Source: an optimization exercise on an open RTL-to-GDS flow (aim: small area). Production flows keep margins and buffers that such runs may drop.
Where RTL was checked, it was by simulation tests only, not by an equivalence proof against the original.
The series may have gaps, and a smaller design here may also do less where the tests do not look.
Only the layout flow was run in runs 4 to 8; the RTL was not checked for function there.
The clock port is modelled as an ideal driver; clocking choices that lean on that would not hold on a real chip.

run_1/power_grid.png
The bar under the picture is 50 um long. Pins as bars on the die edge. Tap cells in gray.
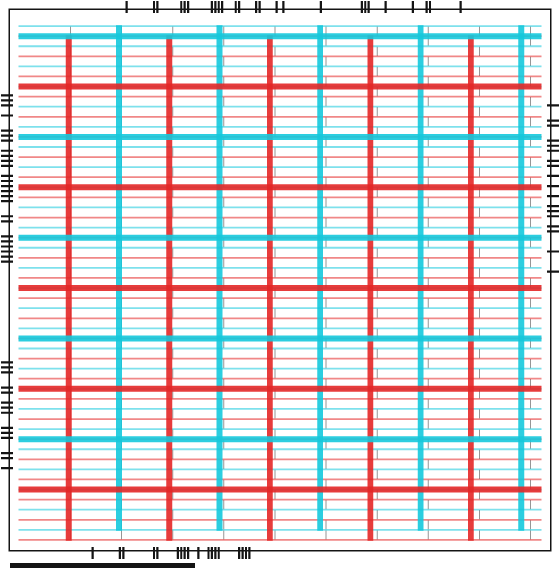
run_1/placement_by_type.png
The bar under the picture is 50 um long.
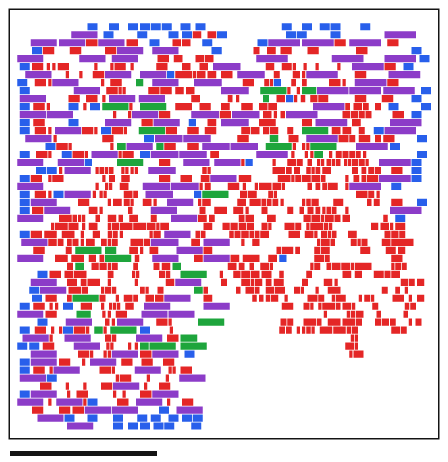
run_1/clk_routes.png
The bar under the picture is 50 um long.
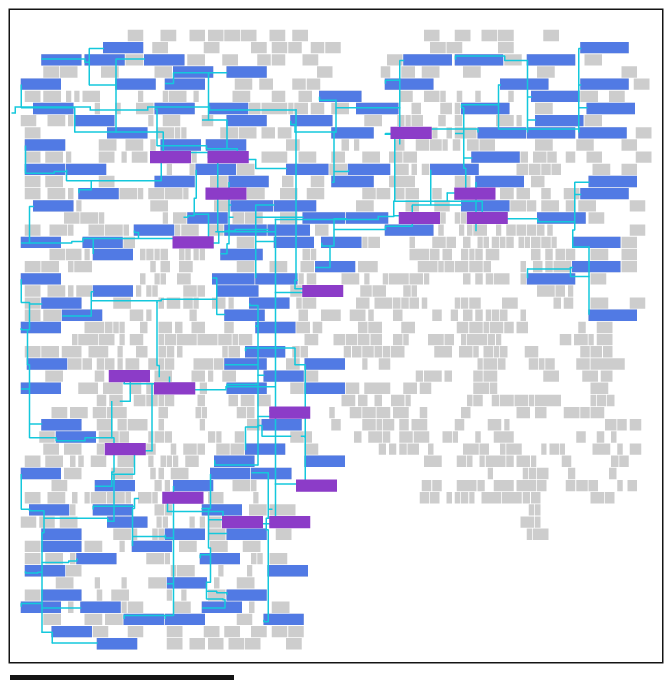
<file path="flow/run.sh">
#!/bin/bash
# synth_recipe.tcl (not shown) runs the flow's synth.tcl, then flattens the netlist and writes it again
# the make line also repeats each setting of config.mk as NAME=value (left out here)
make -C /OpenROAD-flow-scripts/flow DESIGN_CONFIG=/design/flow/config.mk WORK_HOME=/design/flow/orfs CLKGATE_MAP_FILE= SYNTH_SCRIPT=/design/flow/synth_recipe.tcl finish
</file>
<file path="flow/config.mk">
export PLATFORM = sky130hd
export DESIGN_NAME = task4_2
export DESIGN_NICKNAME = task4_2
export VERILOG_FILES = /design/flow/design.v
export SDC_FILE = /design/flow/constraint.sdc
export NUM_CORES = 4
export LEC_CHECK = 0
export CAP_MARGIN = 20
export CORE_MARGIN = 2
export CORE_UTILIZATION = 40
export SLEW_MARGIN = 20
</file>
<file path="flow/constraint.sdc">
create_clock -name core_clock -period 7.0 [get_ports {clk}]
set_input_delay 1.4000 -clock core_clock [delete_from_list [all_inputs] [get_ports {clk}]]
set_output_delay 1.4000 -clock core_clock [all_outputs]
set_load 0.01 [all_outputs]
</file>
<file path="flow/design.v">
module task2 #(parameter x=32)			 
  ( output reg [15:0]r,
   output reg [25:0]data_out,
   output reg done,
             input  data,start,clk);
  reg [7:0]b;
  always@(posedge clk or posedge start)
    begin
      if(start) begin r<=16'hFFFF;b<=1'b0;done<=1'b0;end
      else if(~done) begin
        r[0]<=data+r[15];
        r[1]<=r[0];
        r[2]<=data+r[1]+r[15];
        r[14:3]<=r[13:2];
        r[15]<=r[14]+r[15]+data;
        b<=b+1;
        if(b>=23)
          begin
            data_out[(x-b+2)*2]<=r[5]^r[4]^r[3]^r[2];
            data_out[(x-b+2)*2+1]<=r[5]^r[4]^r[2];
          end
        if(b==x-1) 
          begin
            done<=1'b1;                       
          end
      end
      else
        begin
          data_out[25]<=r[15]^r[14]^r[12];
          data_out[24]<=r[15]^r[14]^r[13]^r[12];
          data_out[5]<=r[5]^r[4]^r[2];
          data_out[4]<=r[5]^r[4]^r[3]^r[2];
          data_out[3]<=r[4]^r[3]^r[1];
          data_out[2]<=r[4]^r[3]^r[2]^r[1];
          data_out[1]<=r[3]^r[2]^r[0];
          data_out[0]<=r[3]^r[2]^r[1]^r[0];
        end
    end
endmodule
module task3#(parameter x =32, k=4)(output reg [2*x-1:0]fec,
                                    output reg done,
                                    output reg [3:0]r,
                              input data,start,clk);
  reg [7:0] b;
  always@(posedge clk or posedge start)
    begin
      if(start) begin r<=0;b<=2*x+2;done<=1'b0;fec<=0;end
      else if(~done)
        begin
          if(b!=2)begin r[0]<=data;
            r[3:1]<=r[2:0];end
          fec[b-2]<=r[3]^r[2]^r[1]^r[0];
          fec[b-1]<=r[3]^r[2]^r[0];
          b<=b-2;
          if(b==2) done<=1'b1;
        end
    end
endmodule
module interleaver_4byte (
  input [7:0] byte0,		
  input [7:0] byte1,
  input [7:0] byte2,
  input [7:0] byte3, 
  output [7:0] out0,
  output [7:0] out1,
  output [7:0] out2,
  output [7:0] out3
  );
  assign out3 = {byte3[7:6],byte2[7:6],byte1[7:6],byte0[7:6]};
  assign out2 = {byte3[5:4],byte2[5:4],byte1[5:4],byte0[5:4]};
  assign out1 = {byte3[3:2],byte2[3:2],byte1[3:2],byte0[3:2]};
  assign out0 = {byte3[1:0],byte2[1:0],byte1[1:0],byte0[1:0]};
endmodule
module interleaver (output [95:0] data_out,
             input [95:0] data_in);
  interleaver_4byte IL1 (data_in[31:24],data_in[23:16],data_in[15:8],data_in[7:0],data_out[31:24],data_out[23:16],data_out[15:8],data_out[7:0]);
  interleaver_4byte IL2 (data_in[63:56],data_in[55:48],data_in[47:40],data_in[39:32],data_out[63:56],data_out[55:48],data_out[47:40],data_out[39:32]);
  interleaver_4byte IL3 (data_in[95:88],data_in[87:80],data_in[79:72],data_in[71:64],data_out[95:88],data_out[87:80],data_out[79:72],data_out[71:64]);
endmodule
module task4_2(output [95:0] yout,  
               output done,
              input data,start,clk);
  wire [15:0]r;
  wire [3:0] last4_data;
  wire [25:0] data_out;
  wire [63:0] fec1;
  wire [95:0] fec2;
  wire done1;
  wire [5:0]b;
  task2 T2_2(r,data_out,done1,data,start,clk);
  task3 T3_2(fec1,done,last4_data,data,start,clk);
  interleaver I1(yout,fec2);
  assign b[5]=r[15]^last4_data[2]^last4_data[1];
  assign b[4]=r[15]^last4_data[2]^last4_data[1]^last4_data[0];
  assign b[3]=r[14]^last4_data[1]^last4_data[0];
  assign b[2]=r[15]^r[14]^last4_data[1]^last4_data[0];
  assign b[1]=r[15]^r[13]^last4_data[0];
  assign b[0]=r[15]^r[14]^r[13]^last4_data[0];  
  assign fec2={fec1,b,data_out};
endmodule
</file>
==> impl_metrics.env, run 1 <==
export IMPL_synthCells=812
export IMPL_cts_buffer_depth=2
export IMPL_crit_path_end_kind="flop"
export IMPL_gp_congestion=0.863
export IMPL_syn_area_per_cell_um2=9.90
export IMPL_die_h_um=146
export IMPL_rrSetupSlack_ns=0.84
export IMPL_async_flop_share_pct=79.5
export IMPL_cts_buffers=17
export IMPL_max_freq_mhz=162
export IMPL_synthToLayoutAreaGrowth_pct=22.8
export IMPL_via_count=6385
export IMPL_tightest_slew_ns=0.961
export IMPL_post_cts_buffers=0
export IMPL_grt_pass1_wl_mm=32.6
export IMPL_status="timing/DRC/antenna clean"
export IMPL_io_pins=100
export IMPL_timing_rr_end="T2_2.data_out[20]"
export IMPL_crit_arrival_ns=6.33
export IMPL_portBuffers=99
export IMPL_start_kind="flop"
export IMPL_final_cell_mix="99 x mux2_2, 99 x clkdlybuf4s50_1, 90 x nand2_1, 83 x dfrtp_1, 79 x nor2_1"
export IMPL_crit_top_cell="ha_1"
export IMPL_critPathKind="reg -> reg"
export IMPL_hp_class="reg -> reg"
export IMPL_drt_wl_total_mm=19.5
## Picture notes: power_grid.png
VDD: drawn in cyan. VSS: drawn in red.
100 signal pins sit on the boundary. The core has 51 rows. 10 straps on met5.

## Picture notes: placement_by_type.png
flops: drawn in purple, cells 127. clock drivers and dummy loads: drawn in green, cells 32. other buffers and delay cells: drawn in blue, cells 107. combinational and other logic: drawn in red, cells 647.

## Picture notes: clk_routes.png
clock wires: drawn in cyan, length 1820 um. flip-flops: drawn in blue, count 127. clock drivers: drawn in purple, count 17.
There are 18 routed clock nets.

run 1: synthesized netlist by cell type, drive strengths merged, types with 3 or more instances:
| cell type | instances | area share, % |
|---|---|---|
| mux2 | 101 | 14 |
| nand4 | 16 | 1.2 |
| and4 | 5 | 0.54 |
| mux2i | 9 | 1.1 |
| o31ai | 4 | 0.37 |
| a2111oi | 5 | 0.56 |
| a21o | 4 | 0.37 |
| or4b | 4 | 0.50 |
| nand3b | 8 | 0.75 |
| buf | 7 | 0.47 |
| nand4b | 3 | 0.33 |
| edfxtp | 26 | 9.7 |
| nor4b | 3 | 0.33 |
| nor2b | 5 | 0.39 |
| inv | 21 | 0.98 |
| xor2 | 25 | 2.8 |
| ha | 25 | 3.9 |
| or2 | 4 | 0.34 |
| and2 | 7 | 0.54 |
| nor4 | 21 | 1.6 |
| or3 | 9 | 0.76 |
| dfstp | 18 | 5.9 |
| nor3 | 19 | 1.2 |
| a21oi | 13 | 0.86 |
| a31oi | 6 | 0.47 |
| nor2 | 79 | 3.7 |
| or4 | 7 | 0.75 |
| nand3 | 28 | 1.7 |
| o21ai | 21 | 1.3 |
| o31a | 3 | 0.33 |
| dfrtp | 83 | 26 |
| and3 | 6 | 0.47 |
| nand2b | 12 | 0.93 |
| xnor2 | 42 | 4.6 |
| clkbuf | 31 | 1.4 |
| nand2 | 90 | 4.2 |
| o22ai | 5 | 0.39 |
| a22oi | 3 | 0.45 |
| a211oi | 4 | 0.37 |
run 1: kinds of logic after synthesis:
| family | count (synthesis) | share of synthesized area [%] |
|---|---|---|
| buffers and inverters | 60 | 2.94 |
| adder cells (fa/ha/maj) | 25 | 3.89 |
| flip-flops | 127 | 41.4 |
| XOR/XNOR | 67 | 7.39 |
| multiplexers | 110 | 15.3 |
| AND/OR/NAND/NOR | 329 | 20.6 |
| AO/OA/AOI/OAI | 94 | 8.45 |
run 1: final cells by class:
cell class | instances | area, um2
Clock buffer | 19 | 453
Multi-Input combinational cell | 625 | 4500
Sequential cell | 127 | 3330
Fill cell | 1812 | 9720
Tap cell | 265 | 332
Inverter | 22 | 85.1
Timing Repair Buffer | 107 | 1050
Clock inverter | 13 | 119
run 1: metal layers:
metal / up-vias / track usage (%) / share of wire [%]
met2: 153 / 30.3 / 47
li1: 3133 / - / -
met5: - / 0 / 0
met3: 20 / 4.48 / 4.7
met4: 0 / 4.17 / 1.1
met1: 3079 / 25.1 / 47
run 1: state kept, by name, summed over array words and instances, names as in the netlist:
register       flops
T2_2.b             8
T2_2.done          1
T3_2.done          1
T3_2.b             7
T3_2.fec          64
T3_2.r             4
T2_2.r            16
T2_2.data_out     26
run 1: stage by stage:
stage | util [%] | hold WS [ns]
after floorplan | - | 0.460
after global placement | 47.4 | 0.488
after detailed placement | 47.4 | 0.491
after CTS | 50.3 | 0.505
after global routing | 50.4 | 0.521
final | 50.4 | 0.499
run 1: worst max path at each step:
| stage | endpoint | slack (ns) |
|---|---|---|
| 3_5_place_dp | T2_2.data_out[20] | 0.94 |
| 2_1_floorplan | T2_2.data_out[18] | 1.47 |
| 5_1_grt | T2_2.data_out[20] | 0.29 |
| 6_report | T2_2.data_out[20] | 0.84 |
| 4_1_cts | T2_2.data_out[20] | 0.94 |
| 3_3_place_gp | T2_2.data_out[20] | 1.11 |
--- run 2 (diff from run 1) ---
==> flow/design.v (replaced) <==
module task4_2(output [95:0] yout,
               output done,
               input data, start, clk);
  reg  [5:0]  cnt;      
  reg  [31:0] d;        
  reg  [15:0] r;        
  wire        run = ~cnt[5];    
  wire        fb  = data ^ r[15];
  assign done = cnt[5] & cnt[0];
  always @(posedge clk or posedge start)
    if (start)      cnt <= 6'd0;
    else if (!done) cnt <= cnt + 6'd1;
  always @(posedge clk)
    if (run) d <= {data, d[31:1]};
  always @(posedge clk or posedge start)
    if (start)    r <= 16'hFFFF;
    else if (run) r <= {r[14] ^ fb, r[13:2], r[1] ^ fb, r[0], fb};
  wire [34:0] dz = {d, 3'b000};           
  wire [95:0] f;
  genvar j;
  generate
    for (j = 0; j < 32; j = j + 1) begin : g_fec
      assign f[94 - 2*j] = dz[j+3] ^ dz[j+2] ^ dz[j+1] ^ dz[j];
      assign f[95 - 2*j] = dz[j+3] ^ dz[j+1] ^ dz[j];
    end
  endgenerate
  wire [18:0] q = {d[29], d[30], d[31], r};
  generate
    for (j = 0; j < 16; j = j + 1) begin : g_crc
      assign f[2*j]     = q[j] ^ q[j+1] ^ q[j+2] ^ q[j+3];
      assign f[2*j + 1] = q[j] ^ q[j+2] ^ q[j+3];
    end
  endgenerate
  genvar w, k, b;
  generate
    for (w = 0; w < 3; w = w + 1) begin : g_w
      for (k = 0; k < 4; k = k + 1) begin : g_k
        for (b = 0; b < 4; b = b + 1) begin : g_b
          assign yout[32*w + 8*(3-k) + 2*b +: 2] = f[32*w + 8*(3-b) + 2*k +: 2];
        end
      end
    end
  endgenerate
endmodule
run_2/placement_by_type.png
The bar under the picture is 20 um long.
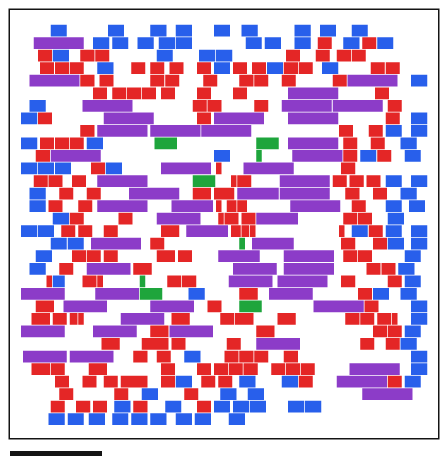
other buffers and delay cells: drawn in blue, cells 100. clock drivers and dummy loads: drawn in green, cells 8. flops: drawn in purple, cells 54. combinational and other logic: drawn in red, cells 178.

run_2/power_grid.png
The bar under the picture is 20 um long. Pins as bars on the die edge. Tap cells in gray.
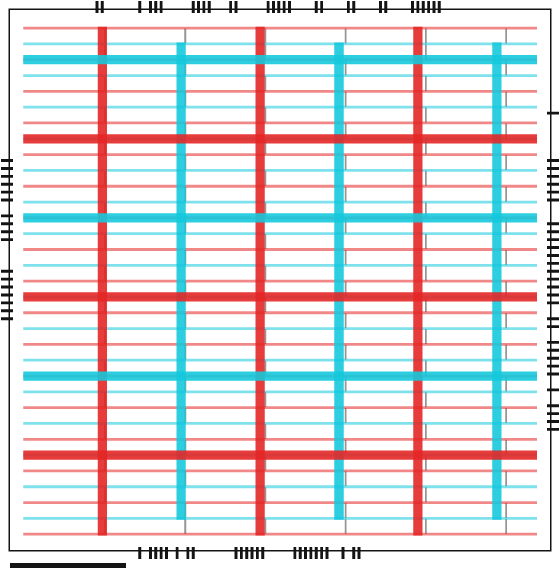
VSS: drawn in red. VDD: drawn in cyan.
102 tap cells. The core has 32 rows.

run_2/ir_drop.png
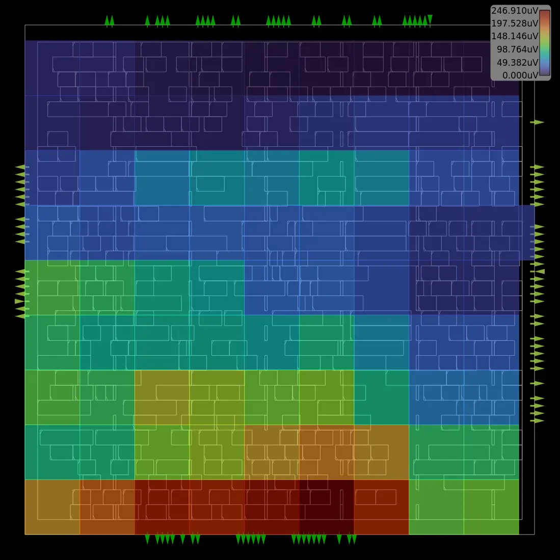

==> run 2 against run 1 <==
Area after synthesis is 61% lower. Maximum frequency is 75% higher. Still clean on timing, DRC and antenna. Via count is 69% lower. Clock skew is 0.0046 ns lower. Hold slack worse by 0.025 ns.
==> impl_metrics.env, run 2 <==
export IMPL_die_h_um=92.9
export IMPL_start_kind="flop"
export IMPL_synth_most_common_cell="xnor2_1"
export IMPL_drt_wl_total_mm=5.57
export IMPL_post_cts_buffers=0
export IMPL_tightest_slew_ns=0.816
export IMPL_status="timing/DRC/antenna clean"
export IMPL_cts_buffer_depth=2
export IMPL_max_freq_mhz=284
export IMPL_largest_register="d"
export IMPL_crit_arrival_ns=2.12
export IMPL_io_pins=100
export IMPL_grt_busiest_layer="met2"
export IMPL_async_flop_share_pct=40.7
export IMPL_multi_input_area_um2=1540
export IMPL_yosys_top_cells_count="103 x xnor2_1, 42 x xor2_1, 32 x edfxtp_1"
export IMPL_synthToLayoutAreaGrowth_pct=35.7
export IMPL_gp_congestion=0.684
export IMPL_crit_path_end_kind="primary output"
export IMPL_top_regs="d x32, r x16, cnt x6"
export IMPL_hp_class="reg -> reg"
export IMPL_portBuffers=99
export IMPL_register_area_um2=1530
export IMPL_final_cell_mix="103 x xnor2_1, 99 x clkdlybuf4s50_1, 42 x xor2_1, 32 x edfxtp_1, 16 x dfstp_2"
run 2: changes by cell type in the layout (fill, tap and decap cells not counted), moves of 19 or more:
cell,previous run,this run
nor2_1,79,0
nor4_1,21,0
o21ai_0,20,1
nor3_1,19,0
nand3_1,28,1
mux2_2,99,15
xnor2_1,39,103
nand2_1,90,6
dfrtp_1,83,6
ha_1,25,1
run 2: final cells by class:
cell class / count / share of cell area [%]
multi-input cells: 174 / 35.8
flip-flops and latches: 54 / 35.7
repair buffers: 100 / 23.3
well taps: 102 / 2.98
clock buffers: 8 / 1.87
inverters: 4 / 0.350
run 2: path summary, 6_finish.rpt:
check	to	from	slack, ns
min in group asynchronous	cnt[4]	start	1.57
worst min register to register	cnt[4]	cnt[4]	0.47
worst max register to register	cnt[3]	cnt[5]	5.29
max in group asynchronous	cnt[2]	start	4.93
worst max-delay path	yout[24]	r[13]	3.48
worst min-delay path	cnt[4]	cnt[4]	0.47
run 2: kinds of logic (layout without fill, tap and decap cells):
kind of cell,after synthesis,after routing,share of synthesized area (%)
xor gates and xnor gates,147,147,41.2
DFF,54,54,48.5
buffers and inverters,18,112,2.93
muxes,15,15,5.35
and+or+nand+nor,10,10,1.47
adders and majority gates,1,1,0.396
AOI/OAI and AO/OA,1,1,0.158
run 2: metrics by stage:
stage	cells	utilization [%]	worst slack, ns
floorplan	246	-	4.26
global placement	434	54.7	3.80
detailed placement	434	54.7	3.79
CTS	442	55.8	3.43
global route	442	55.8	3.31
finish	442	55.8	3.48
run 2: layer usage:
layer	vias to the layer above	wire [um]
met1	944	2560
met2	54	2640
met3	6	310
met5	-	0
met4	0	59
li1	961	-
run 2: critical path, stage by stage, from the launching register on:
cell and delay [ns]:
dfstp_2 0.60, xor2_1 0.45, xnor2_1 0.20, clkdlybuf4s50_1 0.58
--- run 3 (diff from run 2) ---
==> flow/flow/run.sh (new file) <==
#!/bin/bash
set -uo pipefail
bash standard.sh "BUFFER_PORTS_ARGS=-buffer_cell sky130_fd_sc_hd__buf_1" finish > standard.log 2>&1
rc=$?
tail -n 30 standard.log
exit $rc
==> flow/standard.sh (new file) <==
#!/bin/bash
# synth_recipe.tcl (not shown) runs the flow's synth.tcl, then flattens the netlist and writes it again
# the make line also repeats each setting of config.mk as NAME=value (left out here)
make -C /OpenROAD-flow-scripts/flow DESIGN_CONFIG=/design/flow/config.mk WORK_HOME=/design/flow/orfs CLKGATE_MAP_FILE= SYNTH_SCRIPT=/design/flow/synth_recipe.tcl "${@:-finish}"
removed: flow/run.sh
run_3/placement_by_type.png
The bar under the picture is 20 um long.
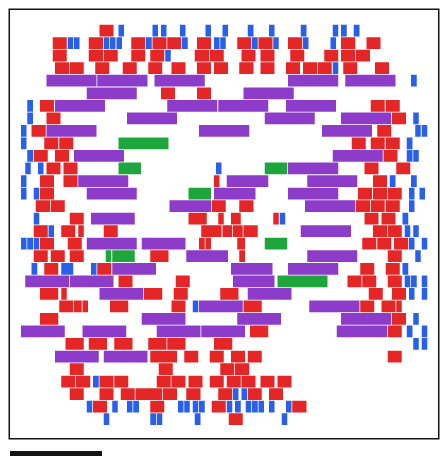
clock drivers and dummy loads: drawn in green, cells 8. other buffers and delay cells: drawn in blue, cells 100. combinational and other logic: drawn in red, cells 178. flops: drawn in purple, cells 54.

run_3/clk_routes.png
The bar under the picture is 20 um long.
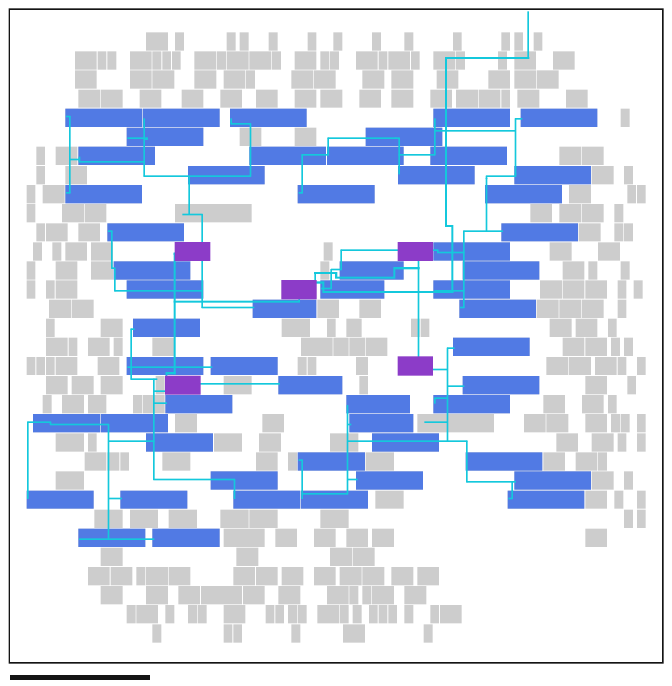
clock drivers: drawn in purple, count 5. clock wires: drawn in cyan, length 604 um. flip-flops: drawn in blue, count 54.
There are 6 routed clock nets.

run_3/wires.png
The bar under the picture is 20 um long. Two of the layers only.
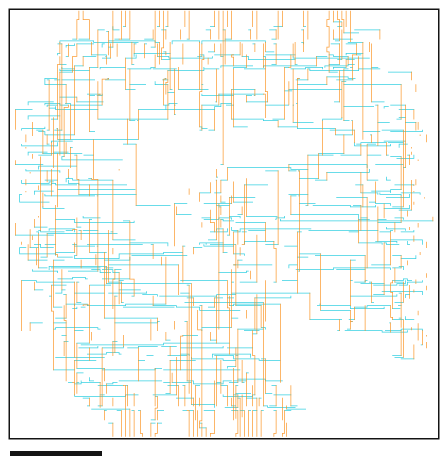
metal 2: drawn in orange, wire length 2350 um. metal 1: drawn in cyan, wire length 2460 um.

==> run 3 against run 2 <==
Clock-buffer cell count is 3 lower. First-iteration DRC count increased by 51%. Still clean. Non-clock buffer count stayed put. Largest cell class unchanged. Area after synthesis is the same. Setup slack better by 0.34 ns. Via count down 1.7%. Highest routed layer unchanged.
==> impl_metrics.env, run 3 <==
export IMPL_status="timing/DRC/antenna clean"
export IMPL_crit_start="r[13]"
export IMPL_postLayoutCoreUtil_pct=48.4
export IMPL_ys_ff_latch=54
export IMPL_portBuffers=99
export IMPL_cts_buffer_depth=2
export IMPL_synth_fp_nets=250
export IMPL_largest_register="d"
export IMPL_final_net_count=343
export IMPL_top_regs="d x32, r x16, cnt x6"
export IMPL_ys_flop_type="edfxtp_1"
export IMPL_timing_rr_end="cnt[3]"
export IMPL_viasPerCell=4.37
export IMPL_syn_area_um2=3160
export IMPL_tightest_slew_ns=0.807
export IMPL_dpl_worst_slack_ns=4.15
export IMPL_rr_startpoint="cnt[5]"
export IMPL_start_kind="flop"
export IMPL_crit_arrival_ns=1.78
export IMPL_diodes=0
export IMPL_fill_cells=747
export IMPL_drt_wl_total_mm=5.13
export IMPL_final_cell_mix="103 x xnor2_1, 99 x buf_1, 42 x xor2_1, 32 x edfxtp_1, 16 x dfstp_2"
export IMPL_max_freq_mhz=315
export IMPL_cts_sinks=54
export IMPL_synth_most_common_cell="xnor2_1"
export IMPL_via_count=1932
export IMPL_fp_row_count=32
export IMPL_hold_viol=0
export IMPL_multi_input_area_um2=1540
export IMPL_crit_path_end_kind="primary output"
export IMPL_hp_class="reg -> reg"
export IMPL_register_area_um2=1530
export IMPL_die_h_um=92.9
export IMPL_post_cts_buffers=0
export IMPL_dp_hpwl_mm=3.77
export IMPL_yosys_top_cells_count="103 x xnor2_1, 42 x xor2_1, 32 x edfxtp_1"
export IMPL_async_flop_share_pct=40.7
export IMPL_htree_levels=2
export IMPL_io_pins=100
export IMPL_gp_congestion=0.666
export IMPL_synthToLayoutAreaGrowth_pct=17.8
export IMPL_grt_overflow_total=0
export IMPL_rrSetupSlack_ns=5.34
export IMPL_fin_ws_ns=3.82
export IMPL_final_min_clock_period_ns=3.18
export IMPL_min_from="cnt[0]"
export IMPL_endpoint="yout[11]"
run 3: cell types whose count changed in the layout (fill, tap and decap cells not counted):
cell,previous run,this run
clkbuf_1,3,0
buf_1,0,99
clkdlybuf4s50_1,99,0
bufinv_16,0,2
clkinv_1,0,1
run 3: layout make-up:
cell class                      instances  area share, %
Inverter                                4          0.403
Clock buffer                            5           1.85
Sequential cell                        54           41.2
Multi-Input combinational cell        174           41.3
Timing Repair Buffer                  100           10.2
Clock inverter                          3           1.71
Tap cell                              102           3.43
run 3: how the worst min path moves through the flow:
stage | slack (ns) | cells after the start | endpoint
floorplan | 0.45 | 1 | cnt[4]
global placement | 0.47 | 1 | cnt[4]
detailed placement | 0.47 | 1 | cnt[0]
CTS | 0.49 | 1 | cnt[0]
global route | 0.52 | 1 | cnt[4]
finish | 0.48 | 1 | cnt[0]
run 3: per-layer routing:
metal | global-route usage [%] | up-vias | wire [um]
met4 | 3.68 | 0 | 51
met3 | 2.60 | 5 | 264
li1 | - | 964 | -
met1 | 16.7 | 909 | 2460
met5 | 0 | - | 0
met2 | 18.4 | 54 | 2350
run 3: kinds of logic after synthesis:
| kind of cell | Yosys count | share of synthesized area, % |
|---|---|---|
| AO/OA/AOI/OAI | 1 | 0.158 |
| XOR/XNOR | 147 | 41.2 |
| adder cells (fa/ha/maj) | 1 | 0.396 |
| buffers and inverters | 18 | 2.93 |
| flip-flops | 54 | 48.5 |
| multiplexers | 15 | 5.35 |
| AND/OR/NAND/NOR | 10 | 1.47 |
run 3: through the flow:
stage               instances  hold WS, ns
detailed placement        434        0.475
finish                    442        0.483
floorplan                 246        0.446
global placement          434        0.469
CTS                       442        0.490
global route              442        0.523
run 3: critical path, cell delays in order (launching register included):
cell	delay, ns
dfstp_2	0.60
xor2_1	0.51
xor2_1	0.19
buf_1	0.17
--- run 4 (diff from run 3) ---
==> flow/design.v (replaced) <==
module task4_2(output [95:0] yout,
               output done,
               input data, start, clk);
  reg  [5:0]  cnt;      
  reg  [31:0] d;        
  reg  [15:0] g;        
  wire        run = ~cnt[5];    
  assign done = cnt[5] & cnt[0];
  always @(posedge clk or posedge start)
    if (start)      cnt <= 6'd0;
    else if (!done) cnt <= cnt + 6'd1;
  always @(posedge clk)
    if (run) d <= {data, d[31:1]};
  wire x = data ^ g[15];        
  always @(posedge clk)
    if (run) begin
      if (start) g <= 16'h0000;
      else       g <= {g[14] ^ x, ~g[13:2], g[1] ^ x, ~g[0], ~x};
    end
  wire [15:0] r = g ^ 16'h2AB5;
  wire [34:0] dz = {d, 3'b000};           
  wire [33:0] tz = dz[34:1] ^ dz[33:0];   
  wire [95:0] f;
  genvar j;
  generate
    for (j = 0; j < 32; j = j + 1) begin : g_fec
      assign f[95 - 2*j] = dz[j+3] ^ tz[j];
      assign f[94 - 2*j] = f[95 - 2*j] ^ dz[j+2];
    end
  endgenerate
  wire [18:0] q = {d[29], d[30], d[31], r};
  wire [17:0] tq = q[18:1] ^ q[17:0];
  generate
    for (j = 0; j < 16; j = j + 1) begin : g_crc
      assign f[2*j + 1] = q[j] ^ tq[j+2];
      assign f[2*j]     = f[2*j + 1] ^ q[j+1];
    end
  endgenerate
  genvar w, k, b;
  generate
    for (w = 0; w < 3; w = w + 1) begin : g_w
      for (k = 0; k < 4; k = k + 1) begin : g_k
        for (b = 0; b < 4; b = b + 1) begin : g_b
          assign yout[32*w + 8*(3-k) + 2*b +: 2] = f[32*w + 8*(3-b) + 2*k +: 2];
        end
      end
    end
  endgenerate
endmodule
run_4/wires.png
The bar under the picture is 20 um long. Two of the layers only.
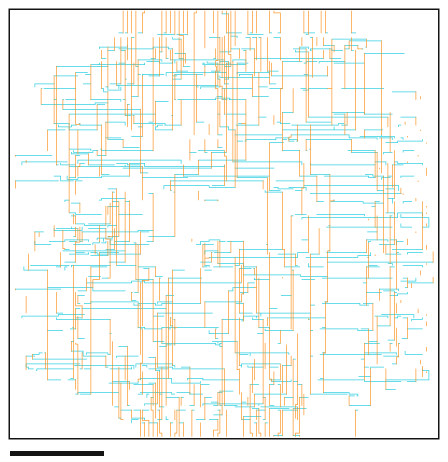
metal 2: drawn in orange, wire length 2580 um. metal 1: drawn in cyan, wire length 2510 um.

run_4/power_grid.png
The bar under the picture is 20 um long. Pins as bars on the die edge. Tap cells in gray.
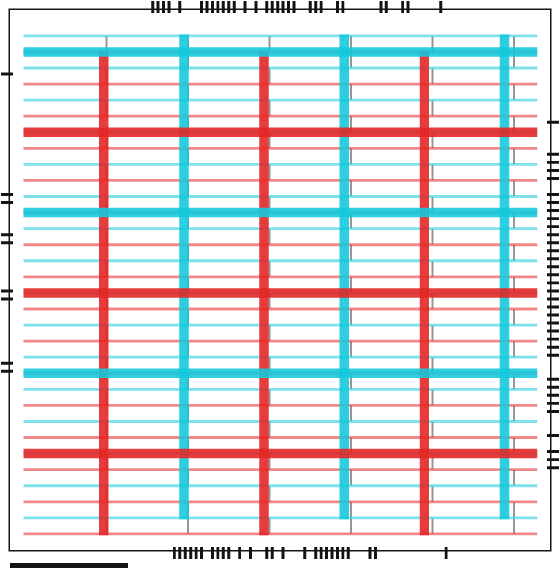
VDD: drawn in cyan. VSS: drawn in red.
99 tap cells. 32 met1 rails follow the rows. 100 signal pins sit on the boundary. 6 straps on met5.

run_4/ir_drop.png
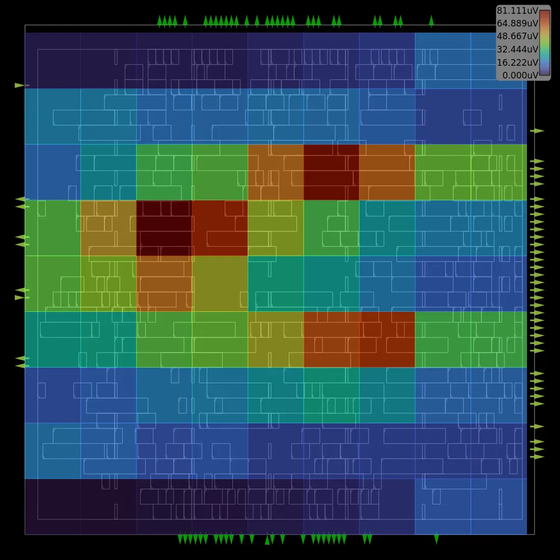

==> run 4 against run 3 <==
Still clean. Global-route usage increased by 1.2 points. Wire length increased by 6.9%. Register-to-register slack got worse by 0.04 ns. Critical path type unchanged. Largest cell class is now sequential cells. Highest routed layer unchanged.
==> impl_metrics.env, run 4 <==
export IMPL_portBuffers=99
export IMPL_diodes=0
export IMPL_drt_wl_total_mm=5.48
export IMPL_via_count=1917
export IMPL_postCtsResizedCells=0
export IMPL_clock_latency_ns=0.30
export IMPL_start_kind="flop"
export IMPL_min_from="cnt[4]"
export IMPL_ys_flop_type="edfxtp_1"
export IMPL_timing_rr_end="cnt[3]"
export IMPL_rrSetupSlack_ns=5.30
export IMPL_gp_congestion=0.742
export IMPL_yosys_top_cells_count="98 x xnor2_1, 48 x edfxtp_1, 43 x xor2_1"
export IMPL_largest_register="d"
export IMPL_cts_buffer_depth=2
export IMPL_postLayoutCoreUtil_pct=48.9
export IMPL_fill_cells=689
export IMPL_die_h_um=91.4
export IMPL_final_net_count=339
export IMPL_status="timing/DRC/antenna clean"
export IMPL_track_usage_pct=13.1
export IMPL_crit_start="d[27]"
export IMPL_io_pins=100
export IMPL_fp_row_count=31
export IMPL_dp_hpwl_mm=4.13
export IMPL_fin_ws_ns=3.91
export IMPL_synth_fp_nets=242
export IMPL_ys_ff_latch=54
export IMPL_endpoint="yout[54]"
export IMPL_rr_startpoint="cnt[5]"
export IMPL_hp_class="reg -> reg"
export IMPL_synthCells=238
export IMPL_final_min_clock_period_ns=3.09
export IMPL_top_regs="d x32, g x16, cnt x6"
export IMPL_tightest_slew_ns=1.02
export IMPL_crit_path_end_kind="primary output"
export IMPL_synth_area_leader_cell="edfxtp_1"
export IMPL_grt_overflow_total=0
export IMPL_reg2regPathDepth=3
export IMPL_post_cts_buffers=0
export IMPL_htree_levels=2
export IMPL_max_freq_mhz=324
export IMPL_setup_violations=0
export IMPL_crit_arrival_ns=1.69
export IMPL_synthToLayoutAreaGrowth_pct=17.2
export IMPL_dpl_worst_slack_ns=4.24
export IMPL_cts_sinks=54
export IMPL_viasPerCell=4.41
export IMPL_hold_viol=0
export IMPL_final_cell_mix="99 x buf_1, 98 x xnor2_1, 48 x edfxtp_1, 43 x xor2_1, 15 x nor2_1"
-- run 4: changes by cell type in the layout (fill, tap and decap cells not counted), moves of 2 or more --
| cell | previous run | this run |
|---|---|---|
| dfstp_2 | 16 | 0 |
| xnor2_1 | 103 | 98 |
| mux2_2 | 15 | 1 |
| edfxtp_1 | 32 | 48 |
| nor2_1 | 0 | 15 |
| bufinv_16 | 2 | 0 |
-- run 4: how the worst min path moves through the flow --
stage / to / cells after the start
2_1_floorplan: cnt[4] / 1
3_3_place_gp: cnt[4] / 1
3_5_place_dp: cnt[4] / 1
4_1_cts: cnt[4] / 1
5_1_grt: cnt[4] / 1
6_report: cnt[4] / 1
-- run 4: layout make-up --
type                    count  area (um2)  share of cell area (%)
clock buffers               6        72.6                    2.03
multi-input cells         171        1400                    39.1
inverters                   4        15.0                   0.419
flip-flops and latches     54        1590                    44.4
well taps                  99         124                    3.46
repair buffers             99         372                    10.4
clock inverters             2        8.76                   0.244
-- run 4: metal layers --
metal / GRT usage (%) / vias up / share of wire [%]
met5: 0 / - / 0
met1: 17.4 / 895 / 46
met3: 3.40 / 7 / 5.7
met2: 20.8 / 55 / 47
met4: 4.17 / 0 / 1.4
li1: - / 960 / -
-- run 4: through the flow --
stage	std cells	cell area [um2]	hold WS (ns)
floorplan	238	3060	0.445
global placement	427	3500	0.464
detailed placement	427	3500	0.479
CTS	435	3580	0.496
global route	435	3580	0.525
finish	435	3580	0.494
-- run 4: cells by family (layout without fill, tap and decap cells) --
| kind of cell | Yosys count | after routing | synth area share (%) |
|---|---|---|---|
| xor gates and xnor gates | 143 | 143 | 41.5 |
| DFF | 54 | 54 | 52.1 |
| and+or+nand+nor | 24 | 24 | 3.23 |
| buffers and inverters | 13 | 111 | 2.13 |
| AOI/OAI and AO/OA | 2 | 2 | 0.327 |
| adders and majority gates | 1 | 1 | 0.409 |
| muxes | 1 | 1 | 0.368 |
-- run 4: critical path, stage by stage, from the launching register on --
cell and delay (ns):
edfxtp_1 0.49, xnor2_1 0.35, xnor2_1 0.19, xor2_1 0.16, buf_1 0.20
--- run 5 (diff from run 4) ---
==> flow/flow/run.sh (replaced) <==
#!/bin/bash
set -uo pipefail
bash standard.sh "BUFFER_PORTS_ARGS=-buffer_cell sky130_fd_sc_hd__buf_1" \
  "CTS_ARGS=-sink_clustering_enable -repair_clock_nets -dont_use_dummy_load" \
  finish > standard.log 2>&1
rc=$?
tail -n 30 standard.log
exit $rc
run_5/wires.png
The bar under the picture is 20 um long. Two of the layers only.
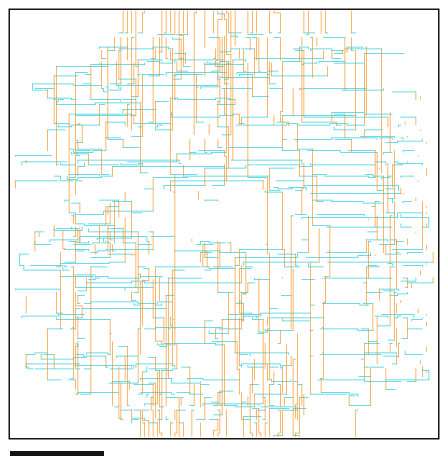
metal 2: drawn in orange, wire length 2520 um. metal 1: drawn in cyan, wire length 2540 um.

run_5/ir_drop.png
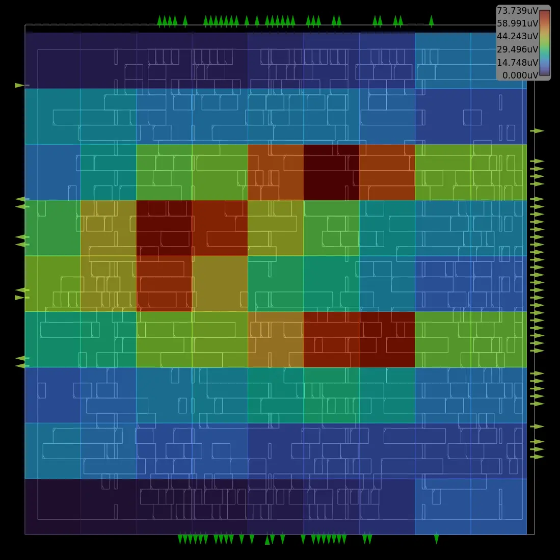

run_5/clk_routes.png
The bar under the picture is 20 um long.
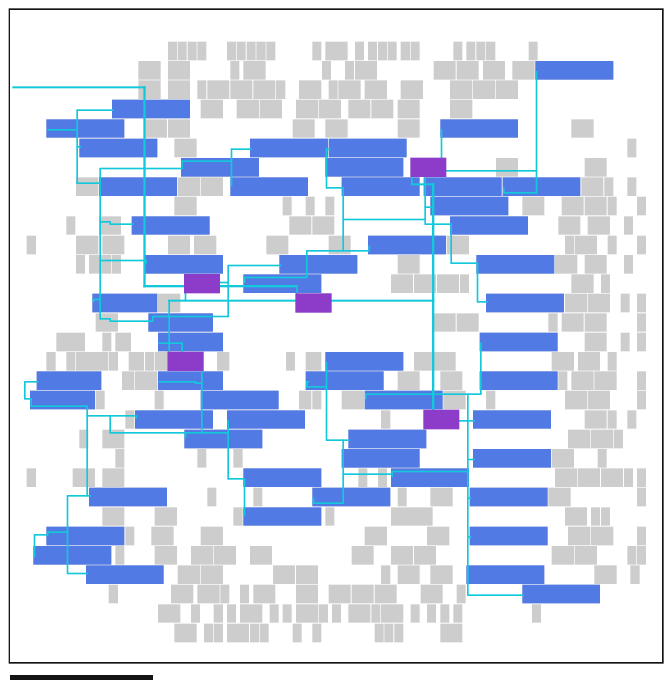
flip-flops: drawn in blue, count 54. clock drivers: drawn in purple, count 5. clock wires: drawn in cyan, length 632 um.
There are 6 routed clock nets.

==> run 5 against run 4 <==
Still clean on timing, DRC and antenna. Area after synthesis did not move. Maximum frequency fell by 0.17%. Cell area fell by 0.31%. Critical path type unchanged. Largest cell class unchanged.
==> impl_metrics.env, run 5 <==
export IMPL_track_usage_pct=13.1
export IMPL_fp_row_count=31
export IMPL_largest_register_ff_count=32
export IMPL_final_min_clock_period_ns=3.09
export IMPL_viasPerCell=4.38
export IMPL_critical_path_cell_chain="xnor2_1 -> xnor2_1 -> xor2_1 -> buf_1"
export IMPL_top_regs="d x32, g x16, cnt x6"
export IMPL_via_count=1893
export IMPL_met2_length_mm=2.52
export IMPL_htree_levels=2
export IMPL_dpl_worst_slack_ns=4.24
export IMPL_grt_overflow_total=0
export IMPL_ys_ff_latch=54
export IMPL_yosysWarnings=1
export IMPL_drt_wl_total_mm=5.44
export IMPL_postCtsResizedCells=0
export IMPL_diodes=0
export IMPL_start_kind="flop"
export IMPL_synthCells=238
export IMPL_ys_flop_type="edfxtp_1"
export IMPL_crit_top_cell="xnor2_1"
export IMPL_crit_arrival_ns=1.69
export IMPL_clock_latency_ns=0.29
export IMPL_crit_path_end_kind="primary output"
export IMPL_synth_fp_nets=242
export IMPL_final_net_count=339
export IMPL_hold_viol=0
export IMPL_dp_hpwl_mm=4.13
export IMPL_yosys_top_cells_count="98 x xnor2_1, 48 x edfxtp_1, 43 x xor2_1"
export IMPL_slowest_delay_ns=0.48
export IMPL_io_pins=100
export IMPL_postRouteAntennaNets=0
export IMPL_fill_cells=690
export IMPL_synthToLayoutAreaGrowth_pct=16.9
export IMPL_tightest_slew_ns=0.839
export IMPL_final_cell_mix="99 x buf_1, 98 x xnor2_1, 48 x edfxtp_1, 43 x xor2_1, 15 x nor2_1"
export IMPL_postLayoutCoreUtil_pct=48.7
export IMPL_status="timing/DRC/antenna clean"
export IMPL_cts_buffer_depth=2
export IMPL_fin_hold_ws_ns=0.493
export IMPL_setup_violations=0
export IMPL_wl_met1_mm=2.54
export IMPL_fin_ws_ns=3.91
export IMPL_cp_slowest_cell="edfxtp_1"
export IMPL_die_h_um=91.4
export IMPL_start_util_pct=41.7
export IMPL_largest_register="d"
export IMPL_highest_layer="met4"
export IMPL_cts_sinks=54
export IMPL_synth_area_leader_cell="edfxtp_1"
export IMPL_portBuffers=99
export IMPL_wl_met3_um=307
export IMPL_max_freq_mhz=323
export IMPL_gp_congestion=0.742
export IMPL_post_cts_buffers=0
[run 5: cell counts after synthesis]
No cell type changed its count.
[run 5: worst max-delay path, delay by kind of cell, from the launching register on]
family / cells / cell delay, ns
XOR/XNOR: 3 / 0.72
buffers and inverters: 1 / 0.20
flip-flops: 1 / 0.48
[run 5: worst paths after layout]
path	from	end	slack, ns	cells after the start
worst max-delay path	d[27]	yout[54]	3.91	4
worst min-delay path	cnt[4]	cnt[4]	0.49	1
worst max register to register	cnt[5]	cnt[3]	5.39	3
worst min register to register	cnt[4]	cnt[4]	0.49	1
max in group asynchronous	start	cnt[3]	5.47	2
min in group asynchronous	start	cnt[1]	1.33	2
[run 5: per-stage QoR]
| stage | std cells | area [um2] |
|---|---|---|
| after floorplan | 238 | 3060 |
| after global placement | 427 | 3500 |
| after detailed placement | 427 | 3500 |
| after CTS | 432 | 3570 |
| after global routing | 432 | 3570 |
| final | 432 | 3570 |
[run 5: layer usage]
metal,GRT usage [%],up-vias
li1,-,956
met1,17.7,874
met2,20.5,56
met3,3.40,7
met4,4.17,0
met5,0,-
[run 5: final cells by class]
class	instances	area (um2)	area share, %
well taps	99	124	3.47
multi-input cells	171	1400	39.2
inverters	4	16.3	0.455
flip-flops and latches	54	1590	44.6
repair buffers	99	372	10.4
clock buffers	5	68.8	1.93
[run 5: logic make-up (layout without fill, tap and decap cells)]
kind of cell | after synthesis | after routing | share of synthesized area [%]
simple gates | 24 | 24 | 3.23
buf+inv | 13 | 108 | 2.13
mux | 1 | 1 | 0.368
fa+ha+maj | 1 | 1 | 0.409
xor+xnor | 143 | 143 | 41.5
flops | 54 | 54 | 52.1
compound gates | 2 | 2 | 0.327
--- run 6 (diff from run 5) ---
==> flow/flow/run.sh (replaced) <==
#!/bin/bash
set -uo pipefail
bash standard.sh "BUFFER_PORTS_ARGS=-buffer_cell sky130_fd_sc_hd__buf_1" \
  "CTS_ARGS=-sink_clustering_enable -repair_clock_nets -dont_use_dummy_load -buf_list {sky130_fd_sc_hd__clkbuf_4 sky130_fd_sc_hd__clkbuf_8} -sink_clustering_size 30 -sink_clustering_max_diameter 100" \
  finish > standard.log 2>&1
rc=$?
tail -n 30 standard.log
exit $rc
run_6/placement_by_type.png
The bar under the picture is 20 um long.
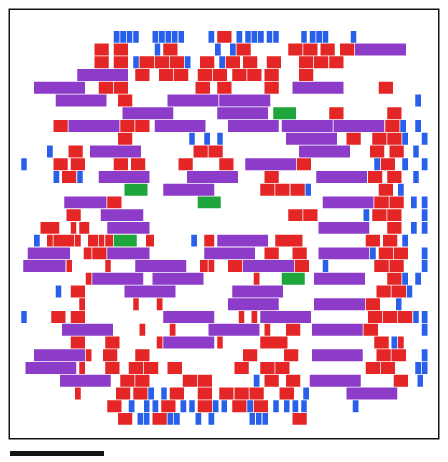
combinational and other logic: drawn in red, cells 175. clock drivers: drawn in green, cells 5. flops: drawn in purple, cells 54. other buffers and delay cells: drawn in blue, cells 99.

==> run 6 against run 5 <==
Sequential share of layout area unchanged. Clock skew unchanged. Die area is the same.
==> impl_metrics.env, run 6 <==
export IMPL_fill_cells=690
export IMPL_track_usage_pct=13.1
export IMPL_critical_path_cell_chain="xnor2_1 -> xnor2_1 -> xor2_1 -> buf_1"
export IMPL_synthToLayoutAreaGrowth_pct=16.9
export IMPL_wl_met3_um=307
export IMPL_io_pins=100
export IMPL_portBuffers=99
export IMPL_crit_path_end_kind="primary output"
export IMPL_status="timing/DRC/antenna clean"
export IMPL_final_net_count=339
export IMPL_ys_ff_latch=54
export IMPL_fp_row_count=31
export IMPL_cts_sinks=54
export IMPL_highest_layer="met4"
export IMPL_htree_levels=2
export IMPL_largest_register="d"
export IMPL_drt_wl_total_mm=5.44
export IMPL_cts_buffer_depth=2
export IMPL_synth_fp_nets=242
export IMPL_final_cell_mix="99 x buf_1, 98 x xnor2_1, 48 x edfxtp_1, 43 x xor2_1, 15 x nor2_1"
export IMPL_grt_overflow_total=0
export IMPL_rr_startpoint="cnt[5]"
export IMPL_max_freq_mhz=323
export IMPL_via_count=1893
export IMPL_min_from="cnt[4]"
export IMPL_largest_register_ff_count=32
export IMPL_tightest_slew_ns=0.839
export IMPL_ys_flop_type="edfxtp_1"
==> run 6: cell counts after synthesis <==
No cell type changed its count.
==> run 6: worst max-delay path, delay by kind of cell (launching register included) <==
| family | cells | cell delay [ns] |
|---|---|---|
| buffers and inverters | 1 | 0.20 |
| xor gates and xnor gates | 3 | 0.72 |
| DFF | 1 | 0.48 |
==> run 6: worst paths after layout <==
check | slack [ns] | to | cells past startpoint
hold / removal | 0.49 | cnt[4] | 1
setup reg to reg | 5.39 | cnt[3] | 3
max in group asynchronous | 5.47 | cnt[3] | 2
min in group asynchronous | 1.33 | cnt[1] | 2
setup / recovery | 3.91 | yout[54] | 4
hold reg to reg | 0.49 | cnt[4] | 1
==> run 6: stage by stage <==
step | area [um2] | instances | worst slack [ns] | util, %
2_1_floorplan | 3060 | 238 | 4.36 | -
3_3_place_gp | 3500 | 427 | 4.22 | 47.8
3_5_place_dp | 3500 | 427 | 4.24 | 47.8
4_1_cts | 3570 | 432 | 3.91 | 48.7
5_1_grt | 3570 | 432 | 3.81 | 48.7
6_report | 3570 | 432 | 3.91 | 48.7
==> run 6: cells by family after synthesis <==
| logic type | share of synthesized area [%] |
|---|---|
| fa+ha+maj | 0.409 |
| compound gates | 0.327 |
| xor+xnor | 41.5 |
| buf+inv | 2.13 |
| mux | 0.368 |
| simple gates | 3.23 |
| flops | 52.1 |
==> run 6: cell type report <==
| cell class | instances | area (um2) | area share, % |
|---|---|---|---|
| multi-input cells | 171 | 1400 | 39.2 |
| repair buffers | 99 | 372 | 10.4 |
| flip-flops and latches | 54 | 1590 | 44.6 |
| well taps | 99 | 124 | 3.47 |
| inverters | 4 | 16.3 | 0.455 |
| clock buffers | 5 | 68.8 | 1.93 |
==> run 6: per-layer routing <==
metal	global-route usage, %	up-vias
met5	0	-
met4	4.17	0
met3	3.40	7
met2	20.5	56
met1	17.7	874
li1	-	956
--- run 7 (diff from run 6) ---
==> flow/flow/run.sh (replaced) <==
#!/bin/bash
set -uo pipefail
bash standard.sh "BUFFER_PORTS_ARGS=-buffer_cell sky130_fd_sc_hd__buf_1" \
  "CTS_ARGS=-sink_clustering_enable -repair_clock_nets -dont_use_dummy_load -buf_list sky130_fd_sc_hd__clkbuf_16 -sink_clustering_size 64 -sink_clustering_max_diameter 300" \
  finish > standard.log 2>&1
rc=$?
tail -n 30 standard.log
exit $rc
run_7/clk_routes.png
The bar under the picture is 20 um long.
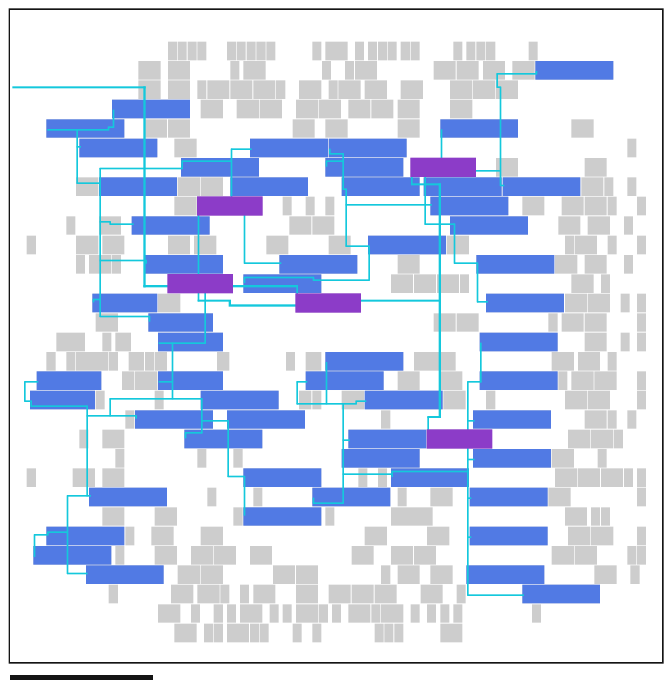
clock wires: drawn in cyan, length 627 um. clock drivers: drawn in purple, count 5. flip-flops: drawn in blue, count 54.
There are 6 routed clock nets.

run_7/wires.png
The bar under the picture is 20 um long. Two of the layers only.
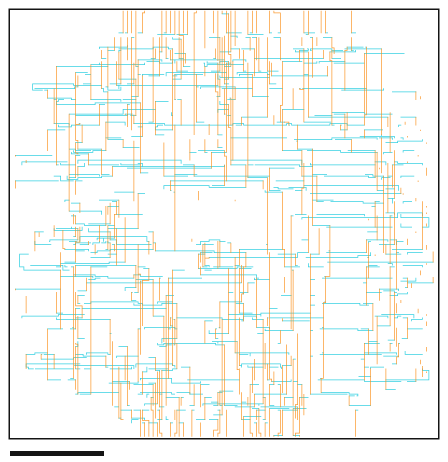
metal 1: drawn in cyan, wire length 2510 um. metal 2: drawn in orange, wire length 2510 um.

run_7/placement_by_type.png
The bar under the picture is 20 um long.
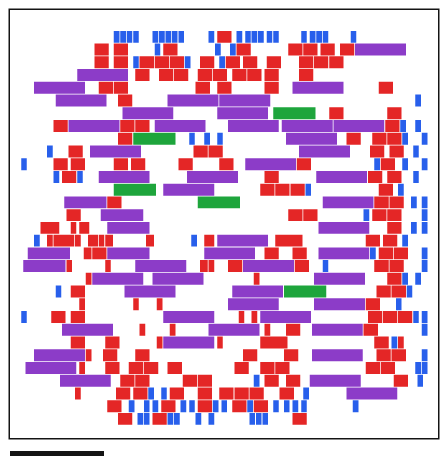
other buffers and delay cells: drawn in blue, cells 99. flops: drawn in purple, cells 54. combinational and other logic: drawn in red, cells 175. clock drivers: drawn in green, cells 5.

==> run 7 against run 6 <==
Still clean. Clock-buffer cell count unchanged. Setup slack better by 0.033 ns. Critical path type unchanged.
==> impl_metrics.env, run 7 <==
export IMPL_endpoint="yout[54]"
export IMPL_cts_sinks=54
export IMPL_ys_ff_latch=54
export IMPL_cts_tree="done"
export IMPL_final_min_clock_period_ns=3.06
export IMPL_yosysWarnings=1
export IMPL_drt_wl_total_mm=5.42
export IMPL_crit_arrival_ns=1.66
export IMPL_drive_gt1_share_pct=2.70
export IMPL_synth_most_common_cell="xnor2_1"
export IMPL_tightest_slew_ns=0.827
export IMPL_htree_levels=2
export IMPL_multi_input_area_um2=1400
export IMPL_ys_flop_type="edfxtp_1"
export IMPL_ys_seq_area_share_pct=52.1
export IMPL_dpl_worst_slack_ns=4.24
export IMPL_via_count=1903
export IMPL_rr_startpoint="cnt[5]"
export IMPL_cts_buffer_depth=2
export IMPL_clock_latency_ns=0.28
export IMPL_timing_rr_end="cnt[3]"
export IMPL_crit_top_cell="xnor2_1"
export IMPL_period_share_pct=43.7
export IMPL_cp_depth=4
export IMPL_path_clk_slew_ns=0.06
export IMPL_final_cell_mix="99 x buf_1, 98 x xnor2_1, 48 x edfxtp_1, 43 x xor2_1, 15 x nor2_1"
export IMPL_track_usage_pct=13.2
export IMPL_largest_register_ff_count=32
export IMPL_slowest_delay_ns=0.48
export IMPL_fin_ws_ns=3.94
export IMPL_grt_pass1_wl_mm=8.74
export IMPL_grt_overflow_total=0
export IMPL_portBuffers=99
export IMPL_synth_edf_count=48
export IMPL_dpl_cell_count=427
export IMPL_cpLargestDelayFamily="XOR/XNOR gates"
export IMPL_crit_path_end_kind="primary output"
export IMPL_path_buf_inv=1
export IMPL_fill_cells=685
export IMPL_synth_fp_nets=242
export IMPL_critical_path_cell_chain="xnor2_1 -> xnor2_1 -> xor2_1 -> buf_1"
export IMPL_coreArea_um2=7330
export IMPL_final_cells=432
export IMPL_ys_top_cells_by_area="edfxtp_1 47%, xnor2_1 28%, xor2_1 12%"
export IMPL_dieArea_um2=8360
export IMPL_cts_buffers=5
export IMPL_synthToLayoutAreaGrowth_pct=18.7
export IMPL_largest_register="d"
export IMPL_place_area_um2=3500
export IMPL_rrSetupSlack_ns=5.41
export IMPL_final_area_um2=3630
export IMPL_io_pins=100
export IMPL_reg2regPathDepth=3
export IMPL_fp_row_count=31
export IMPL_register_area_um2=1590
export IMPL_start_kind="flop"
export IMPL_final_net_count=339
export IMPL_max_freq_mhz=327
export IMPL_status="timing/DRC/antenna clean"
-- run 7: changes by cell type in the layout (fill, tap and decap cells not counted) --
| cell | before | now |
|---|---|---|
| clkbuf_8 | 5 | 0 |
| clkbuf_16 | 0 | 5 |
-- run 7: worst register-to-register path, stage by stage, from the launching register on --
cell,delay [ns]
dfrtp_1,0.38
clkinv_2,0.65
nand4_1,0.33
xnor2_1,0.14
-- run 7: how the worst min path moves through the flow --
stage,startpoint,end,slack [ns],cells past startpoint
after global placement,cnt[4],cnt[4],0.46,1
final,cnt[4],cnt[4],0.49,1
after CTS,cnt[4],cnt[4],0.49,1
after global routing,cnt[4],cnt[4],0.52,1
after detailed placement,cnt[4],cnt[4],0.48,1
after floorplan,cnt[4],cnt[4],0.45,1
-- run 7: layout make-up --
| type | count | area share [%] |
|---|---|---|
| flip-flops and latches | 54 | 43.9 |
| well taps | 99 | 3.41 |
| clock buffers | 5 | 3.45 |
| multi-input cells | 171 | 38.6 |
| repair buffers | 99 | 10.2 |
| inverters | 4 | 0.448 |
-- run 7: kinds of logic (layout without fill, tap and decap cells) --
group	after synthesis	in the layout	share of synthesized area (%)
and+or+nand+nor	24	24	3.23
xor gates and xnor gates	143	143	41.5
DFF	54	54	52.1
adders and majority gates	1	1	0.409
muxes	1	1	0.368
AOI/OAI and AO/OA	2	2	0.327
buffers and inverters	13	108	2.13
-- run 7: routing by layer --
layer,vias up,GRT usage [%],share of wire (%)
met4,0,4.55,1.4
met5,-,0,0
li1,958,-,-
met2,58,20.2,46
met1,880,18.1,46
met3,7,3.40,5.9
-- run 7: stage by stage --
stage          utilization [%]
2_1_floorplan                -
3_3_place_gp              47.8
3_5_place_dp              47.8
4_1_cts                   49.5
5_1_grt                   49.5
6_report                  49.5
--- run 8 (diff from run 7) ---
==> flow/flow/run.sh (replaced) <==
#!/bin/bash
set -uo pipefail
bash standard.sh "BUFFER_PORTS_ARGS=-buffer_cell sky130_fd_sc_hd__buf_1" \
  "CTS_ARGS=-sink_clustering_enable -repair_clock_nets -dont_use_dummy_load -buf_list sky130_fd_sc_hd__clkbuf_4 -root_buf sky130_fd_sc_hd__clkbuf_8 -tree_buf sky130_fd_sc_hd__clkbuf_4" \
  finish > standard.log 2>&1
rc=$?
tail -n 30 standard.log
exit $rc
==> run 8 against run 7 <==
First-iteration DRC count rose by 25%. Hold slack improved by 0.0037 ns. Utilization fell by 0.77 points. Synthesized cell count did not move. Non-clock buffer count did not move. Final cell count did not move. Clock skew barely moved. Sequential cell count did not move. Maximum frequency fell by 1.1%. Critical path type unchanged. Largest cell class unchanged.
==> impl_metrics.env, run 8 <==
export IMPL_cts_buffer_depth=2
export IMPL_reg2regPathDepth=3
export IMPL_dieArea_um2=8360
export IMPL_status="timing/DRC/antenna clean"
export IMPL_via_count=1893
export IMPL_register_area_um2=1590
export IMPL_period_share_pct=44.2
export IMPL_cts_buffers=5
export IMPL_met2_usage_pct=20.5
export IMPL_ys_flop_type="edfxtp_1"
export IMPL_yosysWarnings=1
export IMPL_htree_levels=2
export IMPL_synth_top_family_by_area="XOR/XNOR gates"
export IMPL_yosys_area_share_simple_pct=3.23
export IMPL_portBuffers=99
export IMPL_grt_busiest_layer="met2"
export IMPL_tightest_slew_ns=0.839
export IMPL_drt_wl_total_mm=5.44
export IMPL_multi_input_area_um2=1400
export IMPL_ys_seq_area_share_pct=52.1
export IMPL_final_cell_mix="99 x buf_1, 98 x xnor2_1, 48 x edfxtp_1, 43 x xor2_1, 15 x nor2_1"
export IMPL_cts_sinks=54
export IMPL_ys_ff_latch=54
export IMPL_timing_rr_end="cnt[3]"
export IMPL_grt_overflow_total=0
export IMPL_clock_latency_ns=0.29
export IMPL_crit_path_end_kind="primary output"
export IMPL_grt_use_met3_pct=3.40
export IMPL_drive_gt1_share_pct=2.70
export IMPL_rrSetupSlack_ns=5.39
export IMPL_final_net_count=339
export IMPL_final_min_clock_period_ns=3.09
export IMPL_io_pins=100
export IMPL_synthXorXnorAreaFrac_pct=41.5
export IMPL_fill_cells=690
export IMPL_synthMuxAreaShare_pct=0.368
export IMPL_largest_register_ff_count=32
export IMPL_synth_adder_area_share_pct=0.409
export IMPL_grtUsageMet1_pct=17.7
export IMPL_track_usage_pct=13.1
export IMPL_start_kind="flop"
export IMPL_fin_ws_ns=3.91
export IMPL_synth_compound_area_share_pct=0.327
export IMPL_fp_row_count=31
export IMPL_path_clk_slew_ns=0.09
export IMPL_synth_edf_count=48
export IMPL_grt_pass1_wl_mm=8.73
export IMPL_crit_arrival_ns=1.69
==> run 8: metrics by stage <==
stage                     std cells  instance area (um2)  hold slack [ns]  utilization (%)
after CTS                       432                 3570            0.495             48.7
after global routing            432                 3570            0.524             48.7
after global placement          427                 3500            0.464             47.8
after floorplan                 238                 3060            0.445                -
final                           432                 3570            0.493             48.7
after detailed placement        427                 3500            0.479             47.8
==> run 8: how the worst min path moves through the flow <==
stage	from	endpoint	slack (ns)	depth (start not counted)
4_1_cts	cnt[4]	cnt[4]	0.49	1
3_3_place_gp	cnt[4]	cnt[4]	0.46	1
5_1_grt	cnt[4]	cnt[4]	0.52	1
2_1_floorplan	cnt[4]	cnt[4]	0.45	1
6_report	cnt[4]	cnt[4]	0.49	1
3_5_place_dp	cnt[4]	cnt[4]	0.48	1
==> run 8: logic make-up after synthesis <==
kind of cell / Yosys count
xor+xnor: 143
flops: 54
simple gates: 24
buf+inv: 13
compound gates: 2
mux: 1
fa+ha+maj: 1
==> run 8: routing by layer <==
layer,wire length [um],part of all wire (%)
met1,2540,47
met2,2520,46
met3,307,5.6
met4,76,1.4
met5,0,0
==> run 8: worst max-delay path: stages, from the launching register on <==
cell      delay (ns)
edfxtp_1        0.48
xnor2_1         0.36
xnor2_1         0.20
xor2_1          0.16
buf_1           0.20
==> run 8: area by class of cell <==
cell class | count | area share [%]
well taps | 99 | 3.47
inverters | 4 | 0.455
clock buffers | 5 | 1.93
multi-input cells | 171 | 39.2
flip-flops and latches | 54 | 44.6
repair buffers | 99 | 10.4
--- run 9 (diff from run 8) ---
==> flow/design.v (replaced) <==
module task4_2(output [95:0] yout,
               output done,
               input data, start, clk);
  reg  [5:0]  cnt;      
  reg  [31:0] d;        
  reg  [15:0] g;        
  wire        run = ~cnt[5];    
  assign done = cnt[5] & cnt[0];
  always @(posedge clk or posedge start)
    if (start)      cnt <= 6'd0;
    else if (!done) cnt <= cnt + 6'd1;
  always @(posedge clk)
    if (run) d <= {data, d[31:1]};
  wire first = (cnt == 6'd0);
  wire x = d[31] ^ g[15];       
  always @(posedge clk)
    if (!done) begin
      if (first) g <= 16'h0000;
      else       g <= {g[14] ^ x, ~g[13:2], g[1] ^ x, ~g[0], ~x};
    end
  wire [15:0] r = g ^ 16'h2AB5;
  wire [34:0] dz = {d, 3'b000};            
  wire [31:0] tz = dz[32:1] ^ dz[31:0];    
  wire [31:0] fo = dz[34:3] ^ tz;
  wire [31:0] fe = fo ^ dz[33:2];
  wire [18:0] q  = {d[29], d[30], d[31], r};
  wire [15:0] tq = q[18:3] ^ q[17:2];      
  wire [15:0] co = q[15:0] ^ tq;
  wire [15:0] ce = co ^ q[16:1];
  assign yout = {fo[15], fe[15], fo[11], fe[11], fo[7], fe[7], fo[3], fe[3],
                 fo[14], fe[14], fo[10], fe[10], fo[6], fe[6], fo[2], fe[2],
                 fo[13], fe[13], fo[9], fe[9], fo[5], fe[5], fo[1], fe[1],
                 fo[12], fe[12], fo[8], fe[8], fo[4], fe[4], fo[0], fe[0],
                 fo[31], fe[31], fo[27], fe[27], fo[23], fe[23], fo[19], fe[19],
                 fo[30], fe[30], fo[26], fe[26], fo[22], fe[22], fo[18], fe[18],
                 fo[29], fe[29], fo[25], fe[25], fo[21], fe[21], fo[17], fe[17],
                 fo[28], fe[28], fo[24], fe[24], fo[20], fe[20], fo[16], fe[16],
                 co[0], ce[0], co[4], ce[4], co[8], ce[8], co[12], ce[12],
                 co[1], ce[1], co[5], ce[5], co[9], ce[9], co[13], ce[13],
                 co[2], ce[2], co[6], ce[6], co[10], ce[10], co[14], ce[14],
                 co[3], ce[3], co[7], ce[7], co[11], ce[11], co[15], ce[15]};
endmodule
==> flow/flow/run.sh (replaced) <==
#!/bin/bash
set -uo pipefail
bash standard.sh "BUFFER_PORTS_ARGS=-buffer_cell sky130_fd_sc_hd__buf_1" \
  "CTS_ARGS=-sink_clustering_enable -repair_clock_nets -dont_use_dummy_load" \
  finish > standard.log 2>&1
rc=$?
tail -n 30 standard.log
exit $rc
run_9/wires.png
The bar under the picture is 20 um long. Two of the layers only.
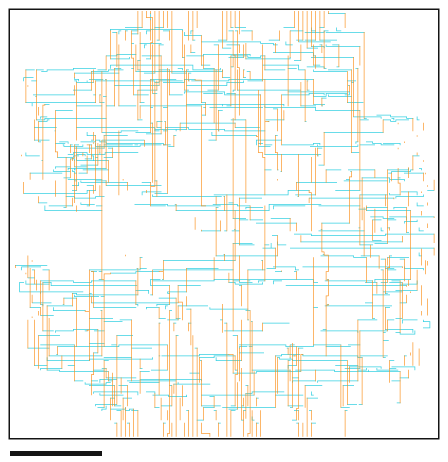
metal 2: drawn in orange, wire length 2520 um. metal 1: drawn in cyan, wire length 2730 um.

run_9/ir_drop.png
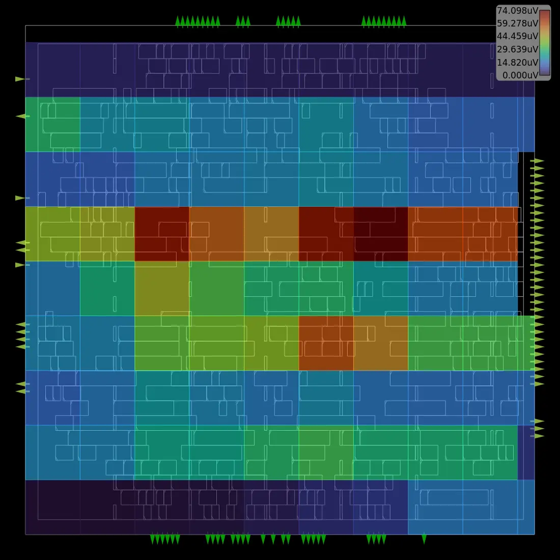

run_9/clk_routes.png
The bar under the picture is 20 um long.
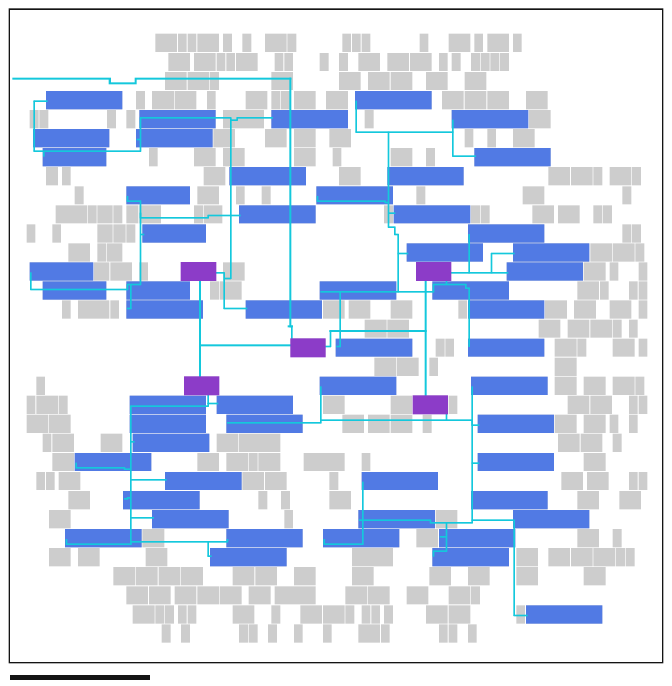
flip-flops: drawn in blue, count 54. clock wires: drawn in cyan, length 624 um. clock drivers: drawn in purple, count 5.
Position of the flops: widely spread. There are 6 routed clock nets.

==> run 9 against run 8 <==
Sequential cell count is the same. Sequential share of layout area shrank 1.6 points. Clock-buffer cell count did not move. Via count grew 3.6%. Critical path depth unchanged. Still clean. Critical endpoint is now yout[8]. Area after synthesis up 3.9%. First-iteration DRC count decreased by 5.5%. Die area up 3.7%.
==> impl_metrics.env, run 9 <==
export IMPL_final_min_clock_period_ns=3.18
export IMPL_path_clk_slew_ns=0.09
export IMPL_cts_buffer_depth=2
export IMPL_track_usage_pct=13.3
export IMPL_drive_gt1_share_pct=3.17
export IMPL_start_kind="flop"
export IMPL_cts_buffers=5
export IMPL_crit_path_end_kind="primary output"
export IMPL_crit_arrival_ns=1.78
export IMPL_status="timing/DRC/antenna clean"
export IMPL_ys_flop_type="edfxtp_1"
export IMPL_tightest_slew_ns=0.816
export IMPL_postLayoutCoreUtil_pct=47.9
export IMPL_synth_adder_area_share_pct=0.788
export IMPL_min_from="cnt[4]"
export IMPL_portBuffers=99
export IMPL_final_net_count=354
export IMPL_grt_overflow_total=0
export IMPL_io_pins=100
export IMPL_period_share_pct=45.4
export IMPL_yosys_area_share_simple_pct=3.43
export IMPL_synthMuxAreaShare_pct=0
export IMPL_rrSetupSlack_ns=5.42
export IMPL_synth_compound_area_share_pct=0.315
export IMPL_cts_sinks=54
export IMPL_reg2regPathDepth=3
export IMPL_final_cells=449
export IMPL_yosysWarnings=1
export IMPL_via_count=1961
run 9: cell types whose count changed after synthesis, sizes merged, moves of 2 or more:
| cell | previous run | this run |
|---|---|---|
| xnor2 | 99 | 119 |
| xor2 | 44 | 33 |
| buf | 7 | 5 |
| clkbuf | 2 | 4 |
| inv | 4 | 6 |
run 9: cells by family after synthesis:
family                     after synthesis
AOI/OAI and AO/OA                        2
and+or+nand+nor                         26
xor gates and xnor gates               152
DFF                                     54
adders and majority gates                2
buffers and inverters                   15
run 9: through the flow:
step / cell area [um2] / hold slack [ns] / setup slack, ns
floorplan: 3180 / 0.424 / 4.35
global placement: 3630 / 0.488 / 4.18
detailed placement: 3630 / 0.492 / 4.15
CTS: 3700 / 0.512 / 3.79
global route: 3700 / 0.547 / 3.68
finish: 3700 / 0.515 / 3.82
run 9: cell type report:
| class | instances | area (um2) |
|---|---|---|
| repair buffers | 100 | 379 |
| multi-input cells | 182 | 1510 |
| fillers | 752 | 4030 |
| well taps | 102 | 128 |
| flip-flops and latches | 54 | 1590 |
| inverters | 6 | 22.5 |
| clock buffers | 5 | 68.8 |
run 9: routing by layer:
metal	vias up	global-route usage (%)	routed length, um
li1	988	-	-
met1	911	19.3	2730
met2	54	19.7	2520
met3	8	3.14	302
met4	0	4.41	71
met5	-	0	0
run 9: worst min-delay path by stage:
stage / cells after the start / slack (ns) / end
6_report: 1 / 0.52 / cnt[4]
3_5_place_dp: 1 / 0.49 / cnt[4]
3_3_place_gp: 1 / 0.49 / cnt[4]
4_1_cts: 1 / 0.51 / cnt[4]
5_1_grt: 1 / 0.55 / cnt[3]
2_1_floorplan: 0 / 0.42 / d[1]
run 9: worst max-delay path: stages, from the launching register on:
cell and delay [ns]:
edfxtp_1 0.48, xnor2_2 0.29, xor2_1 0.34, xnor2_1 0.16, buf_1 0.20
## Run 10: files that changed since run 9, shown whole
==> flow/flow/run.sh <==
#!/bin/bash
# The standard layout with three changes:
#  - after the standard synthesis, flow/xorsyn.py rebuilds the netlist's
#    XOR network (the convolutional-code outputs) with fewer gates; the
#    registers and all other cells are kept as synthesised;
#  - the port buffers are the smallest buffer cell;
#  - clock tree synthesis adds no dummy load cells.
set -uo pipefail
R=orfs/results/${FLOW_PLATFORM}/task4_2/base
KNOBS=("BUFFER_PORTS_ARGS=-buffer_cell sky130_fd_sc_hd__buf_1"
       "CTS_ARGS=-sink_clustering_enable -repair_clock_nets -dont_use_dummy_load")
bash standard.sh "${KNOBS[@]}" synth > synth.log 2>&1 || { tail -n 30 synth.log; exit 1; }
cp "$R/1_2_yosys.v" "$R/1_2_yosys_abc.v"
python3 flow/xorsyn.py "$R/1_2_yosys_abc.v" "$R/1_2_yosys.v" > xorsyn.log 2>&1 || { cat xorsyn.log; exit 1; }
cat xorsyn.log
rm -f "$R/1_synth.odb" "$R/1_synth.sdc"
bash standard.sh "${KNOBS[@]}" finish > standard.log 2>&1
rc=$?
tail -n 30 standard.log
exit $rc
==> flow/flow/xorsyn.py <==
#!/usr/bin/env python3
"""Re-synthesise the XOR network of a flat Yosys netlist for least area.

Usage: xorsyn.py IN.v OUT.v

Every xor2/xnor2/inv/buf cell of the netlist ("linear" cells) is removed. Each
net that such a cell drives and that a module output or another cell reads is
a target: an XOR of source nets (register outputs, inputs, outputs of other
cells) plus a constant. The targets are rebuilt from two-input XOR/XNOR gates
by Paar's greedy common-pair elimination (best of several tie-breaking runs);
a gate's choice between XOR and XNOR absorbs the constants, so inverters are
only needed where one node must be used in both polarities. All other cells,
and so all registers with their names, are kept as they are.
"""
import collections
import itertools
import random
import re
import sys

LIN = re.compile(r'sky130_fd_sc_hd__(xor2|xnor2|inv|clkinv|buf|clkbuf)_\d+$')


def parse(text):
    m = re.search(r'\bmodule\s+(\S+)\s*\((.*?)\);', text, re.S)
    top, body_start = m.group(1), m.end()
    body_end = text.rindex('endmodule')
    body = text[body_start:body_end]
    items = []          # ('decl', text) or ('cell', type, name, pins, text)
    pos = 0
    stmt = re.compile(r'\s*((?:\(\*.*?\*\)\s*)*)(input|output|inout|wire|reg)\b(.*?);'
                      r'|\s*((?:\(\*.*?\*\)\s*)*)(\S+)\s+(\\\S+|\S+)\s*\((.*?)\)\s*;', re.S)
    while True:
        mm = stmt.match(body, pos)
        if not mm:
            rest = body[pos:].strip()
            assert rest == '', rest[:200]
            break
        pos = mm.end()
        if mm.group(2):
            items.append(('decl', mm.group(2), mm.group(3).strip()))
        else:
            pins = {}
            for pm in re.finditer(r'\.(\w+)\s*\(\s*(.*?)\s*\)\s*(?:,|$)', mm.group(7).strip(), re.S):
                pins[pm.group(1)] = pm.group(2).strip()
            items.append(('cell', mm.group(5), mm.group(6), pins))
    return top, m.group(2), items


def norm(n):
    return n.strip()


def esc(n):
    """Escaped identifiers need a space before the next token."""
    return n + ' ' if n.startswith('\\') else n


def main(src, dst, tries=400):
    text = open(src).read()
    top, ports, items = parse(text)
    outs = set()
    for it in items:
        if it[0] == 'decl' and it[1] == 'output':
            d = it[2]
            mm = re.match(r'\[(\d+):(\d+)\]\s*(\S+)', d)
            if mm:
                hi, lo, nm = int(mm.group(1)), int(mm.group(2)), mm.group(3)
                for i in range(min(hi, lo), max(hi, lo) + 1):
                    outs.add(f'{nm}[{i}]')
            else:
                outs.add(d.split()[-1])
    cells = [it for it in items if it[0] == 'cell']
    lin = [c for c in cells if LIN.match(c[1])]
    other = [c for c in cells if not LIN.match(c[1])]
    drv = {}
    for c in lin:
        o = c[3].get('X', c[3].get('Y'))
        drv[norm(o)] = c
    memo = {}

    def fn(net):
        net = norm(net)
        if net in memo:
            return memo[net]
        c = drv.get(net)
        if c is None:
            r = (frozenset([net]), 0)
        else:
            kind = LIN.match(c[1]).group(1)
            p = c[3]
            if kind in ('xor2', 'xnor2'):
                a, b = fn(p['A']), fn(p['B'])
                r = (a[0] ^ b[0], a[1] ^ b[1] ^ (kind == 'xnor2'))
            elif kind in ('inv', 'clkinv'):
                a = fn(p['A'])
                r = (a[0], a[1] ^ 1)
            else:
                r = fn(p['A'])
        memo[net] = r
        return r

    # sinks: linear nets read by other cells or that are outputs
    read_by_other = set()
    for c in other:
        for k, v in c[3].items():
            read_by_other.add(norm(v))
    sinks = [n for n in drv if n in outs or n in read_by_other]
    tgt = {n: fn(n) for n in sinks}
    for n, (s, p) in tgt.items():
        assert len(s) > 0 or True
    sets = sorted({s for s, p in tgt.values() if len(s) > 1}, key=lambda s: sorted(s))

    def paar(rng):
        T = [set(s) for s in sets]
        nodes = []
        while True:
            cnt = collections.Counter()
            for t in T:
                for a, b in itertools.combinations(sorted(t), 2):
                    cnt[(a, b)] += 1
            if not cnt:
                break
            best = max(cnt.values())
            cands = sorted(p for p, v in cnt.items() if v == best)
            a, b = rng.choice(cands) if rng else cands[0]
            new = f'@{len(nodes)}'
            nodes.append((a, b))
            for t in T:
                if a in t and b in t:
                    t.discard(a); t.discard(b); t.add(new)
        return nodes, [next(iter(t)) for t in T]

    best = paar(None)
    rng = random.Random(12345)
    for _ in range(tries):
        r = paar(rng)
        if len(r[0]) < len(best[0]):
            best = r
    nodes, roots = best
    root_of = dict(zip(sets, roots))
    # which sinks need which (root, parity)
    want = collections.defaultdict(list)     # root -> list of (sink, parity)
    for n in sinks:
        s, p = tgt[n]
        if len(s) == 1:
            want[next(iter(s))].append((n, p))
        else:
            want[root_of[s]].append((n, p))
    # node polarity: choose from its sinks (port sinks first), default 0
    pol = {}
    name = {}
    newcells = []
    newwires = []
    uid = [0]

    def fresh():
        uid[0] += 1
        w = f'_xs{uid[0]}_'
        newwires.append(w)
        return w
    for i, (a, b) in enumerate(nodes):
        nd = f'@{i}'
        ws = want.get(nd, [])
        ws.sort(key=lambda x: (x[0] not in outs, x[0]))
        if ws:
            pol[nd] = ws[0][1]
            name[nd] = ws[0][0]
        else:
            pol[nd] = 0
            name[nd] = fresh()
        pa = pol.get(a, 0); pb = pol.get(b, 0)
        na = name.get(a, a); nb = name.get(b, b)
        kind = 'xor2' if (pa ^ pb) == pol[nd] else 'xnor2'
        pin = 'X' if kind == 'xor2' else 'Y'
        newcells.append((f'sky130_fd_sc_hd__{kind}_1', {'A': na, 'B': nb, pin: name[nd]}))
    # remaining sinks
    rename = {}
    for root, ws in want.items():
        rp = pol.get(root, 0)
        rn = name.get(root, root)
        for sink, p in ws:
            if sink == rn:
                continue
            if p == rp and sink not in outs:
                rename[sink] = rn
                continue
            if p == rp:
                newcells.append(('sky130_fd_sc_hd__buf_1', {'A': rn, 'X': sink}))
            else:
                newcells.append(('sky130_fd_sc_hd__inv_1', {'A': rn, 'Y': sink}))
    # emit
    removed = set(drv) - set(sinks)
    out = [f'module {top}({ports});']
    for it in items:
        if it[0] == 'decl':
            nm = it[2].split()[-1]
            if it[1] == 'wire' and (nm in removed or nm in rename):
                continue
            out.append(f'  {it[1]} {esc(it[2])};')
    for w in newwires:
        out.append(f'  wire {w};')
    k = 0
    for c in other:
        pins = ', '.join(f'.{p}({esc(rename.get(norm(v), norm(v)))})' for p, v in c[3].items())
        out.append(f'  {c[1]} {esc(c[2])} ({pins});')
    for t, p in newcells:
        k += 1
        pins = ', '.join(f'.{a}({esc(b)})' for a, b in p.items())
        out.append(f'  {t} _xsc{k}_ ({pins});')
    out.append('endmodule')
    open(dst, 'w').write('\n'.join(out) + '\n')
    nx = sum(1 for t, p in newcells if 'xor' in t)
    print(f'xorsyn: {len(lin)} linear cells ({sum(1 for c in lin if "xor" in c[1])} xor) -> '
          f'{len(newcells)} ({nx} xor), {len(sinks)} targets')


if __name__ == '__main__':
    main(sys.argv[1], sys.argv[2])
run_10/clk_routes.png
The bar under the picture is 20 um long.
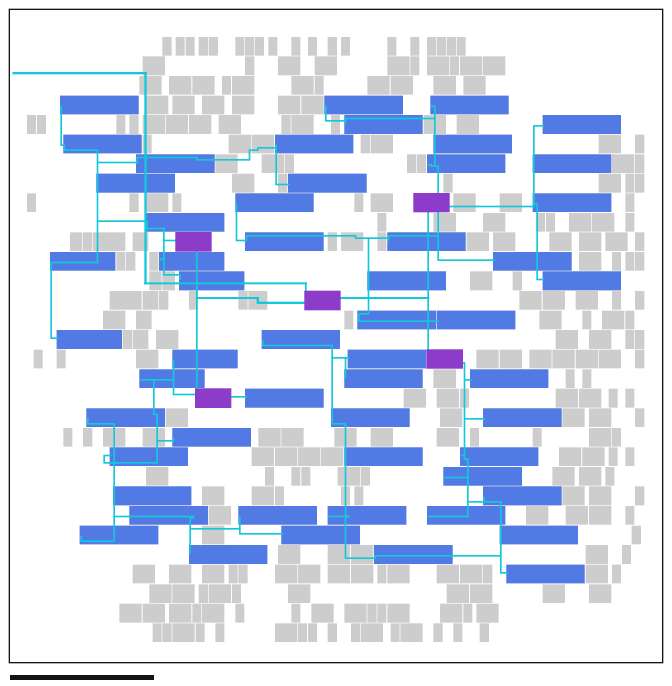
flip-flops: drawn in blue, count 54. clock wires: drawn in cyan, length 632 um. clock drivers: drawn in purple, count 5.
There are 6 routed clock nets.

run_10/ir_drop.png
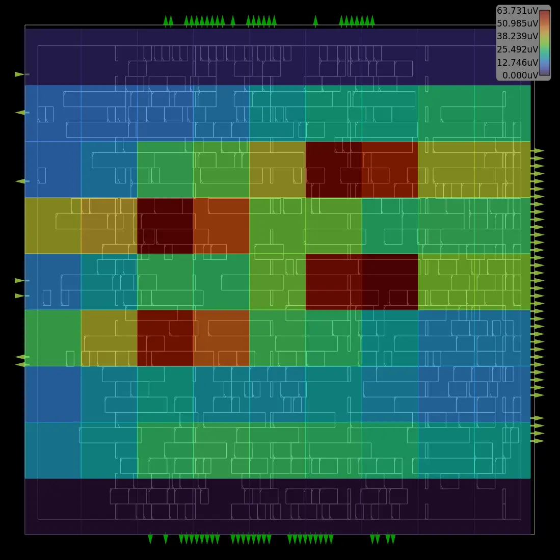

run_10/power_grid.png
The bar under the picture is 20 um long. Pins as bars on the die edge. Tap cells in gray.
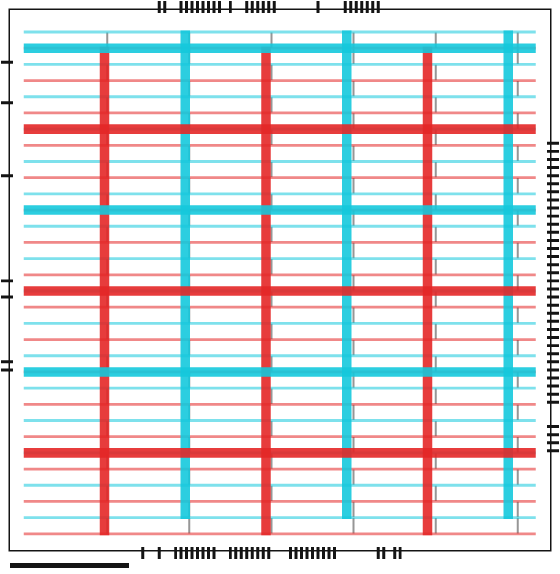
VSS: drawn in red. VDD: drawn in cyan.
6 straps on met4. The core has 31 rows. 99 tap cells. 6 straps on met5.

==> run 10 against run 9 <==
Final cell count is 3.1% lower. First-iteration DRC count shrank 34%. Wire length fell by 3.2%. Register-to-register slack lost 0.08 ns. Sequential share of layout area is 1.6 points higher. Maximum frequency is 1.1% lower. Critical path depth fell by 1. Sequential cell count is the same. Area after synthesis is 5.2% lower. Synthesized cell count is 6.8% lower.
==> impl_metrics.env, run 10 <==
export IMPL_die_w_um=90.7
export IMPL_crit_arrival_ns=1.82
export IMPL_via_count=1895
export IMPL_final_cell_mix="126 x xor2_1, 99 x buf_1, 48 x edfxtp_1, 16 x nor2_1, 16 x xnor2_1"
export IMPL_final_min_clock_period_ns=3.22
export IMPL_io_pins=100
export IMPL_tightest_slew_ns=0.820
export IMPL_grt_overflow_total=0
export IMPL_grt_max_degree=36
export IMPL_period_share_pct=45.9
export IMPL_path_clk_slew_ns=0.10
export IMPL_start_util_pct=41.5
export IMPL_cts_buffer_depth=2
export IMPL_final_net_count=343
export IMPL_cts_buffers=5
export IMPL_synth_fp_nets=239
export IMPL_cts_sinks=54
export IMPL_portBuffers=99
export IMPL_start_kind="flop"
export IMPL_track_usage_pct=13.1
export IMPL_status="timing/DRC/antenna clean"
export IMPL_synthCells=234
export IMPL_crit_path_end_kind="primary output"
export IMPL_viasPerCell=4.36
export IMPL_yosysWarnings=1
export IMPL_fp_row_count=31
export IMPL_drc=0
export IMPL_drive_gt1_share_pct=1.79
## run 10: worst paths after layout
check,endpoint,slack [ns],cells past startpoint,start
hold / removal,cnt[4],0.52,1,cnt[4]
hold reg to reg,cnt[4],0.52,1,cnt[4]
setup / recovery,yout[17],3.78,3,d[31]
setup reg to reg,g[2],5.34,3,d[31]
max in group asynchronous,cnt[0],5.81,2,start
min in group asynchronous,cnt[3],0.99,2,start
## run 10: through the flow
step                util [%]  hold slack [ns]  std cells  setup WS (ns)  instance area, um2
floorplan                  -            0.468        234           4.25                3010
global placement        48.3            0.496        430           4.11                3500
detailed placement      48.3            0.501        430           4.08                3500
CTS                     49.2            0.517        435           3.73                3570
global route            49.2            0.540        435           3.63                3570
finish                  49.2            0.517        435           3.78                3570
## run 10: layout make-up
class / instances / area (um2)
Clock buffer: 5 / 68.8
Fill cell: 694 / 3680
Inverter: 5 / 18.8
Multi-Input combinational cell: 172 / 1390
Sequential cell: 54 / 1590
Tap cell: 99 / 124
Timing Repair Buffer: 100 / 379
## run 10: routing by layer
layer / routed length [um] / vias up / GRT usage, %
li1: - / 959 / -
met1: 2570 / 887 / 17.8
met2: 2560 / 47 / 21.0
met3: 286 / 2 / 3.26
met4: 29 / 0 / 3.85
met5: 0 / - / 0
## run 10: worst max-delay path, stage by stage, from the launching register on
cell	delay [ns]
edfxtp_1	0.47
xor2_1	0.66
xnor2_1	0.21
buf_1	0.17
--- run 11 (diff from run 10) ---
==> flow/flow/clkbuf.py (new file) <==
#!/usr/bin/env python3
"""Put one clock buffer between the clock port and every clock pin.

Usage: clkbuf.py IN.v OUT.v PORT CELL
"""
import re
import sys

src, dst, port, cell = sys.argv[1:5]
text = open(src).read()
net = f'{port}_buf'
n = len(re.findall(r'\.CLK\(\s*' + re.escape(port) + r'\s*\)', text))
text = re.sub(r'\.CLK\(\s*' + re.escape(port) + r'\s*\)', f'.CLK({net})', text)
i = text.rindex('endmodule')
text = (text[:i] + f'  wire {net};\n  {cell} _clkroot_ (.A({port}), .X({net}));\n'
        + text[i:])
open(dst, 'w').write(text)
print(f'clkbuf: {n} clock pins now on {cell}')
run_11/wires.png
The bar under the picture is 20 um long. Two of the layers only.
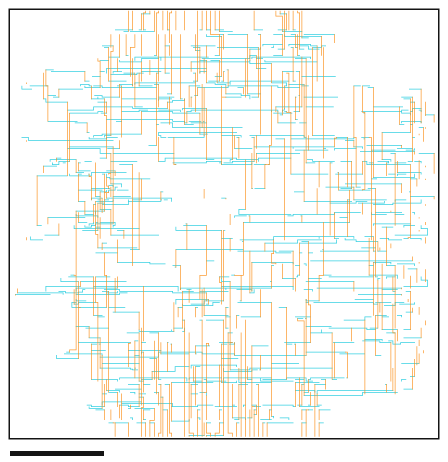
metal 2: drawn in orange, wire length 2560 um. metal 1: drawn in cyan, wire length 2570 um.

run_11/placement_by_type.png
The bar under the picture is 20 um long.
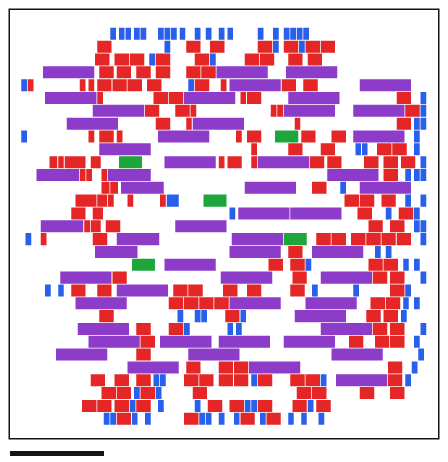
combinational and other logic: drawn in red, cells 177. clock drivers: drawn in green, cells 5. other buffers and delay cells: drawn in blue, cells 100. flops: drawn in purple, cells 54.

==> run 11 against run 10 <==
Critical path depth unchanged. Setup slack is the same. Register-to-register slack about the same. Die area stayed put. Hold slack did not move. Utilization unchanged. Via count did not move. Critical endpoint unchanged. Largest cell class unchanged. Highest routed layer unchanged.
==> impl_metrics.env, run 11 <==
export IMPL_drive_gt1_share_pct=1.79
export IMPL_start_util_pct=41.5
export IMPL_cts_sinks=54
export IMPL_reg2regPathDepth=3
export IMPL_grt_max_degree=36
export IMPL_tightest_slew_ns=0.820
export IMPL_status="timing/DRC/antenna clean"
export IMPL_fp_row_count=31
export IMPL_slowest_delay_ns=0.66
export IMPL_rr_startpoint="d[31]"
export IMPL_synth_fp_nets=239
export IMPL_crit_path_end_kind="primary output"
export IMPL_holdPathStages=1
export IMPL_viasPerCell=4.36
export IMPL_portBuffers=99
export IMPL_track_usage_pct=13.1
export IMPL_rrSetupSlack_ns=5.34
export IMPL_cp_slowest_cell="xor2_1"
export IMPL_via_count=1895
export IMPL_crit_arrival_ns=1.82
export IMPL_whs_endpoint="cnt[4]"
export IMPL_cts_buffers=5
export IMPL_final_cell_mix="126 x xor2_1, 99 x buf_1, 48 x edfxtp_1, 16 x nor2_1, 16 x xnor2_1"
[run 11: worst max-delay path by stage]
stage / endpoint / slack (ns) / from / cells after the start
after floorplan: yout[18] / 4.25 / g[11] / 3
after global placement: yout[17] / 4.11 / d[31] / 3
after detailed placement: yout[17] / 4.08 / d[31] / 3
after CTS: yout[17] / 3.73 / d[31] / 3
after global routing: yout[16] / 3.63 / d[31] / 3
final: yout[17] / 3.78 / d[31] / 3
[run 11: layout make-up]
cell class / count / area [um2] / area share, %
sequential: 54 / 1590 / 44.6
multi-input combinational: 172 / 1390 / 38.9
timing repair buffer: 100 / 379 / 10.6
tap: 99 / 124 / 3.47
clock buffer: 5 / 68.8 / 1.93
inverter: 5 / 18.8 / 0.526
[run 11: through the flow]
stage                     utilization (%)  std cells  instance area, um2  hold WS, ns  setup WS [ns]
after detailed placement             48.3        430                3500        0.501           4.08
after CTS                            49.2        435                3570        0.517           3.73
after floorplan                         -        234                3010        0.468           4.25
final                                49.2        435                3570        0.517           3.78
after global routing                 49.2        435                3570        0.540           3.63
after global placement               48.3        430                3500        0.496           4.11
[run 11: metal layers]
layer / vias up / track usage (%) / part of all wire (%)
li1: 959 / - / -
met1: 887 / 17.8 / 47
met2: 47 / 21.0 / 47
met3: 2 / 3.26 / 5.2
met4: 0 / 3.85 / 0.53
met5: - / 0 / 0
[run 11: worst max-delay path: cells and delay by family (launching register included)]
kind | cells | cell delay [ns]
buf+inv | 1 | 0.17
flops | 1 | 0.47
xor+xnor | 2 | 0.87
--- run 12 (diff from run 11) ---
--- a/flow/flow/run.sh
+++ b/flow/flow/run.sh
@@ -13,6 +13,9 @@
 cp "$R/1_2_yosys.v" "$R/1_2_yosys_abc.v"
 python3 flow/xorsyn.py "$R/1_2_yosys_abc.v" "$R/1_2_yosys.v" > xorsyn.log 2>&1 || { cat xorsyn.log; exit 1; }
 cat xorsyn.log
+mv "$R/1_2_yosys.v" "$R/1_2_yosys_xs.v"
+python3 flow/clkbuf.py "$R/1_2_yosys_xs.v" "$R/1_2_yosys.v" clk sky130_fd_sc_hd__clkbuf_16 > clkbuf.log 2>&1 || { cat clkbuf.log; exit 1; }
+cat clkbuf.log
 rm -f "$R/1_synth.odb" "$R/1_synth.sdc"
 bash standard.sh "${KNOBS[@]}" finish > standard.log 2>&1
 rc=$?
run_12/placement_by_type.png
The bar under the picture is 20 um long.
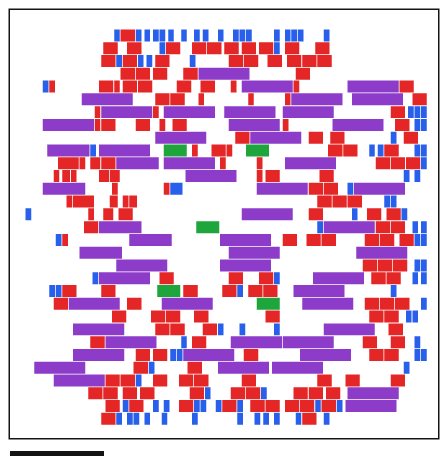
clock drivers: drawn in green, cells 5. other buffers and delay cells: drawn in blue, cells 100. combinational and other logic: drawn in red, cells 177. flops: drawn in purple, cells 54.

run_12/wires.png
The bar under the picture is 20 um long. Two of the layers only.
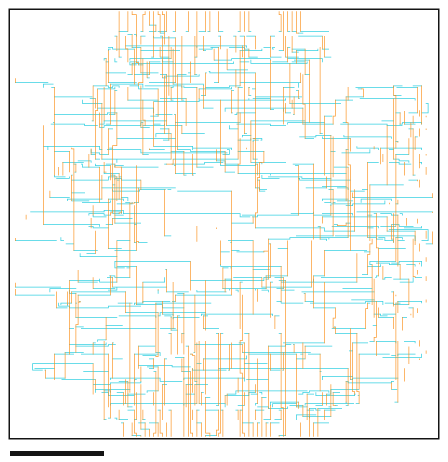
metal 2: drawn in orange, wire length 2570 um. metal 1: drawn in cyan, wire length 2650 um.

run_12/power_grid.png
The bar under the picture is 20 um long. Pins as bars on the die edge. Tap cells in gray.
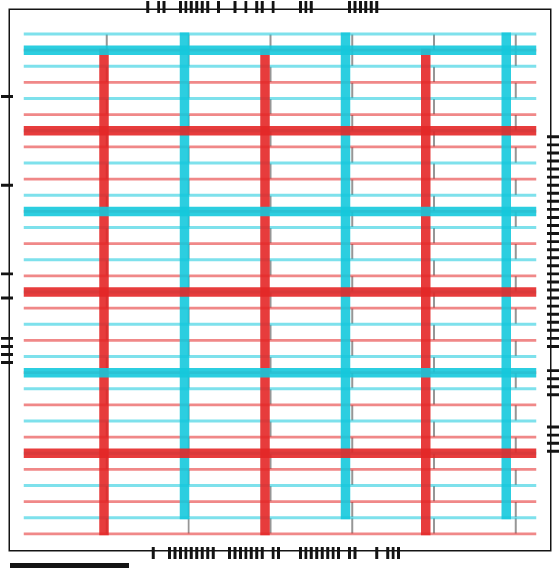
VDD: drawn in cyan. VSS: drawn in red.
6 straps on met4. The core has 31 rows. 100 signal pins sit on the boundary.

==> run 12 against run 11 <==
Global-route usage fell by 0.17 points. Critical path type unchanged. Synthesized cell count rose by 0.43%. Sequential cell count stayed put. Maximum frequency down 0.19%. Largest cell class unchanged. Area after synthesis is 0.83% higher. Sequential share of layout area unchanged. Setup slack got worse by 0.0060 ns. Register-to-register slack about the same. Die area grew 0.80%.
==> impl_metrics.env, run 12 <==
export IMPL_skew_ns=0.0130
export IMPL_track_usage_pct=13.0
export IMPL_via_count=1940
export IMPL_dp_hpwl_mm=4.10
export IMPL_start_kind="flop"
export IMPL_viasPerCell=4.46
export IMPL_fp_row_count=31
export IMPL_wl_per_cell_um=12.7
export IMPL_io_pins=100
export IMPL_grt_max_degree=36
export IMPL_synth_fp_nets=240
export IMPL_cts_buffers=5
export IMPL_status="timing/DRC/antenna clean"
export IMPL_cts_sinks=54
export IMPL_fin_hold_ws_ns=0.517
export IMPL_htree_levels=2
export IMPL_clockRootBuffer="clkbuf_8"
export IMPL_start_util_pct=41.6
export IMPL_tightest_slew_ns=0.794
export IMPL_crit_fanout=7
export IMPL_crit_arrival_ns=1.82
export IMPL_syn_area_um2=3030
export IMPL_drive_gt1_share_pct=1.79
export IMPL_portBuffers=99
export IMPL_final_common_cell="xor2_1"
export IMPL_final_cell_mix="126 x xor2_1, 99 x buf_1, 48 x edfxtp_1, 16 x nor2_1, 16 x xnor2_1"
export IMPL_rrSetupSlack_ns=5.33
export IMPL_postRouteAntennaNets=0
export IMPL_crit_path_end_kind="primary output"
[run 12: path summary, 6_finish.rpt]
kind | cells after the start | to | start
setup / recovery | 3 | yout[0] | d[31]
hold / removal | 1 | cnt[4] | cnt[4]
setup reg to reg | 3 | g[2] | d[31]
hold reg to reg | 1 | cnt[4] | cnt[4]
max in group asynchronous | 2 | cnt[5] | start
min in group asynchronous | 2 | cnt[0] | start
[run 12: metal layers]
metal  share of wire (%)  GRT usage [%]
met5                   0              0
met4                0.69           2.27
met3                 5.0           3.82
met2                  47           20.6
met1                  48           17.9
[run 12: metrics by stage]
step           util, %  instances  cell area [um2]  worst slack (ns)
5_1_grt           49.0        435             3570              3.64
4_1_cts           49.0        435             3570              3.74
3_5_place_dp      48.0        430             3500              4.08
6_report          49.0        435             3570              3.78
2_1_floorplan        -        235             3030              4.25
3_3_place_gp      48.0        430             3500              4.11
[run 12: cell type report]
cell class                 count  area (um2)  area share [%]
clock buffer                   5        68.8            1.93
inverter                       5        18.8           0.526
multi-input combinational    172        1390            38.9
sequential                    54        1590            44.6
tap                           99         124            3.47
timing repair buffer         100         379            10.6
[run 12: worst max-delay path: stages (launching register included)]
cell      delay, ns
edfxtp_1       0.47
xor2_1         0.67
xor2_1         0.21
buf_1          0.18
--- run 13 (diff from run 12) ---
--- a/flow/design.v
+++ b/flow/design.v
@@ -1,17 +1,18 @@
 module task4_2(output [95:0] yout,
                output done,
                input data, start, clk);
-  reg  [5:0]  cnt;      
+  reg  [5:0]  s;        
   reg  [31:0] d;        
   reg  [15:0] g;        
-  wire        run = ~cnt[5];    
-  assign done = cnt[5] & cnt[0];
+  wire all5  = &s[4:0];
+  wire run   = ~all5;
+  wire first = ~s[5] & s[3] & ~s[2] & s[0];
+  assign done = all5 & s[5];
   always @(posedge clk or posedge start)
-    if (start)      cnt <= 6'd0;
-    else if (!done) cnt <= cnt + 6'd1;
+    if (start) s <= 6'b011011;
+    else       s <= {s[4:0], ~(s[5] ^ s[0]) | all5};
   always @(posedge clk)
     if (run) d <= {data, d[31:1]};
-  wire first = (cnt == 6'd0);
   wire x = d[31] ^ g[15];       
   always @(posedge clk)
     if (!done) begin
--- a/flow/flow/run.sh
+++ b/flow/flow/run.sh
@@ -13,9 +13,6 @@
 cp "$R/1_2_yosys.v" "$R/1_2_yosys_abc.v"
 python3 flow/xorsyn.py "$R/1_2_yosys_abc.v" "$R/1_2_yosys.v" > xorsyn.log 2>&1 || { cat xorsyn.log; exit 1; }
 cat xorsyn.log
-mv "$R/1_2_yosys.v" "$R/1_2_yosys_xs.v"
-python3 flow/clkbuf.py "$R/1_2_yosys_xs.v" "$R/1_2_yosys.v" clk sky130_fd_sc_hd__clkbuf_16 > clkbuf.log 2>&1 || { cat clkbuf.log; exit 1; }
-cat clkbuf.log
 rm -f "$R/1_synth.odb" "$R/1_synth.sdc"
 bash standard.sh "${KNOBS[@]}" finish > standard.log 2>&1
 rc=$?
--- a/flow/flow/xorsyn.py
+++ b/flow/flow/xorsyn.py
@@ -3,7 +3,7 @@
 
 Usage: xorsyn.py IN.v OUT.v
 
-Every xor2/xnor2/inv/buf cell of the netlist ("linear" cells) is removed. Each
+Every xor2/xnor2/xor3/xnor3/inv/buf cell of the netlist ("linear" cells) is removed. Each
 net that such a cell drives and that a module output or another cell reads is
 a target: an XOR of source nets (register outputs, inputs, outputs of other
 cells) plus a constant. The targets are rebuilt from two-input XOR/XNOR gates
@@ -18,7 +18,7 @@
 import re
 import sys
 
-LIN = re.compile(r'sky130_fd_sc_hd__(xor2|xnor2|inv|clkinv|buf|clkbuf)_\d+$')
+LIN = re.compile(r'sky130_fd_sc_hd__(xor2|xnor2|xor3|xnor3|inv|clkinv|buf|clkbuf)_\d+$')
 
 
 def parse(text):
@@ -92,6 +92,9 @@
             if kind in ('xor2', 'xnor2'):
                 a, b = fn(p['A']), fn(p['B'])
                 r = (a[0] ^ b[0], a[1] ^ b[1] ^ (kind == 'xnor2'))
+            elif kind in ('xor3', 'xnor3'):
+                a, b, c3 = fn(p['A']), fn(p['B']), fn(p['C'])
+                r = (a[0] ^ b[0] ^ c3[0], a[1] ^ b[1] ^ c3[1] ^ (kind == 'xnor3'))
             elif kind in ('inv', 'clkinv'):
                 a = fn(p['A'])
                 r = (a[0], a[1] ^ 1)
run_13/clk_routes.png
The bar under the picture is 20 um long.
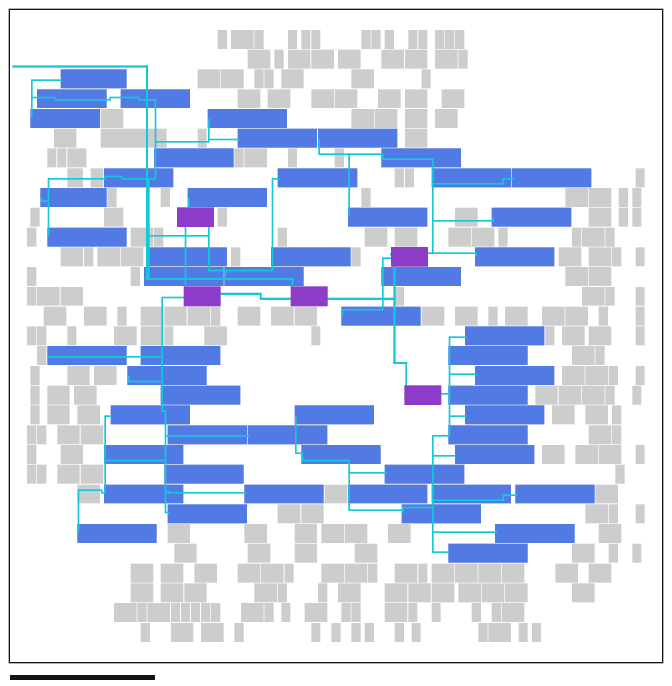
clock drivers: drawn in purple, count 5. flip-flops: drawn in blue, count 54. clock wires: drawn in cyan, length 569 um.
There are 6 routed clock nets.

run_13/power_grid.png
The bar under the picture is 20 um long. Pins as bars on the die edge. Tap cells in gray.
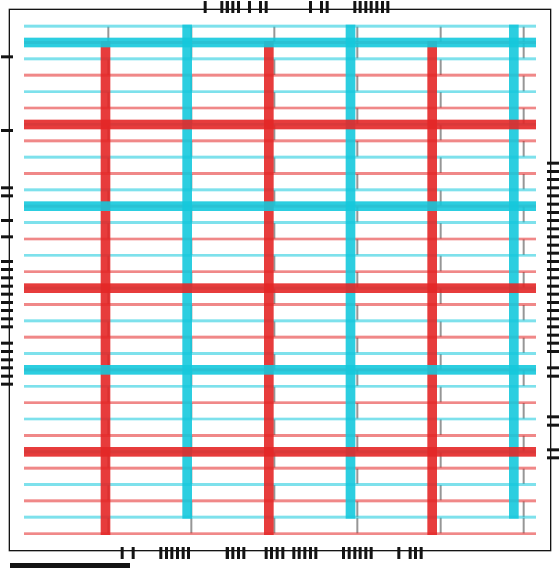
VDD: drawn in cyan. VSS: drawn in red.
6 straps on met5. The core has 31 rows. 100 signal pins sit on the boundary. 32 met1 rails follow the rows.

run_13/wires.png
The bar under the picture is 20 um long. Two of the layers only.
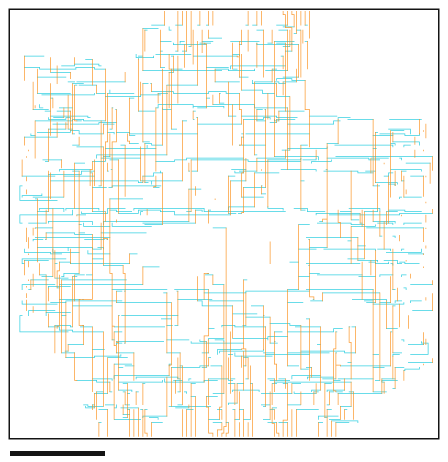
metal 1: drawn in cyan, wire length 2400 um. metal 2: drawn in orange, wire length 2330 um.

==> run 13 against run 12 <==
Clock-buffer cell count stayed put. Still clean on timing, DRC and antenna. Setup slack worse by 0.038 ns. Largest cell class unchanged. Via count is 5.3% lower. Critical endpoint is now yout[16]. Hold slack worse by 0.14 ns. Synthesized cell count is 6.4% lower.
==> impl_metrics.env, run 13 <==
export IMPL_postRouteAntennaNets=0
export IMPL_start_util_pct=41.0
export IMPL_worstPathRequired_ns=5.60
export IMPL_cts_buffers=5
export IMPL_cp_slowest_cell="xor2_1"
export IMPL_drt_iter0_drc=51
export IMPL_final_cells=421
export IMPL_fp_row_count=31
export IMPL_crit_path_end_kind="primary output"
export IMPL_rsz0062_at_grt="no"
export IMPL_tightest_slew_ns=0.814
export IMPL_drive_gt1_share_pct=3.42
export IMPL_grt_max_degree=33
export IMPL_rrSetupSlack_ns=5.10
export IMPL_via_count=1838
export IMPL_dpl_cell_count=416
export IMPL_crit_fanout=5
export IMPL_wl_per_cell_um=12.0
export IMPL_cts_sinks=54
export IMPL_status="timing/DRC/antenna clean"
export IMPL_synth_fp_nets=223
export IMPL_final_cell_mix="124 x xor2_1, 99 x buf_1, 48 x edfxtp_1, 16 x nor2_1, 16 x xnor2_1"
export IMPL_start_kind="flop"
export IMPL_slowest_delay_ns=0.49
export IMPL_syn_area_um2=2940
export IMPL_dp_hpwl_mm=3.81
export IMPL_largest_register_ff_count=32
export IMPL_skew_ns=0.0252
export IMPL_path_clk_slew_ns=0.09
export IMPL_clockRootBuffer="clkbuf_8"
export IMPL_critical_path_cell_chain="xor2_1 -> xnor2_1 -> xor2_1 -> buf_1"
export IMPL_fin_hold_ws_ns=0.382
export IMPL_finalMaxSlewViolations=0
export IMPL_crit_top_cell="xor2_1"
export IMPL_crit_arrival_ns=1.86
export IMPL_portBuffers=99
export IMPL_track_usage_pct=12.3
export IMPL_viasPerCell=4.37
export IMPL_final_common_cell="xor2_1"
-- run 13: critical path: cells and delay by family (launching register included) --
family    cells  cell delay [ns]
flops         1             0.47
xor+xnor      3             0.95
buf+inv       1             0.16
-- run 13: per-stage QoR --
step	worst slack, ns	util [%]	instance area, um2
after global routing	3.56	49.0	3510
final	3.74	49.0	3510
after detailed placement	4.04	48.0	3450
after floorplan	4.25	-	2940
after CTS	3.70	49.0	3510
after global placement	4.10	48.0	3450
-- run 13: area by class of cell --
| class | count | area, um2 |
|---|---|---|
| Clock buffer | 5 | 68.8 |
| Fill cell | 697 | 3660 |
| Inverter | 1 | 3.75 |
| Multi-Input combinational cell | 162 | 1340 |
| Sequential cell | 54 | 1600 |
| Tap cell | 99 | 124 |
| Timing Repair Buffer | 100 | 379 |
-- run 13: per-layer routing --
layer	vias to the layer above	track usage (%)	wire [um]
li1	923	-	-
met1	855	17.3	2400
met2	55	19.1	2330
met3	5	3.27	290
met4	0	3.08	44
met5	-	0	0
-- run 13: path summary, 6_finish.rpt --
check	start	cells past startpoint	end
worst max-delay path	d[31]	4	yout[16]
worst min-delay path	s[3]	0	s[4]
worst max register to register	s[0]	2	g[10]
worst min register to register	s[3]	0	s[4]
max in group asynchronous	start	2	s[4]
min in group asynchronous	start	2	s[2]
--- run 14 (diff from run 13) ---
--- a/flow/flow/run.sh
+++ b/flow/flow/run.sh
@@ -8,7 +8,8 @@
 set -uo pipefail
 R=orfs/results/${FLOW_PLATFORM}/task4_2/base
 KNOBS=("BUFFER_PORTS_ARGS=-buffer_cell sky130_fd_sc_hd__buf_1"
-       "CTS_ARGS=-sink_clustering_enable -repair_clock_nets -dont_use_dummy_load")
+       "CTS_ARGS=-sink_clustering_enable -repair_clock_nets -dont_use_dummy_load -clk_nets clk"
+       "PRE_CTS_TCL=$PWD/flow/pre_cts.tcl")
 bash standard.sh "${KNOBS[@]}" synth > synth.log 2>&1 || { tail -n 30 synth.log; exit 1; }
 cp "$R/1_2_yosys.v" "$R/1_2_yosys_abc.v"
 python3 flow/xorsyn.py "$R/1_2_yosys_abc.v" "$R/1_2_yosys.v" > xorsyn.log 2>&1 || { cat xorsyn.log; exit 1; }
==> flow/flow/pre_cts.tcl (new file) <==
# The clock port drives a few clock buffers directly; each buffer drives the
# clock pins of one group of registers (groups by k-means on the register
# positions) and sits at its group's centre. Clock tree synthesis then only
# sees the port's net, whose sinks are these buffers.
set cell sky130_fd_sc_hd__clkbuf_8
set k 4
set block [ord::get_db_block]
set dbu [$block getDbUnitsPerMicron]
set net [$block findNet clk]
set pins {}
foreach it [$net getITerms] {
  set box [[$it getInst] getBBox]
  lappend pins [list [$it getInst] [$it getMTerm] \
    [expr {([$box xMin] + [$box xMax]) / 2.0 / $dbu}] \
    [expr {([$box yMin] + [$box yMax]) / 2.0 / $dbu}]]
}
# k-means, started from points spread along x
set sorted [lsort -real -index 2 $pins]
set n [llength $sorted]
set cx {}
set cy {}
for {set i 0} {$i < $k} {incr i} {
  set p [lindex $sorted [expr {int(($i + 0.5) * $n / $k)}]]
  lappend cx [lindex $p 2]
  lappend cy [lindex $p 3]
}
for {set iter 0} {$iter < 50} {incr iter} {
  set groups {}
  for {set i 0} {$i < $k} {incr i} { lappend groups {} }
  foreach p $pins {
    set best 0
    set bd 1e30
    for {set i 0} {$i < $k} {incr i} {
      set d [expr {abs([lindex $p 2] - [lindex $cx $i]) + abs([lindex $p 3] - [lindex $cy $i])}]
      if {$d < $bd} { set bd $d; set best $i }
    }
    lset groups $best [concat [lindex $groups $best] [list $p]]
  }
  for {set i 0} {$i < $k} {incr i} {
    set g [lindex $groups $i]
    if {[llength $g] == 0} continue
    set sx 0.0; set sy 0.0
    foreach p $g { set sx [expr {$sx + [lindex $p 2]}]; set sy [expr {$sy + [lindex $p 3]}] }
    lset cx $i [expr {$sx / [llength $g]}]
    lset cy $i [expr {$sy / [llength $g]}]
  }
}
for {set i 0} {$i < $k} {incr i} {
  set g [lindex $groups $i]
  if {[llength $g] == 0} continue
  set loads {}
  foreach p $g {
    lappend loads [get_pins "[[lindex $p 0] getName]/[[lindex $p 1] getName]"]
  }
  puts "pre_cts: clock buffer $i for [llength $g] clock pins at ([lindex $cx $i], [lindex $cy $i])"
  insert_buffer -buffer_cell $cell -net clk -load_pins $loads \
    -location [list [lindex $cx $i] [lindex $cy $i]] \
    -buffer_name clkleaf$i -net_name clk_leaf$i
}
run_14/wires.png
The bar under the picture is 20 um long. Two of the layers only.
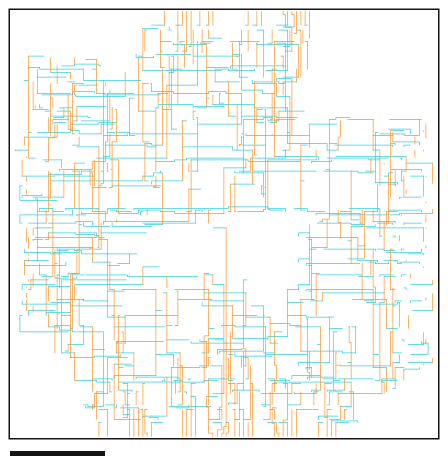
metal 2: drawn in orange, wire length 2330 um. metal 1: drawn in cyan, wire length 2370 um.

run_14/clk_routes.png
The bar under the picture is 20 um long.
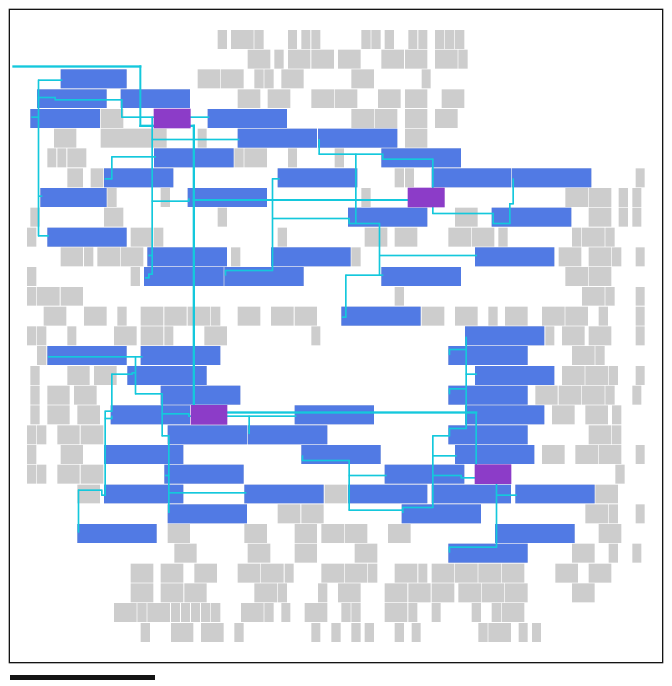
clock wires: drawn in cyan, length 580 um. clock drivers: drawn in purple, count 4. flip-flops: drawn in blue, count 54.
There are 5 routed clock nets.

run_14/placement_by_type.png
The bar under the picture is 20 um long.
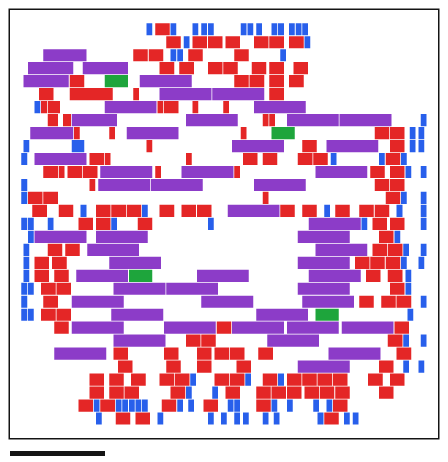
other buffers and delay cells: drawn in blue, cells 100. clock drivers: drawn in green, cells 4. flops: drawn in purple, cells 54. combinational and other logic: drawn in red, cells 163.

==> run 14 against run 13 <==
Via count decreased by 0.38%. Cell area down 0.39%. Utilization is 0.19 points lower. Clock skew is 0.020 ns lower. Critical path depth unchanged. Setup slack improved by 0.14 ns. Area after synthesis stayed put. Die area did not move. First-iteration DRC count rose by 29%.
==> impl_metrics.env, run 14 <==
export IMPL_viasPerCell=4.36
export IMPL_synthCells=220
export IMPL_postLayoutCoreUtil_pct=48.8
export IMPL_postRouteAntennaNets=0
export IMPL_path_clk_slew_ns=0.08
export IMPL_status="timing/DRC/antenna clean"
export IMPL_final_common_cell="xor2_1"
export IMPL_dpl_worst_slack_ns=4.04
export IMPL_fin_ws_ns=3.88
export IMPL_slowest_delay_ns=0.49
export IMPL_drive_gt1_share_pct=3.12
export IMPL_coreArea_um2=7180
export IMPL_syn_area_per_cell_um2=13.4
export IMPL_finalMaxSlewViolations=0
export IMPL_crit_arrival_ns=1.72
export IMPL_portBuffers=99
export IMPL_top_regs="d x32, g x16, s x6"
export IMPL_final_cell_mix="124 x xor2_1, 99 x buf_1, 48 x edfxtp_1, 16 x nor2_1, 16 x xnor2_1"
export IMPL_tightest_slew_ns=0.823
export IMPL_synth_fp_nets=223
export IMPL_skew_ns=0.00531
export IMPL_grt_max_degree=33
export IMPL_crit_fanout=5
export IMPL_drt_wl_total_mm=5.06
export IMPL_rsz0062_at_grt="no"
export IMPL_start_util_pct=41.0
export IMPL_fill_cells=698
export IMPL_hold_viol=0
export IMPL_place_area_um2=3450
export IMPL_fp_row_count=31
export IMPL_crit_top_cell="xor2_1"
export IMPL_drt_iter0_drc=66
export IMPL_cp_slowest_cell="xor2_1"
export IMPL_largest_register_ff_count=32
export IMPL_critPathKind="reg -> out"
export IMPL_hp_class="reg -> reg"
export IMPL_largest_register="d"
export IMPL_dp_hpwl_mm=3.81
export IMPL_wl_per_cell_um=12.1
export IMPL_path_buf_inv=1
export IMPL_worstPathRequired_ns=5.60
export IMPL_track_usage_pct=11.7
export IMPL_start_kind="flop"
export IMPL_syn_area_um2=2940
export IMPL_cpLargestDelayFamily="XOR/XNOR gates"
export IMPL_final_area_um2=3500
export IMPL_critical_path_cell_chain="xor2_1 -> xnor2_1 -> xor2_1 -> buf_1"
export IMPL_synthToLayoutAreaGrowth_pct=19.1
export IMPL_crit_path_end_kind="primary output"
export IMPL_via_count=1831
-- run 14: worst paths after layout --
path / from / to / slack, ns / depth (start not counted)
max: d[31] / yout[16] / 3.88 / 4
min reg2reg: s[3] / s[4] / 0.38 / 0
max reg2reg: s[0] / g[1] / 5.14 / 2
min in group asynchronous: start / s[5] / 1.12 / 2
max in group asynchronous: start / s[3] / 5.63 / 2
min: s[3] / s[4] / 0.38 / 0
-- run 14: per-stage QoR --
| stage | std cells | hold slack (ns) |
|---|---|---|
| after floorplan | 220 | 0.356 |
| after global placement | 416 | 0.369 |
| after detailed placement | 416 | 0.369 |
| after CTS | 420 | 0.370 |
| after global routing | 420 | 0.395 |
| final | 420 | 0.383 |
-- run 14: metal layers --
layer	vias to the layer above	share of wire [%]	track usage, %
li1	917	-	-
met3	5	6.2	2.10
met4	0	0.93	1.03
met5	-	0	0
met2	54	46	19.1
met1	855	47	17.0
-- run 14: layout make-up, without the clock buffers --
type / instances / area (um2) / share of cell area (%)
Timing Repair Buffer: 100 / 379 / 10.8
Multi-Input combinational cell: 162 / 1340 / 38.3
Tap cell: 99 / 124 / 3.54
Sequential cell: 54 / 1600 / 45.6
Inverter: 1 / 3.75 / 0.107
--- run 15 (diff from run 14) ---
--- a/flow/design.v
+++ b/flow/design.v
@@ -13,13 +13,12 @@
     else       s <= {s[4:0], ~(s[5] ^ s[0]) | all5};
   always @(posedge clk)
     if (run) d <= {data, d[31:1]};
-  wire x = d[31] ^ g[15];       
+  wire x   = d[31] ^ g[15];     
+  wire upd = ~done & ~first;    
+  wire [15:0] gn = {~(g[14] ^ x), g[13:2], ~(g[1] ^ x), g[0], x};
   always @(posedge clk)
-    if (!done) begin
-      if (first) g <= 16'h0000;
-      else       g <= {g[14] ^ x, ~g[13:2], g[1] ^ x, ~g[0], ~x};
-    end
-  wire [15:0] r = g ^ 16'h2AB5;
+    g <= ({16{done}} & g) | ({16{upd}} & gn);
+  wire [15:0] r = ~g;
   wire [34:0] dz = {d, 3'b000};            
   wire [31:0] tz = dz[32:1] ^ dz[31:0];    
   wire [31:0] fo = dz[34:3] ^ tz;
--- a/flow/flow/pre_cts.tcl
+++ b/flow/flow/pre_cts.tcl
@@ -3,7 +3,7 @@
 # positions) and sits at its group's centre. Clock tree synthesis then only
 # sees the port's net, whose sinks are these buffers.
 set cell sky130_fd_sc_hd__clkbuf_8
-set k 4
+set k 3
 set block [ord::get_db_block]
 set dbu [$block getDbUnitsPerMicron]
 set net [$block findNet clk]
run_15/power_grid.png
The bar under the picture is 20 um long. Pins as bars on the die edge. Tap cells in gray.
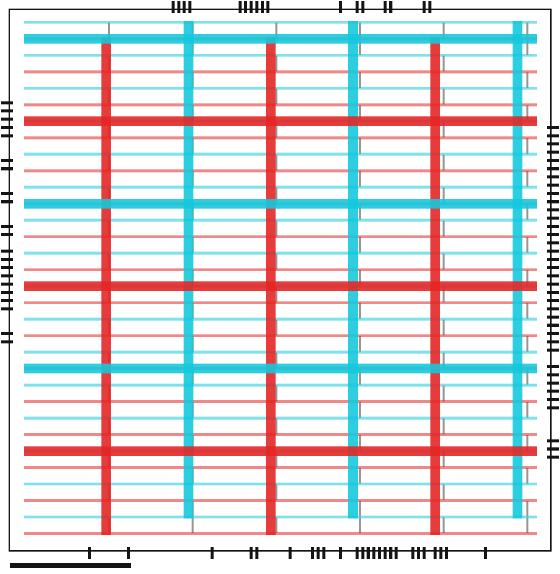
VSS: drawn in red. VDD: drawn in cyan.
100 signal pins sit on the boundary. 6 straps on met5. 32 met1 rails follow the rows.

run_15/placement_by_type.png
The bar under the picture is 20 um long.
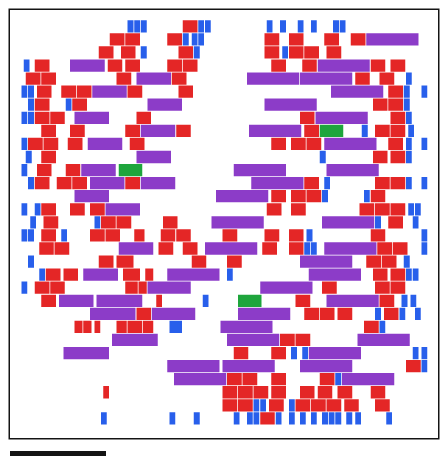
combinational and other logic: drawn in red, cells 169. other buffers and delay cells: drawn in blue, cells 100. flops: drawn in purple, cells 54. clock drivers: drawn in green, cells 3.

run_15/ir_drop.png
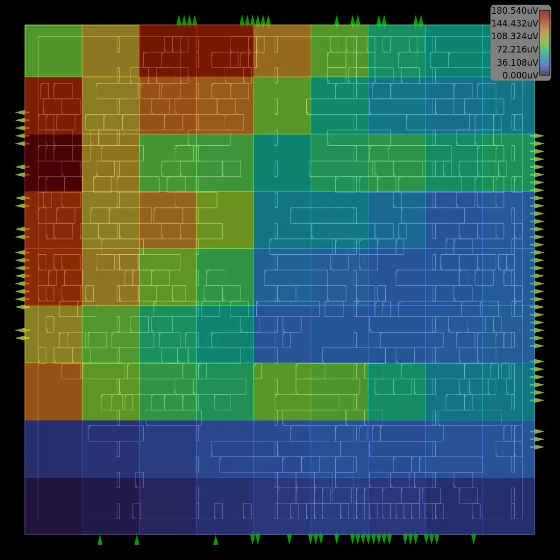

==> run 15 against run 14 <==
Still clean. First-iteration DRC count is 6.1% lower. Via count is 3.0% higher. Setup slack worse by 0.065 ns. Maximum frequency is 2.0% lower. Critical endpoint unchanged.
==> impl_metrics.env, run 15 <==
export IMPL_skew_ns=0.0142
export IMPL_via_count=1886
export IMPL_top_regs="d x32, g x16, s x6"
export IMPL_slowest_delay_ns=0.51
export IMPL_synthCells=227
export IMPL_path_clk_slew_ns=0.12
export IMPL_synthToLayoutAreaGrowth_pct=18.3
export IMPL_drt_wl_total_mm=5.12
export IMPL_fp_row_count=31
export IMPL_crit_arrival_ns=1.79
export IMPL_postRouteAntennaNets=0
export IMPL_final_common_cell="xor2_1"
export IMPL_syn_area_per_cell_um2=12.8
export IMPL_critical_path_cell_chain="xor2_1 -> xor2_1 -> xnor2_1 -> buf_1"
export IMPL_dpl_worst_slack_ns=4.03
export IMPL_tightest_slew_ns=1.01
export IMPL_finalMaxSlewViolations=0
export IMPL_fin_ws_ns=3.81
export IMPL_syn_area_um2=2900
export IMPL_crit_top_cell="xor2_1"
export IMPL_viasPerCell=4.44
export IMPL_coreArea_um2=7140
export IMPL_dp_hpwl_mm=3.91
export IMPL_crit_path_end_kind="primary output"
export IMPL_drc=0
export IMPL_cp_slowest_cell="edfxtp_1"
export IMPL_hold_viol=0
export IMPL_final_net_count=331
export IMPL_worstPathRequired_ns=5.60
export IMPL_grt_max_degree=33
export IMPL_start_kind="flop"
export IMPL_portBuffers=99
export IMPL_hp_class="reg -> reg"
export IMPL_status="timing/DRC/antenna clean"
export IMPL_largest_register_ff_count=32
export IMPL_largest_register="d"
export IMPL_crit_fanout=5
export IMPL_critPathKind="reg -> out"
export IMPL_drive_gt1_share_pct=2.76
export IMPL_drt_iter0_drc=62
export IMPL_fill_cells=687
export IMPL_final_cell_mix="118 x xor2_1, 99 x buf_1, 32 x edfxtp_1, 21 x xnor2_1, 16 x dfxtp_1"
export IMPL_rsz0062_at_grt="no"
run 15: worst max-delay path, delay by kind of cell, from the launching register on:
kind	cells	cell delay, ns
flops	1	0.51
buf+inv	1	0.17
xor+xnor	3	0.94
run 15: path summary, 6_finish.rpt:
check	from	end	slack [ns]	cells after the start
hold reg to reg	s[3]	s[4]	0.36	0
hold / removal	s[3]	s[4]	0.36	0
min in group asynchronous	start	s[2]	1.09	2
setup / recovery	d[31]	yout[16]	3.81	4
setup reg to reg	s[5]	g[1]	5.22	3
max in group asynchronous	start	s[3]	5.65	2
run 15: per-layer routing:
layer  GRT usage (%)  up-vias  wire length (um)  share of wire (%)
li1                -      955                 -                  -
met1            18.8      864              2430                 47
met2            19.6       64              2300                 45
met3            1.29        3               334                6.5
met4            1.22        0                51                1.0
met5               0        -                 0                  0
run 15: cell type report, without the clock buffers:
type / instances / area [um2] / area share [%]
multi-input combinational: 167 / 1440 / 41.9
inverter: 2 / 7.51 / 0.219
timing repair buffer: 100 / 379 / 11.1
tap: 99 / 124 / 3.62
sequential: 54 / 1440 / 41.9
run 15: stage by stage:
stage	utilization (%)	hold WS [ns]	instance area, um2	instances
after floorplan	-	0.357	2900	227
after global placement	47.4	0.358	3380	422
after detailed placement	47.4	0.365	3380	422
after CTS	48.0	0.363	3420	425
after global routing	48.0	0.366	3420	425
final	48.0	0.360	3420	425

==> re-timing with driven ports <==
In the flow no input, the clock included, has a driving cell. The finished layouts below were timed again as built, in two steps.
Step 1 sets driving cells, clkbuf_16 on the clock port and buf_2 on the other inputs (assumed; they add their load-dependent delay and slew).
Step 2 adds t to the input delays and takes it off the output delays; t is the mean of the earliest and latest rising clock arrival at the registers after step 1. Input paths then give back, and output paths get back, about the clock's delay inside the block.
Three values: ideal ports, drivers, drivers and shift; two values: the first two.
run | t (ns) | setup slack, ns | slew at the worst register clock pin (ns) | pins driven straight from the clock port
run 1 | 0.458 | 0.841 / 0.841 / 0.841 | 0.07 / 0.07 | 1
run 2 | 0.324 | 3.483 / 3.455 / 3.779 | 0.09 / 0.09 | 1
run 3 | 0.324 | 3.823 / 3.793 / 4.117 | 0.09 / 0.09 | 1
run 4 | 0.324 | 3.911 / 3.884 / 4.208 | 0.09 / 0.09 | 1
run 5 | 0.320 | 3.906 / 3.879 / 4.198 | 0.09 / 0.09 | 1
run 6 | 0.320 | 3.906 / 3.879 / 4.198 | 0.09 / 0.09 | 1
run 7 | 0.311 | 3.939 / 3.907 / 4.218 | 0.06 / 0.06 | 1
run 8 | 0.320 | 3.906 / 3.879 / 4.198 | 0.09 / 0.09 | 1
run 9 | 0.318 | 3.820 / 3.792 / 4.110 | 0.09 / 0.09 | 1
run 10 | 0.320 | 3.784 / 3.756 / 4.076 | 0.10 / 0.10 | 1
run 11 | 0.320 | 3.784 / 3.756 / 4.076 | 0.10 / 0.10 | 1
run 12 | 0.321 | 3.778 / 3.754 / 4.075 | 0.09 / 0.09 | 1
run 13 | 0.310 | 3.741 / 3.712 / 4.023 | 0.09 / 0.09 | 1
run 14 | 0.196 | 3.876 / 3.821 / 4.017 | 0.08 / 0.08 | 4
run 15 | 0.211 | 3.811 / 3.761 / 3.972 | 0.12 / 0.12 | 3
After both steps every run listed still meets setup and hold.
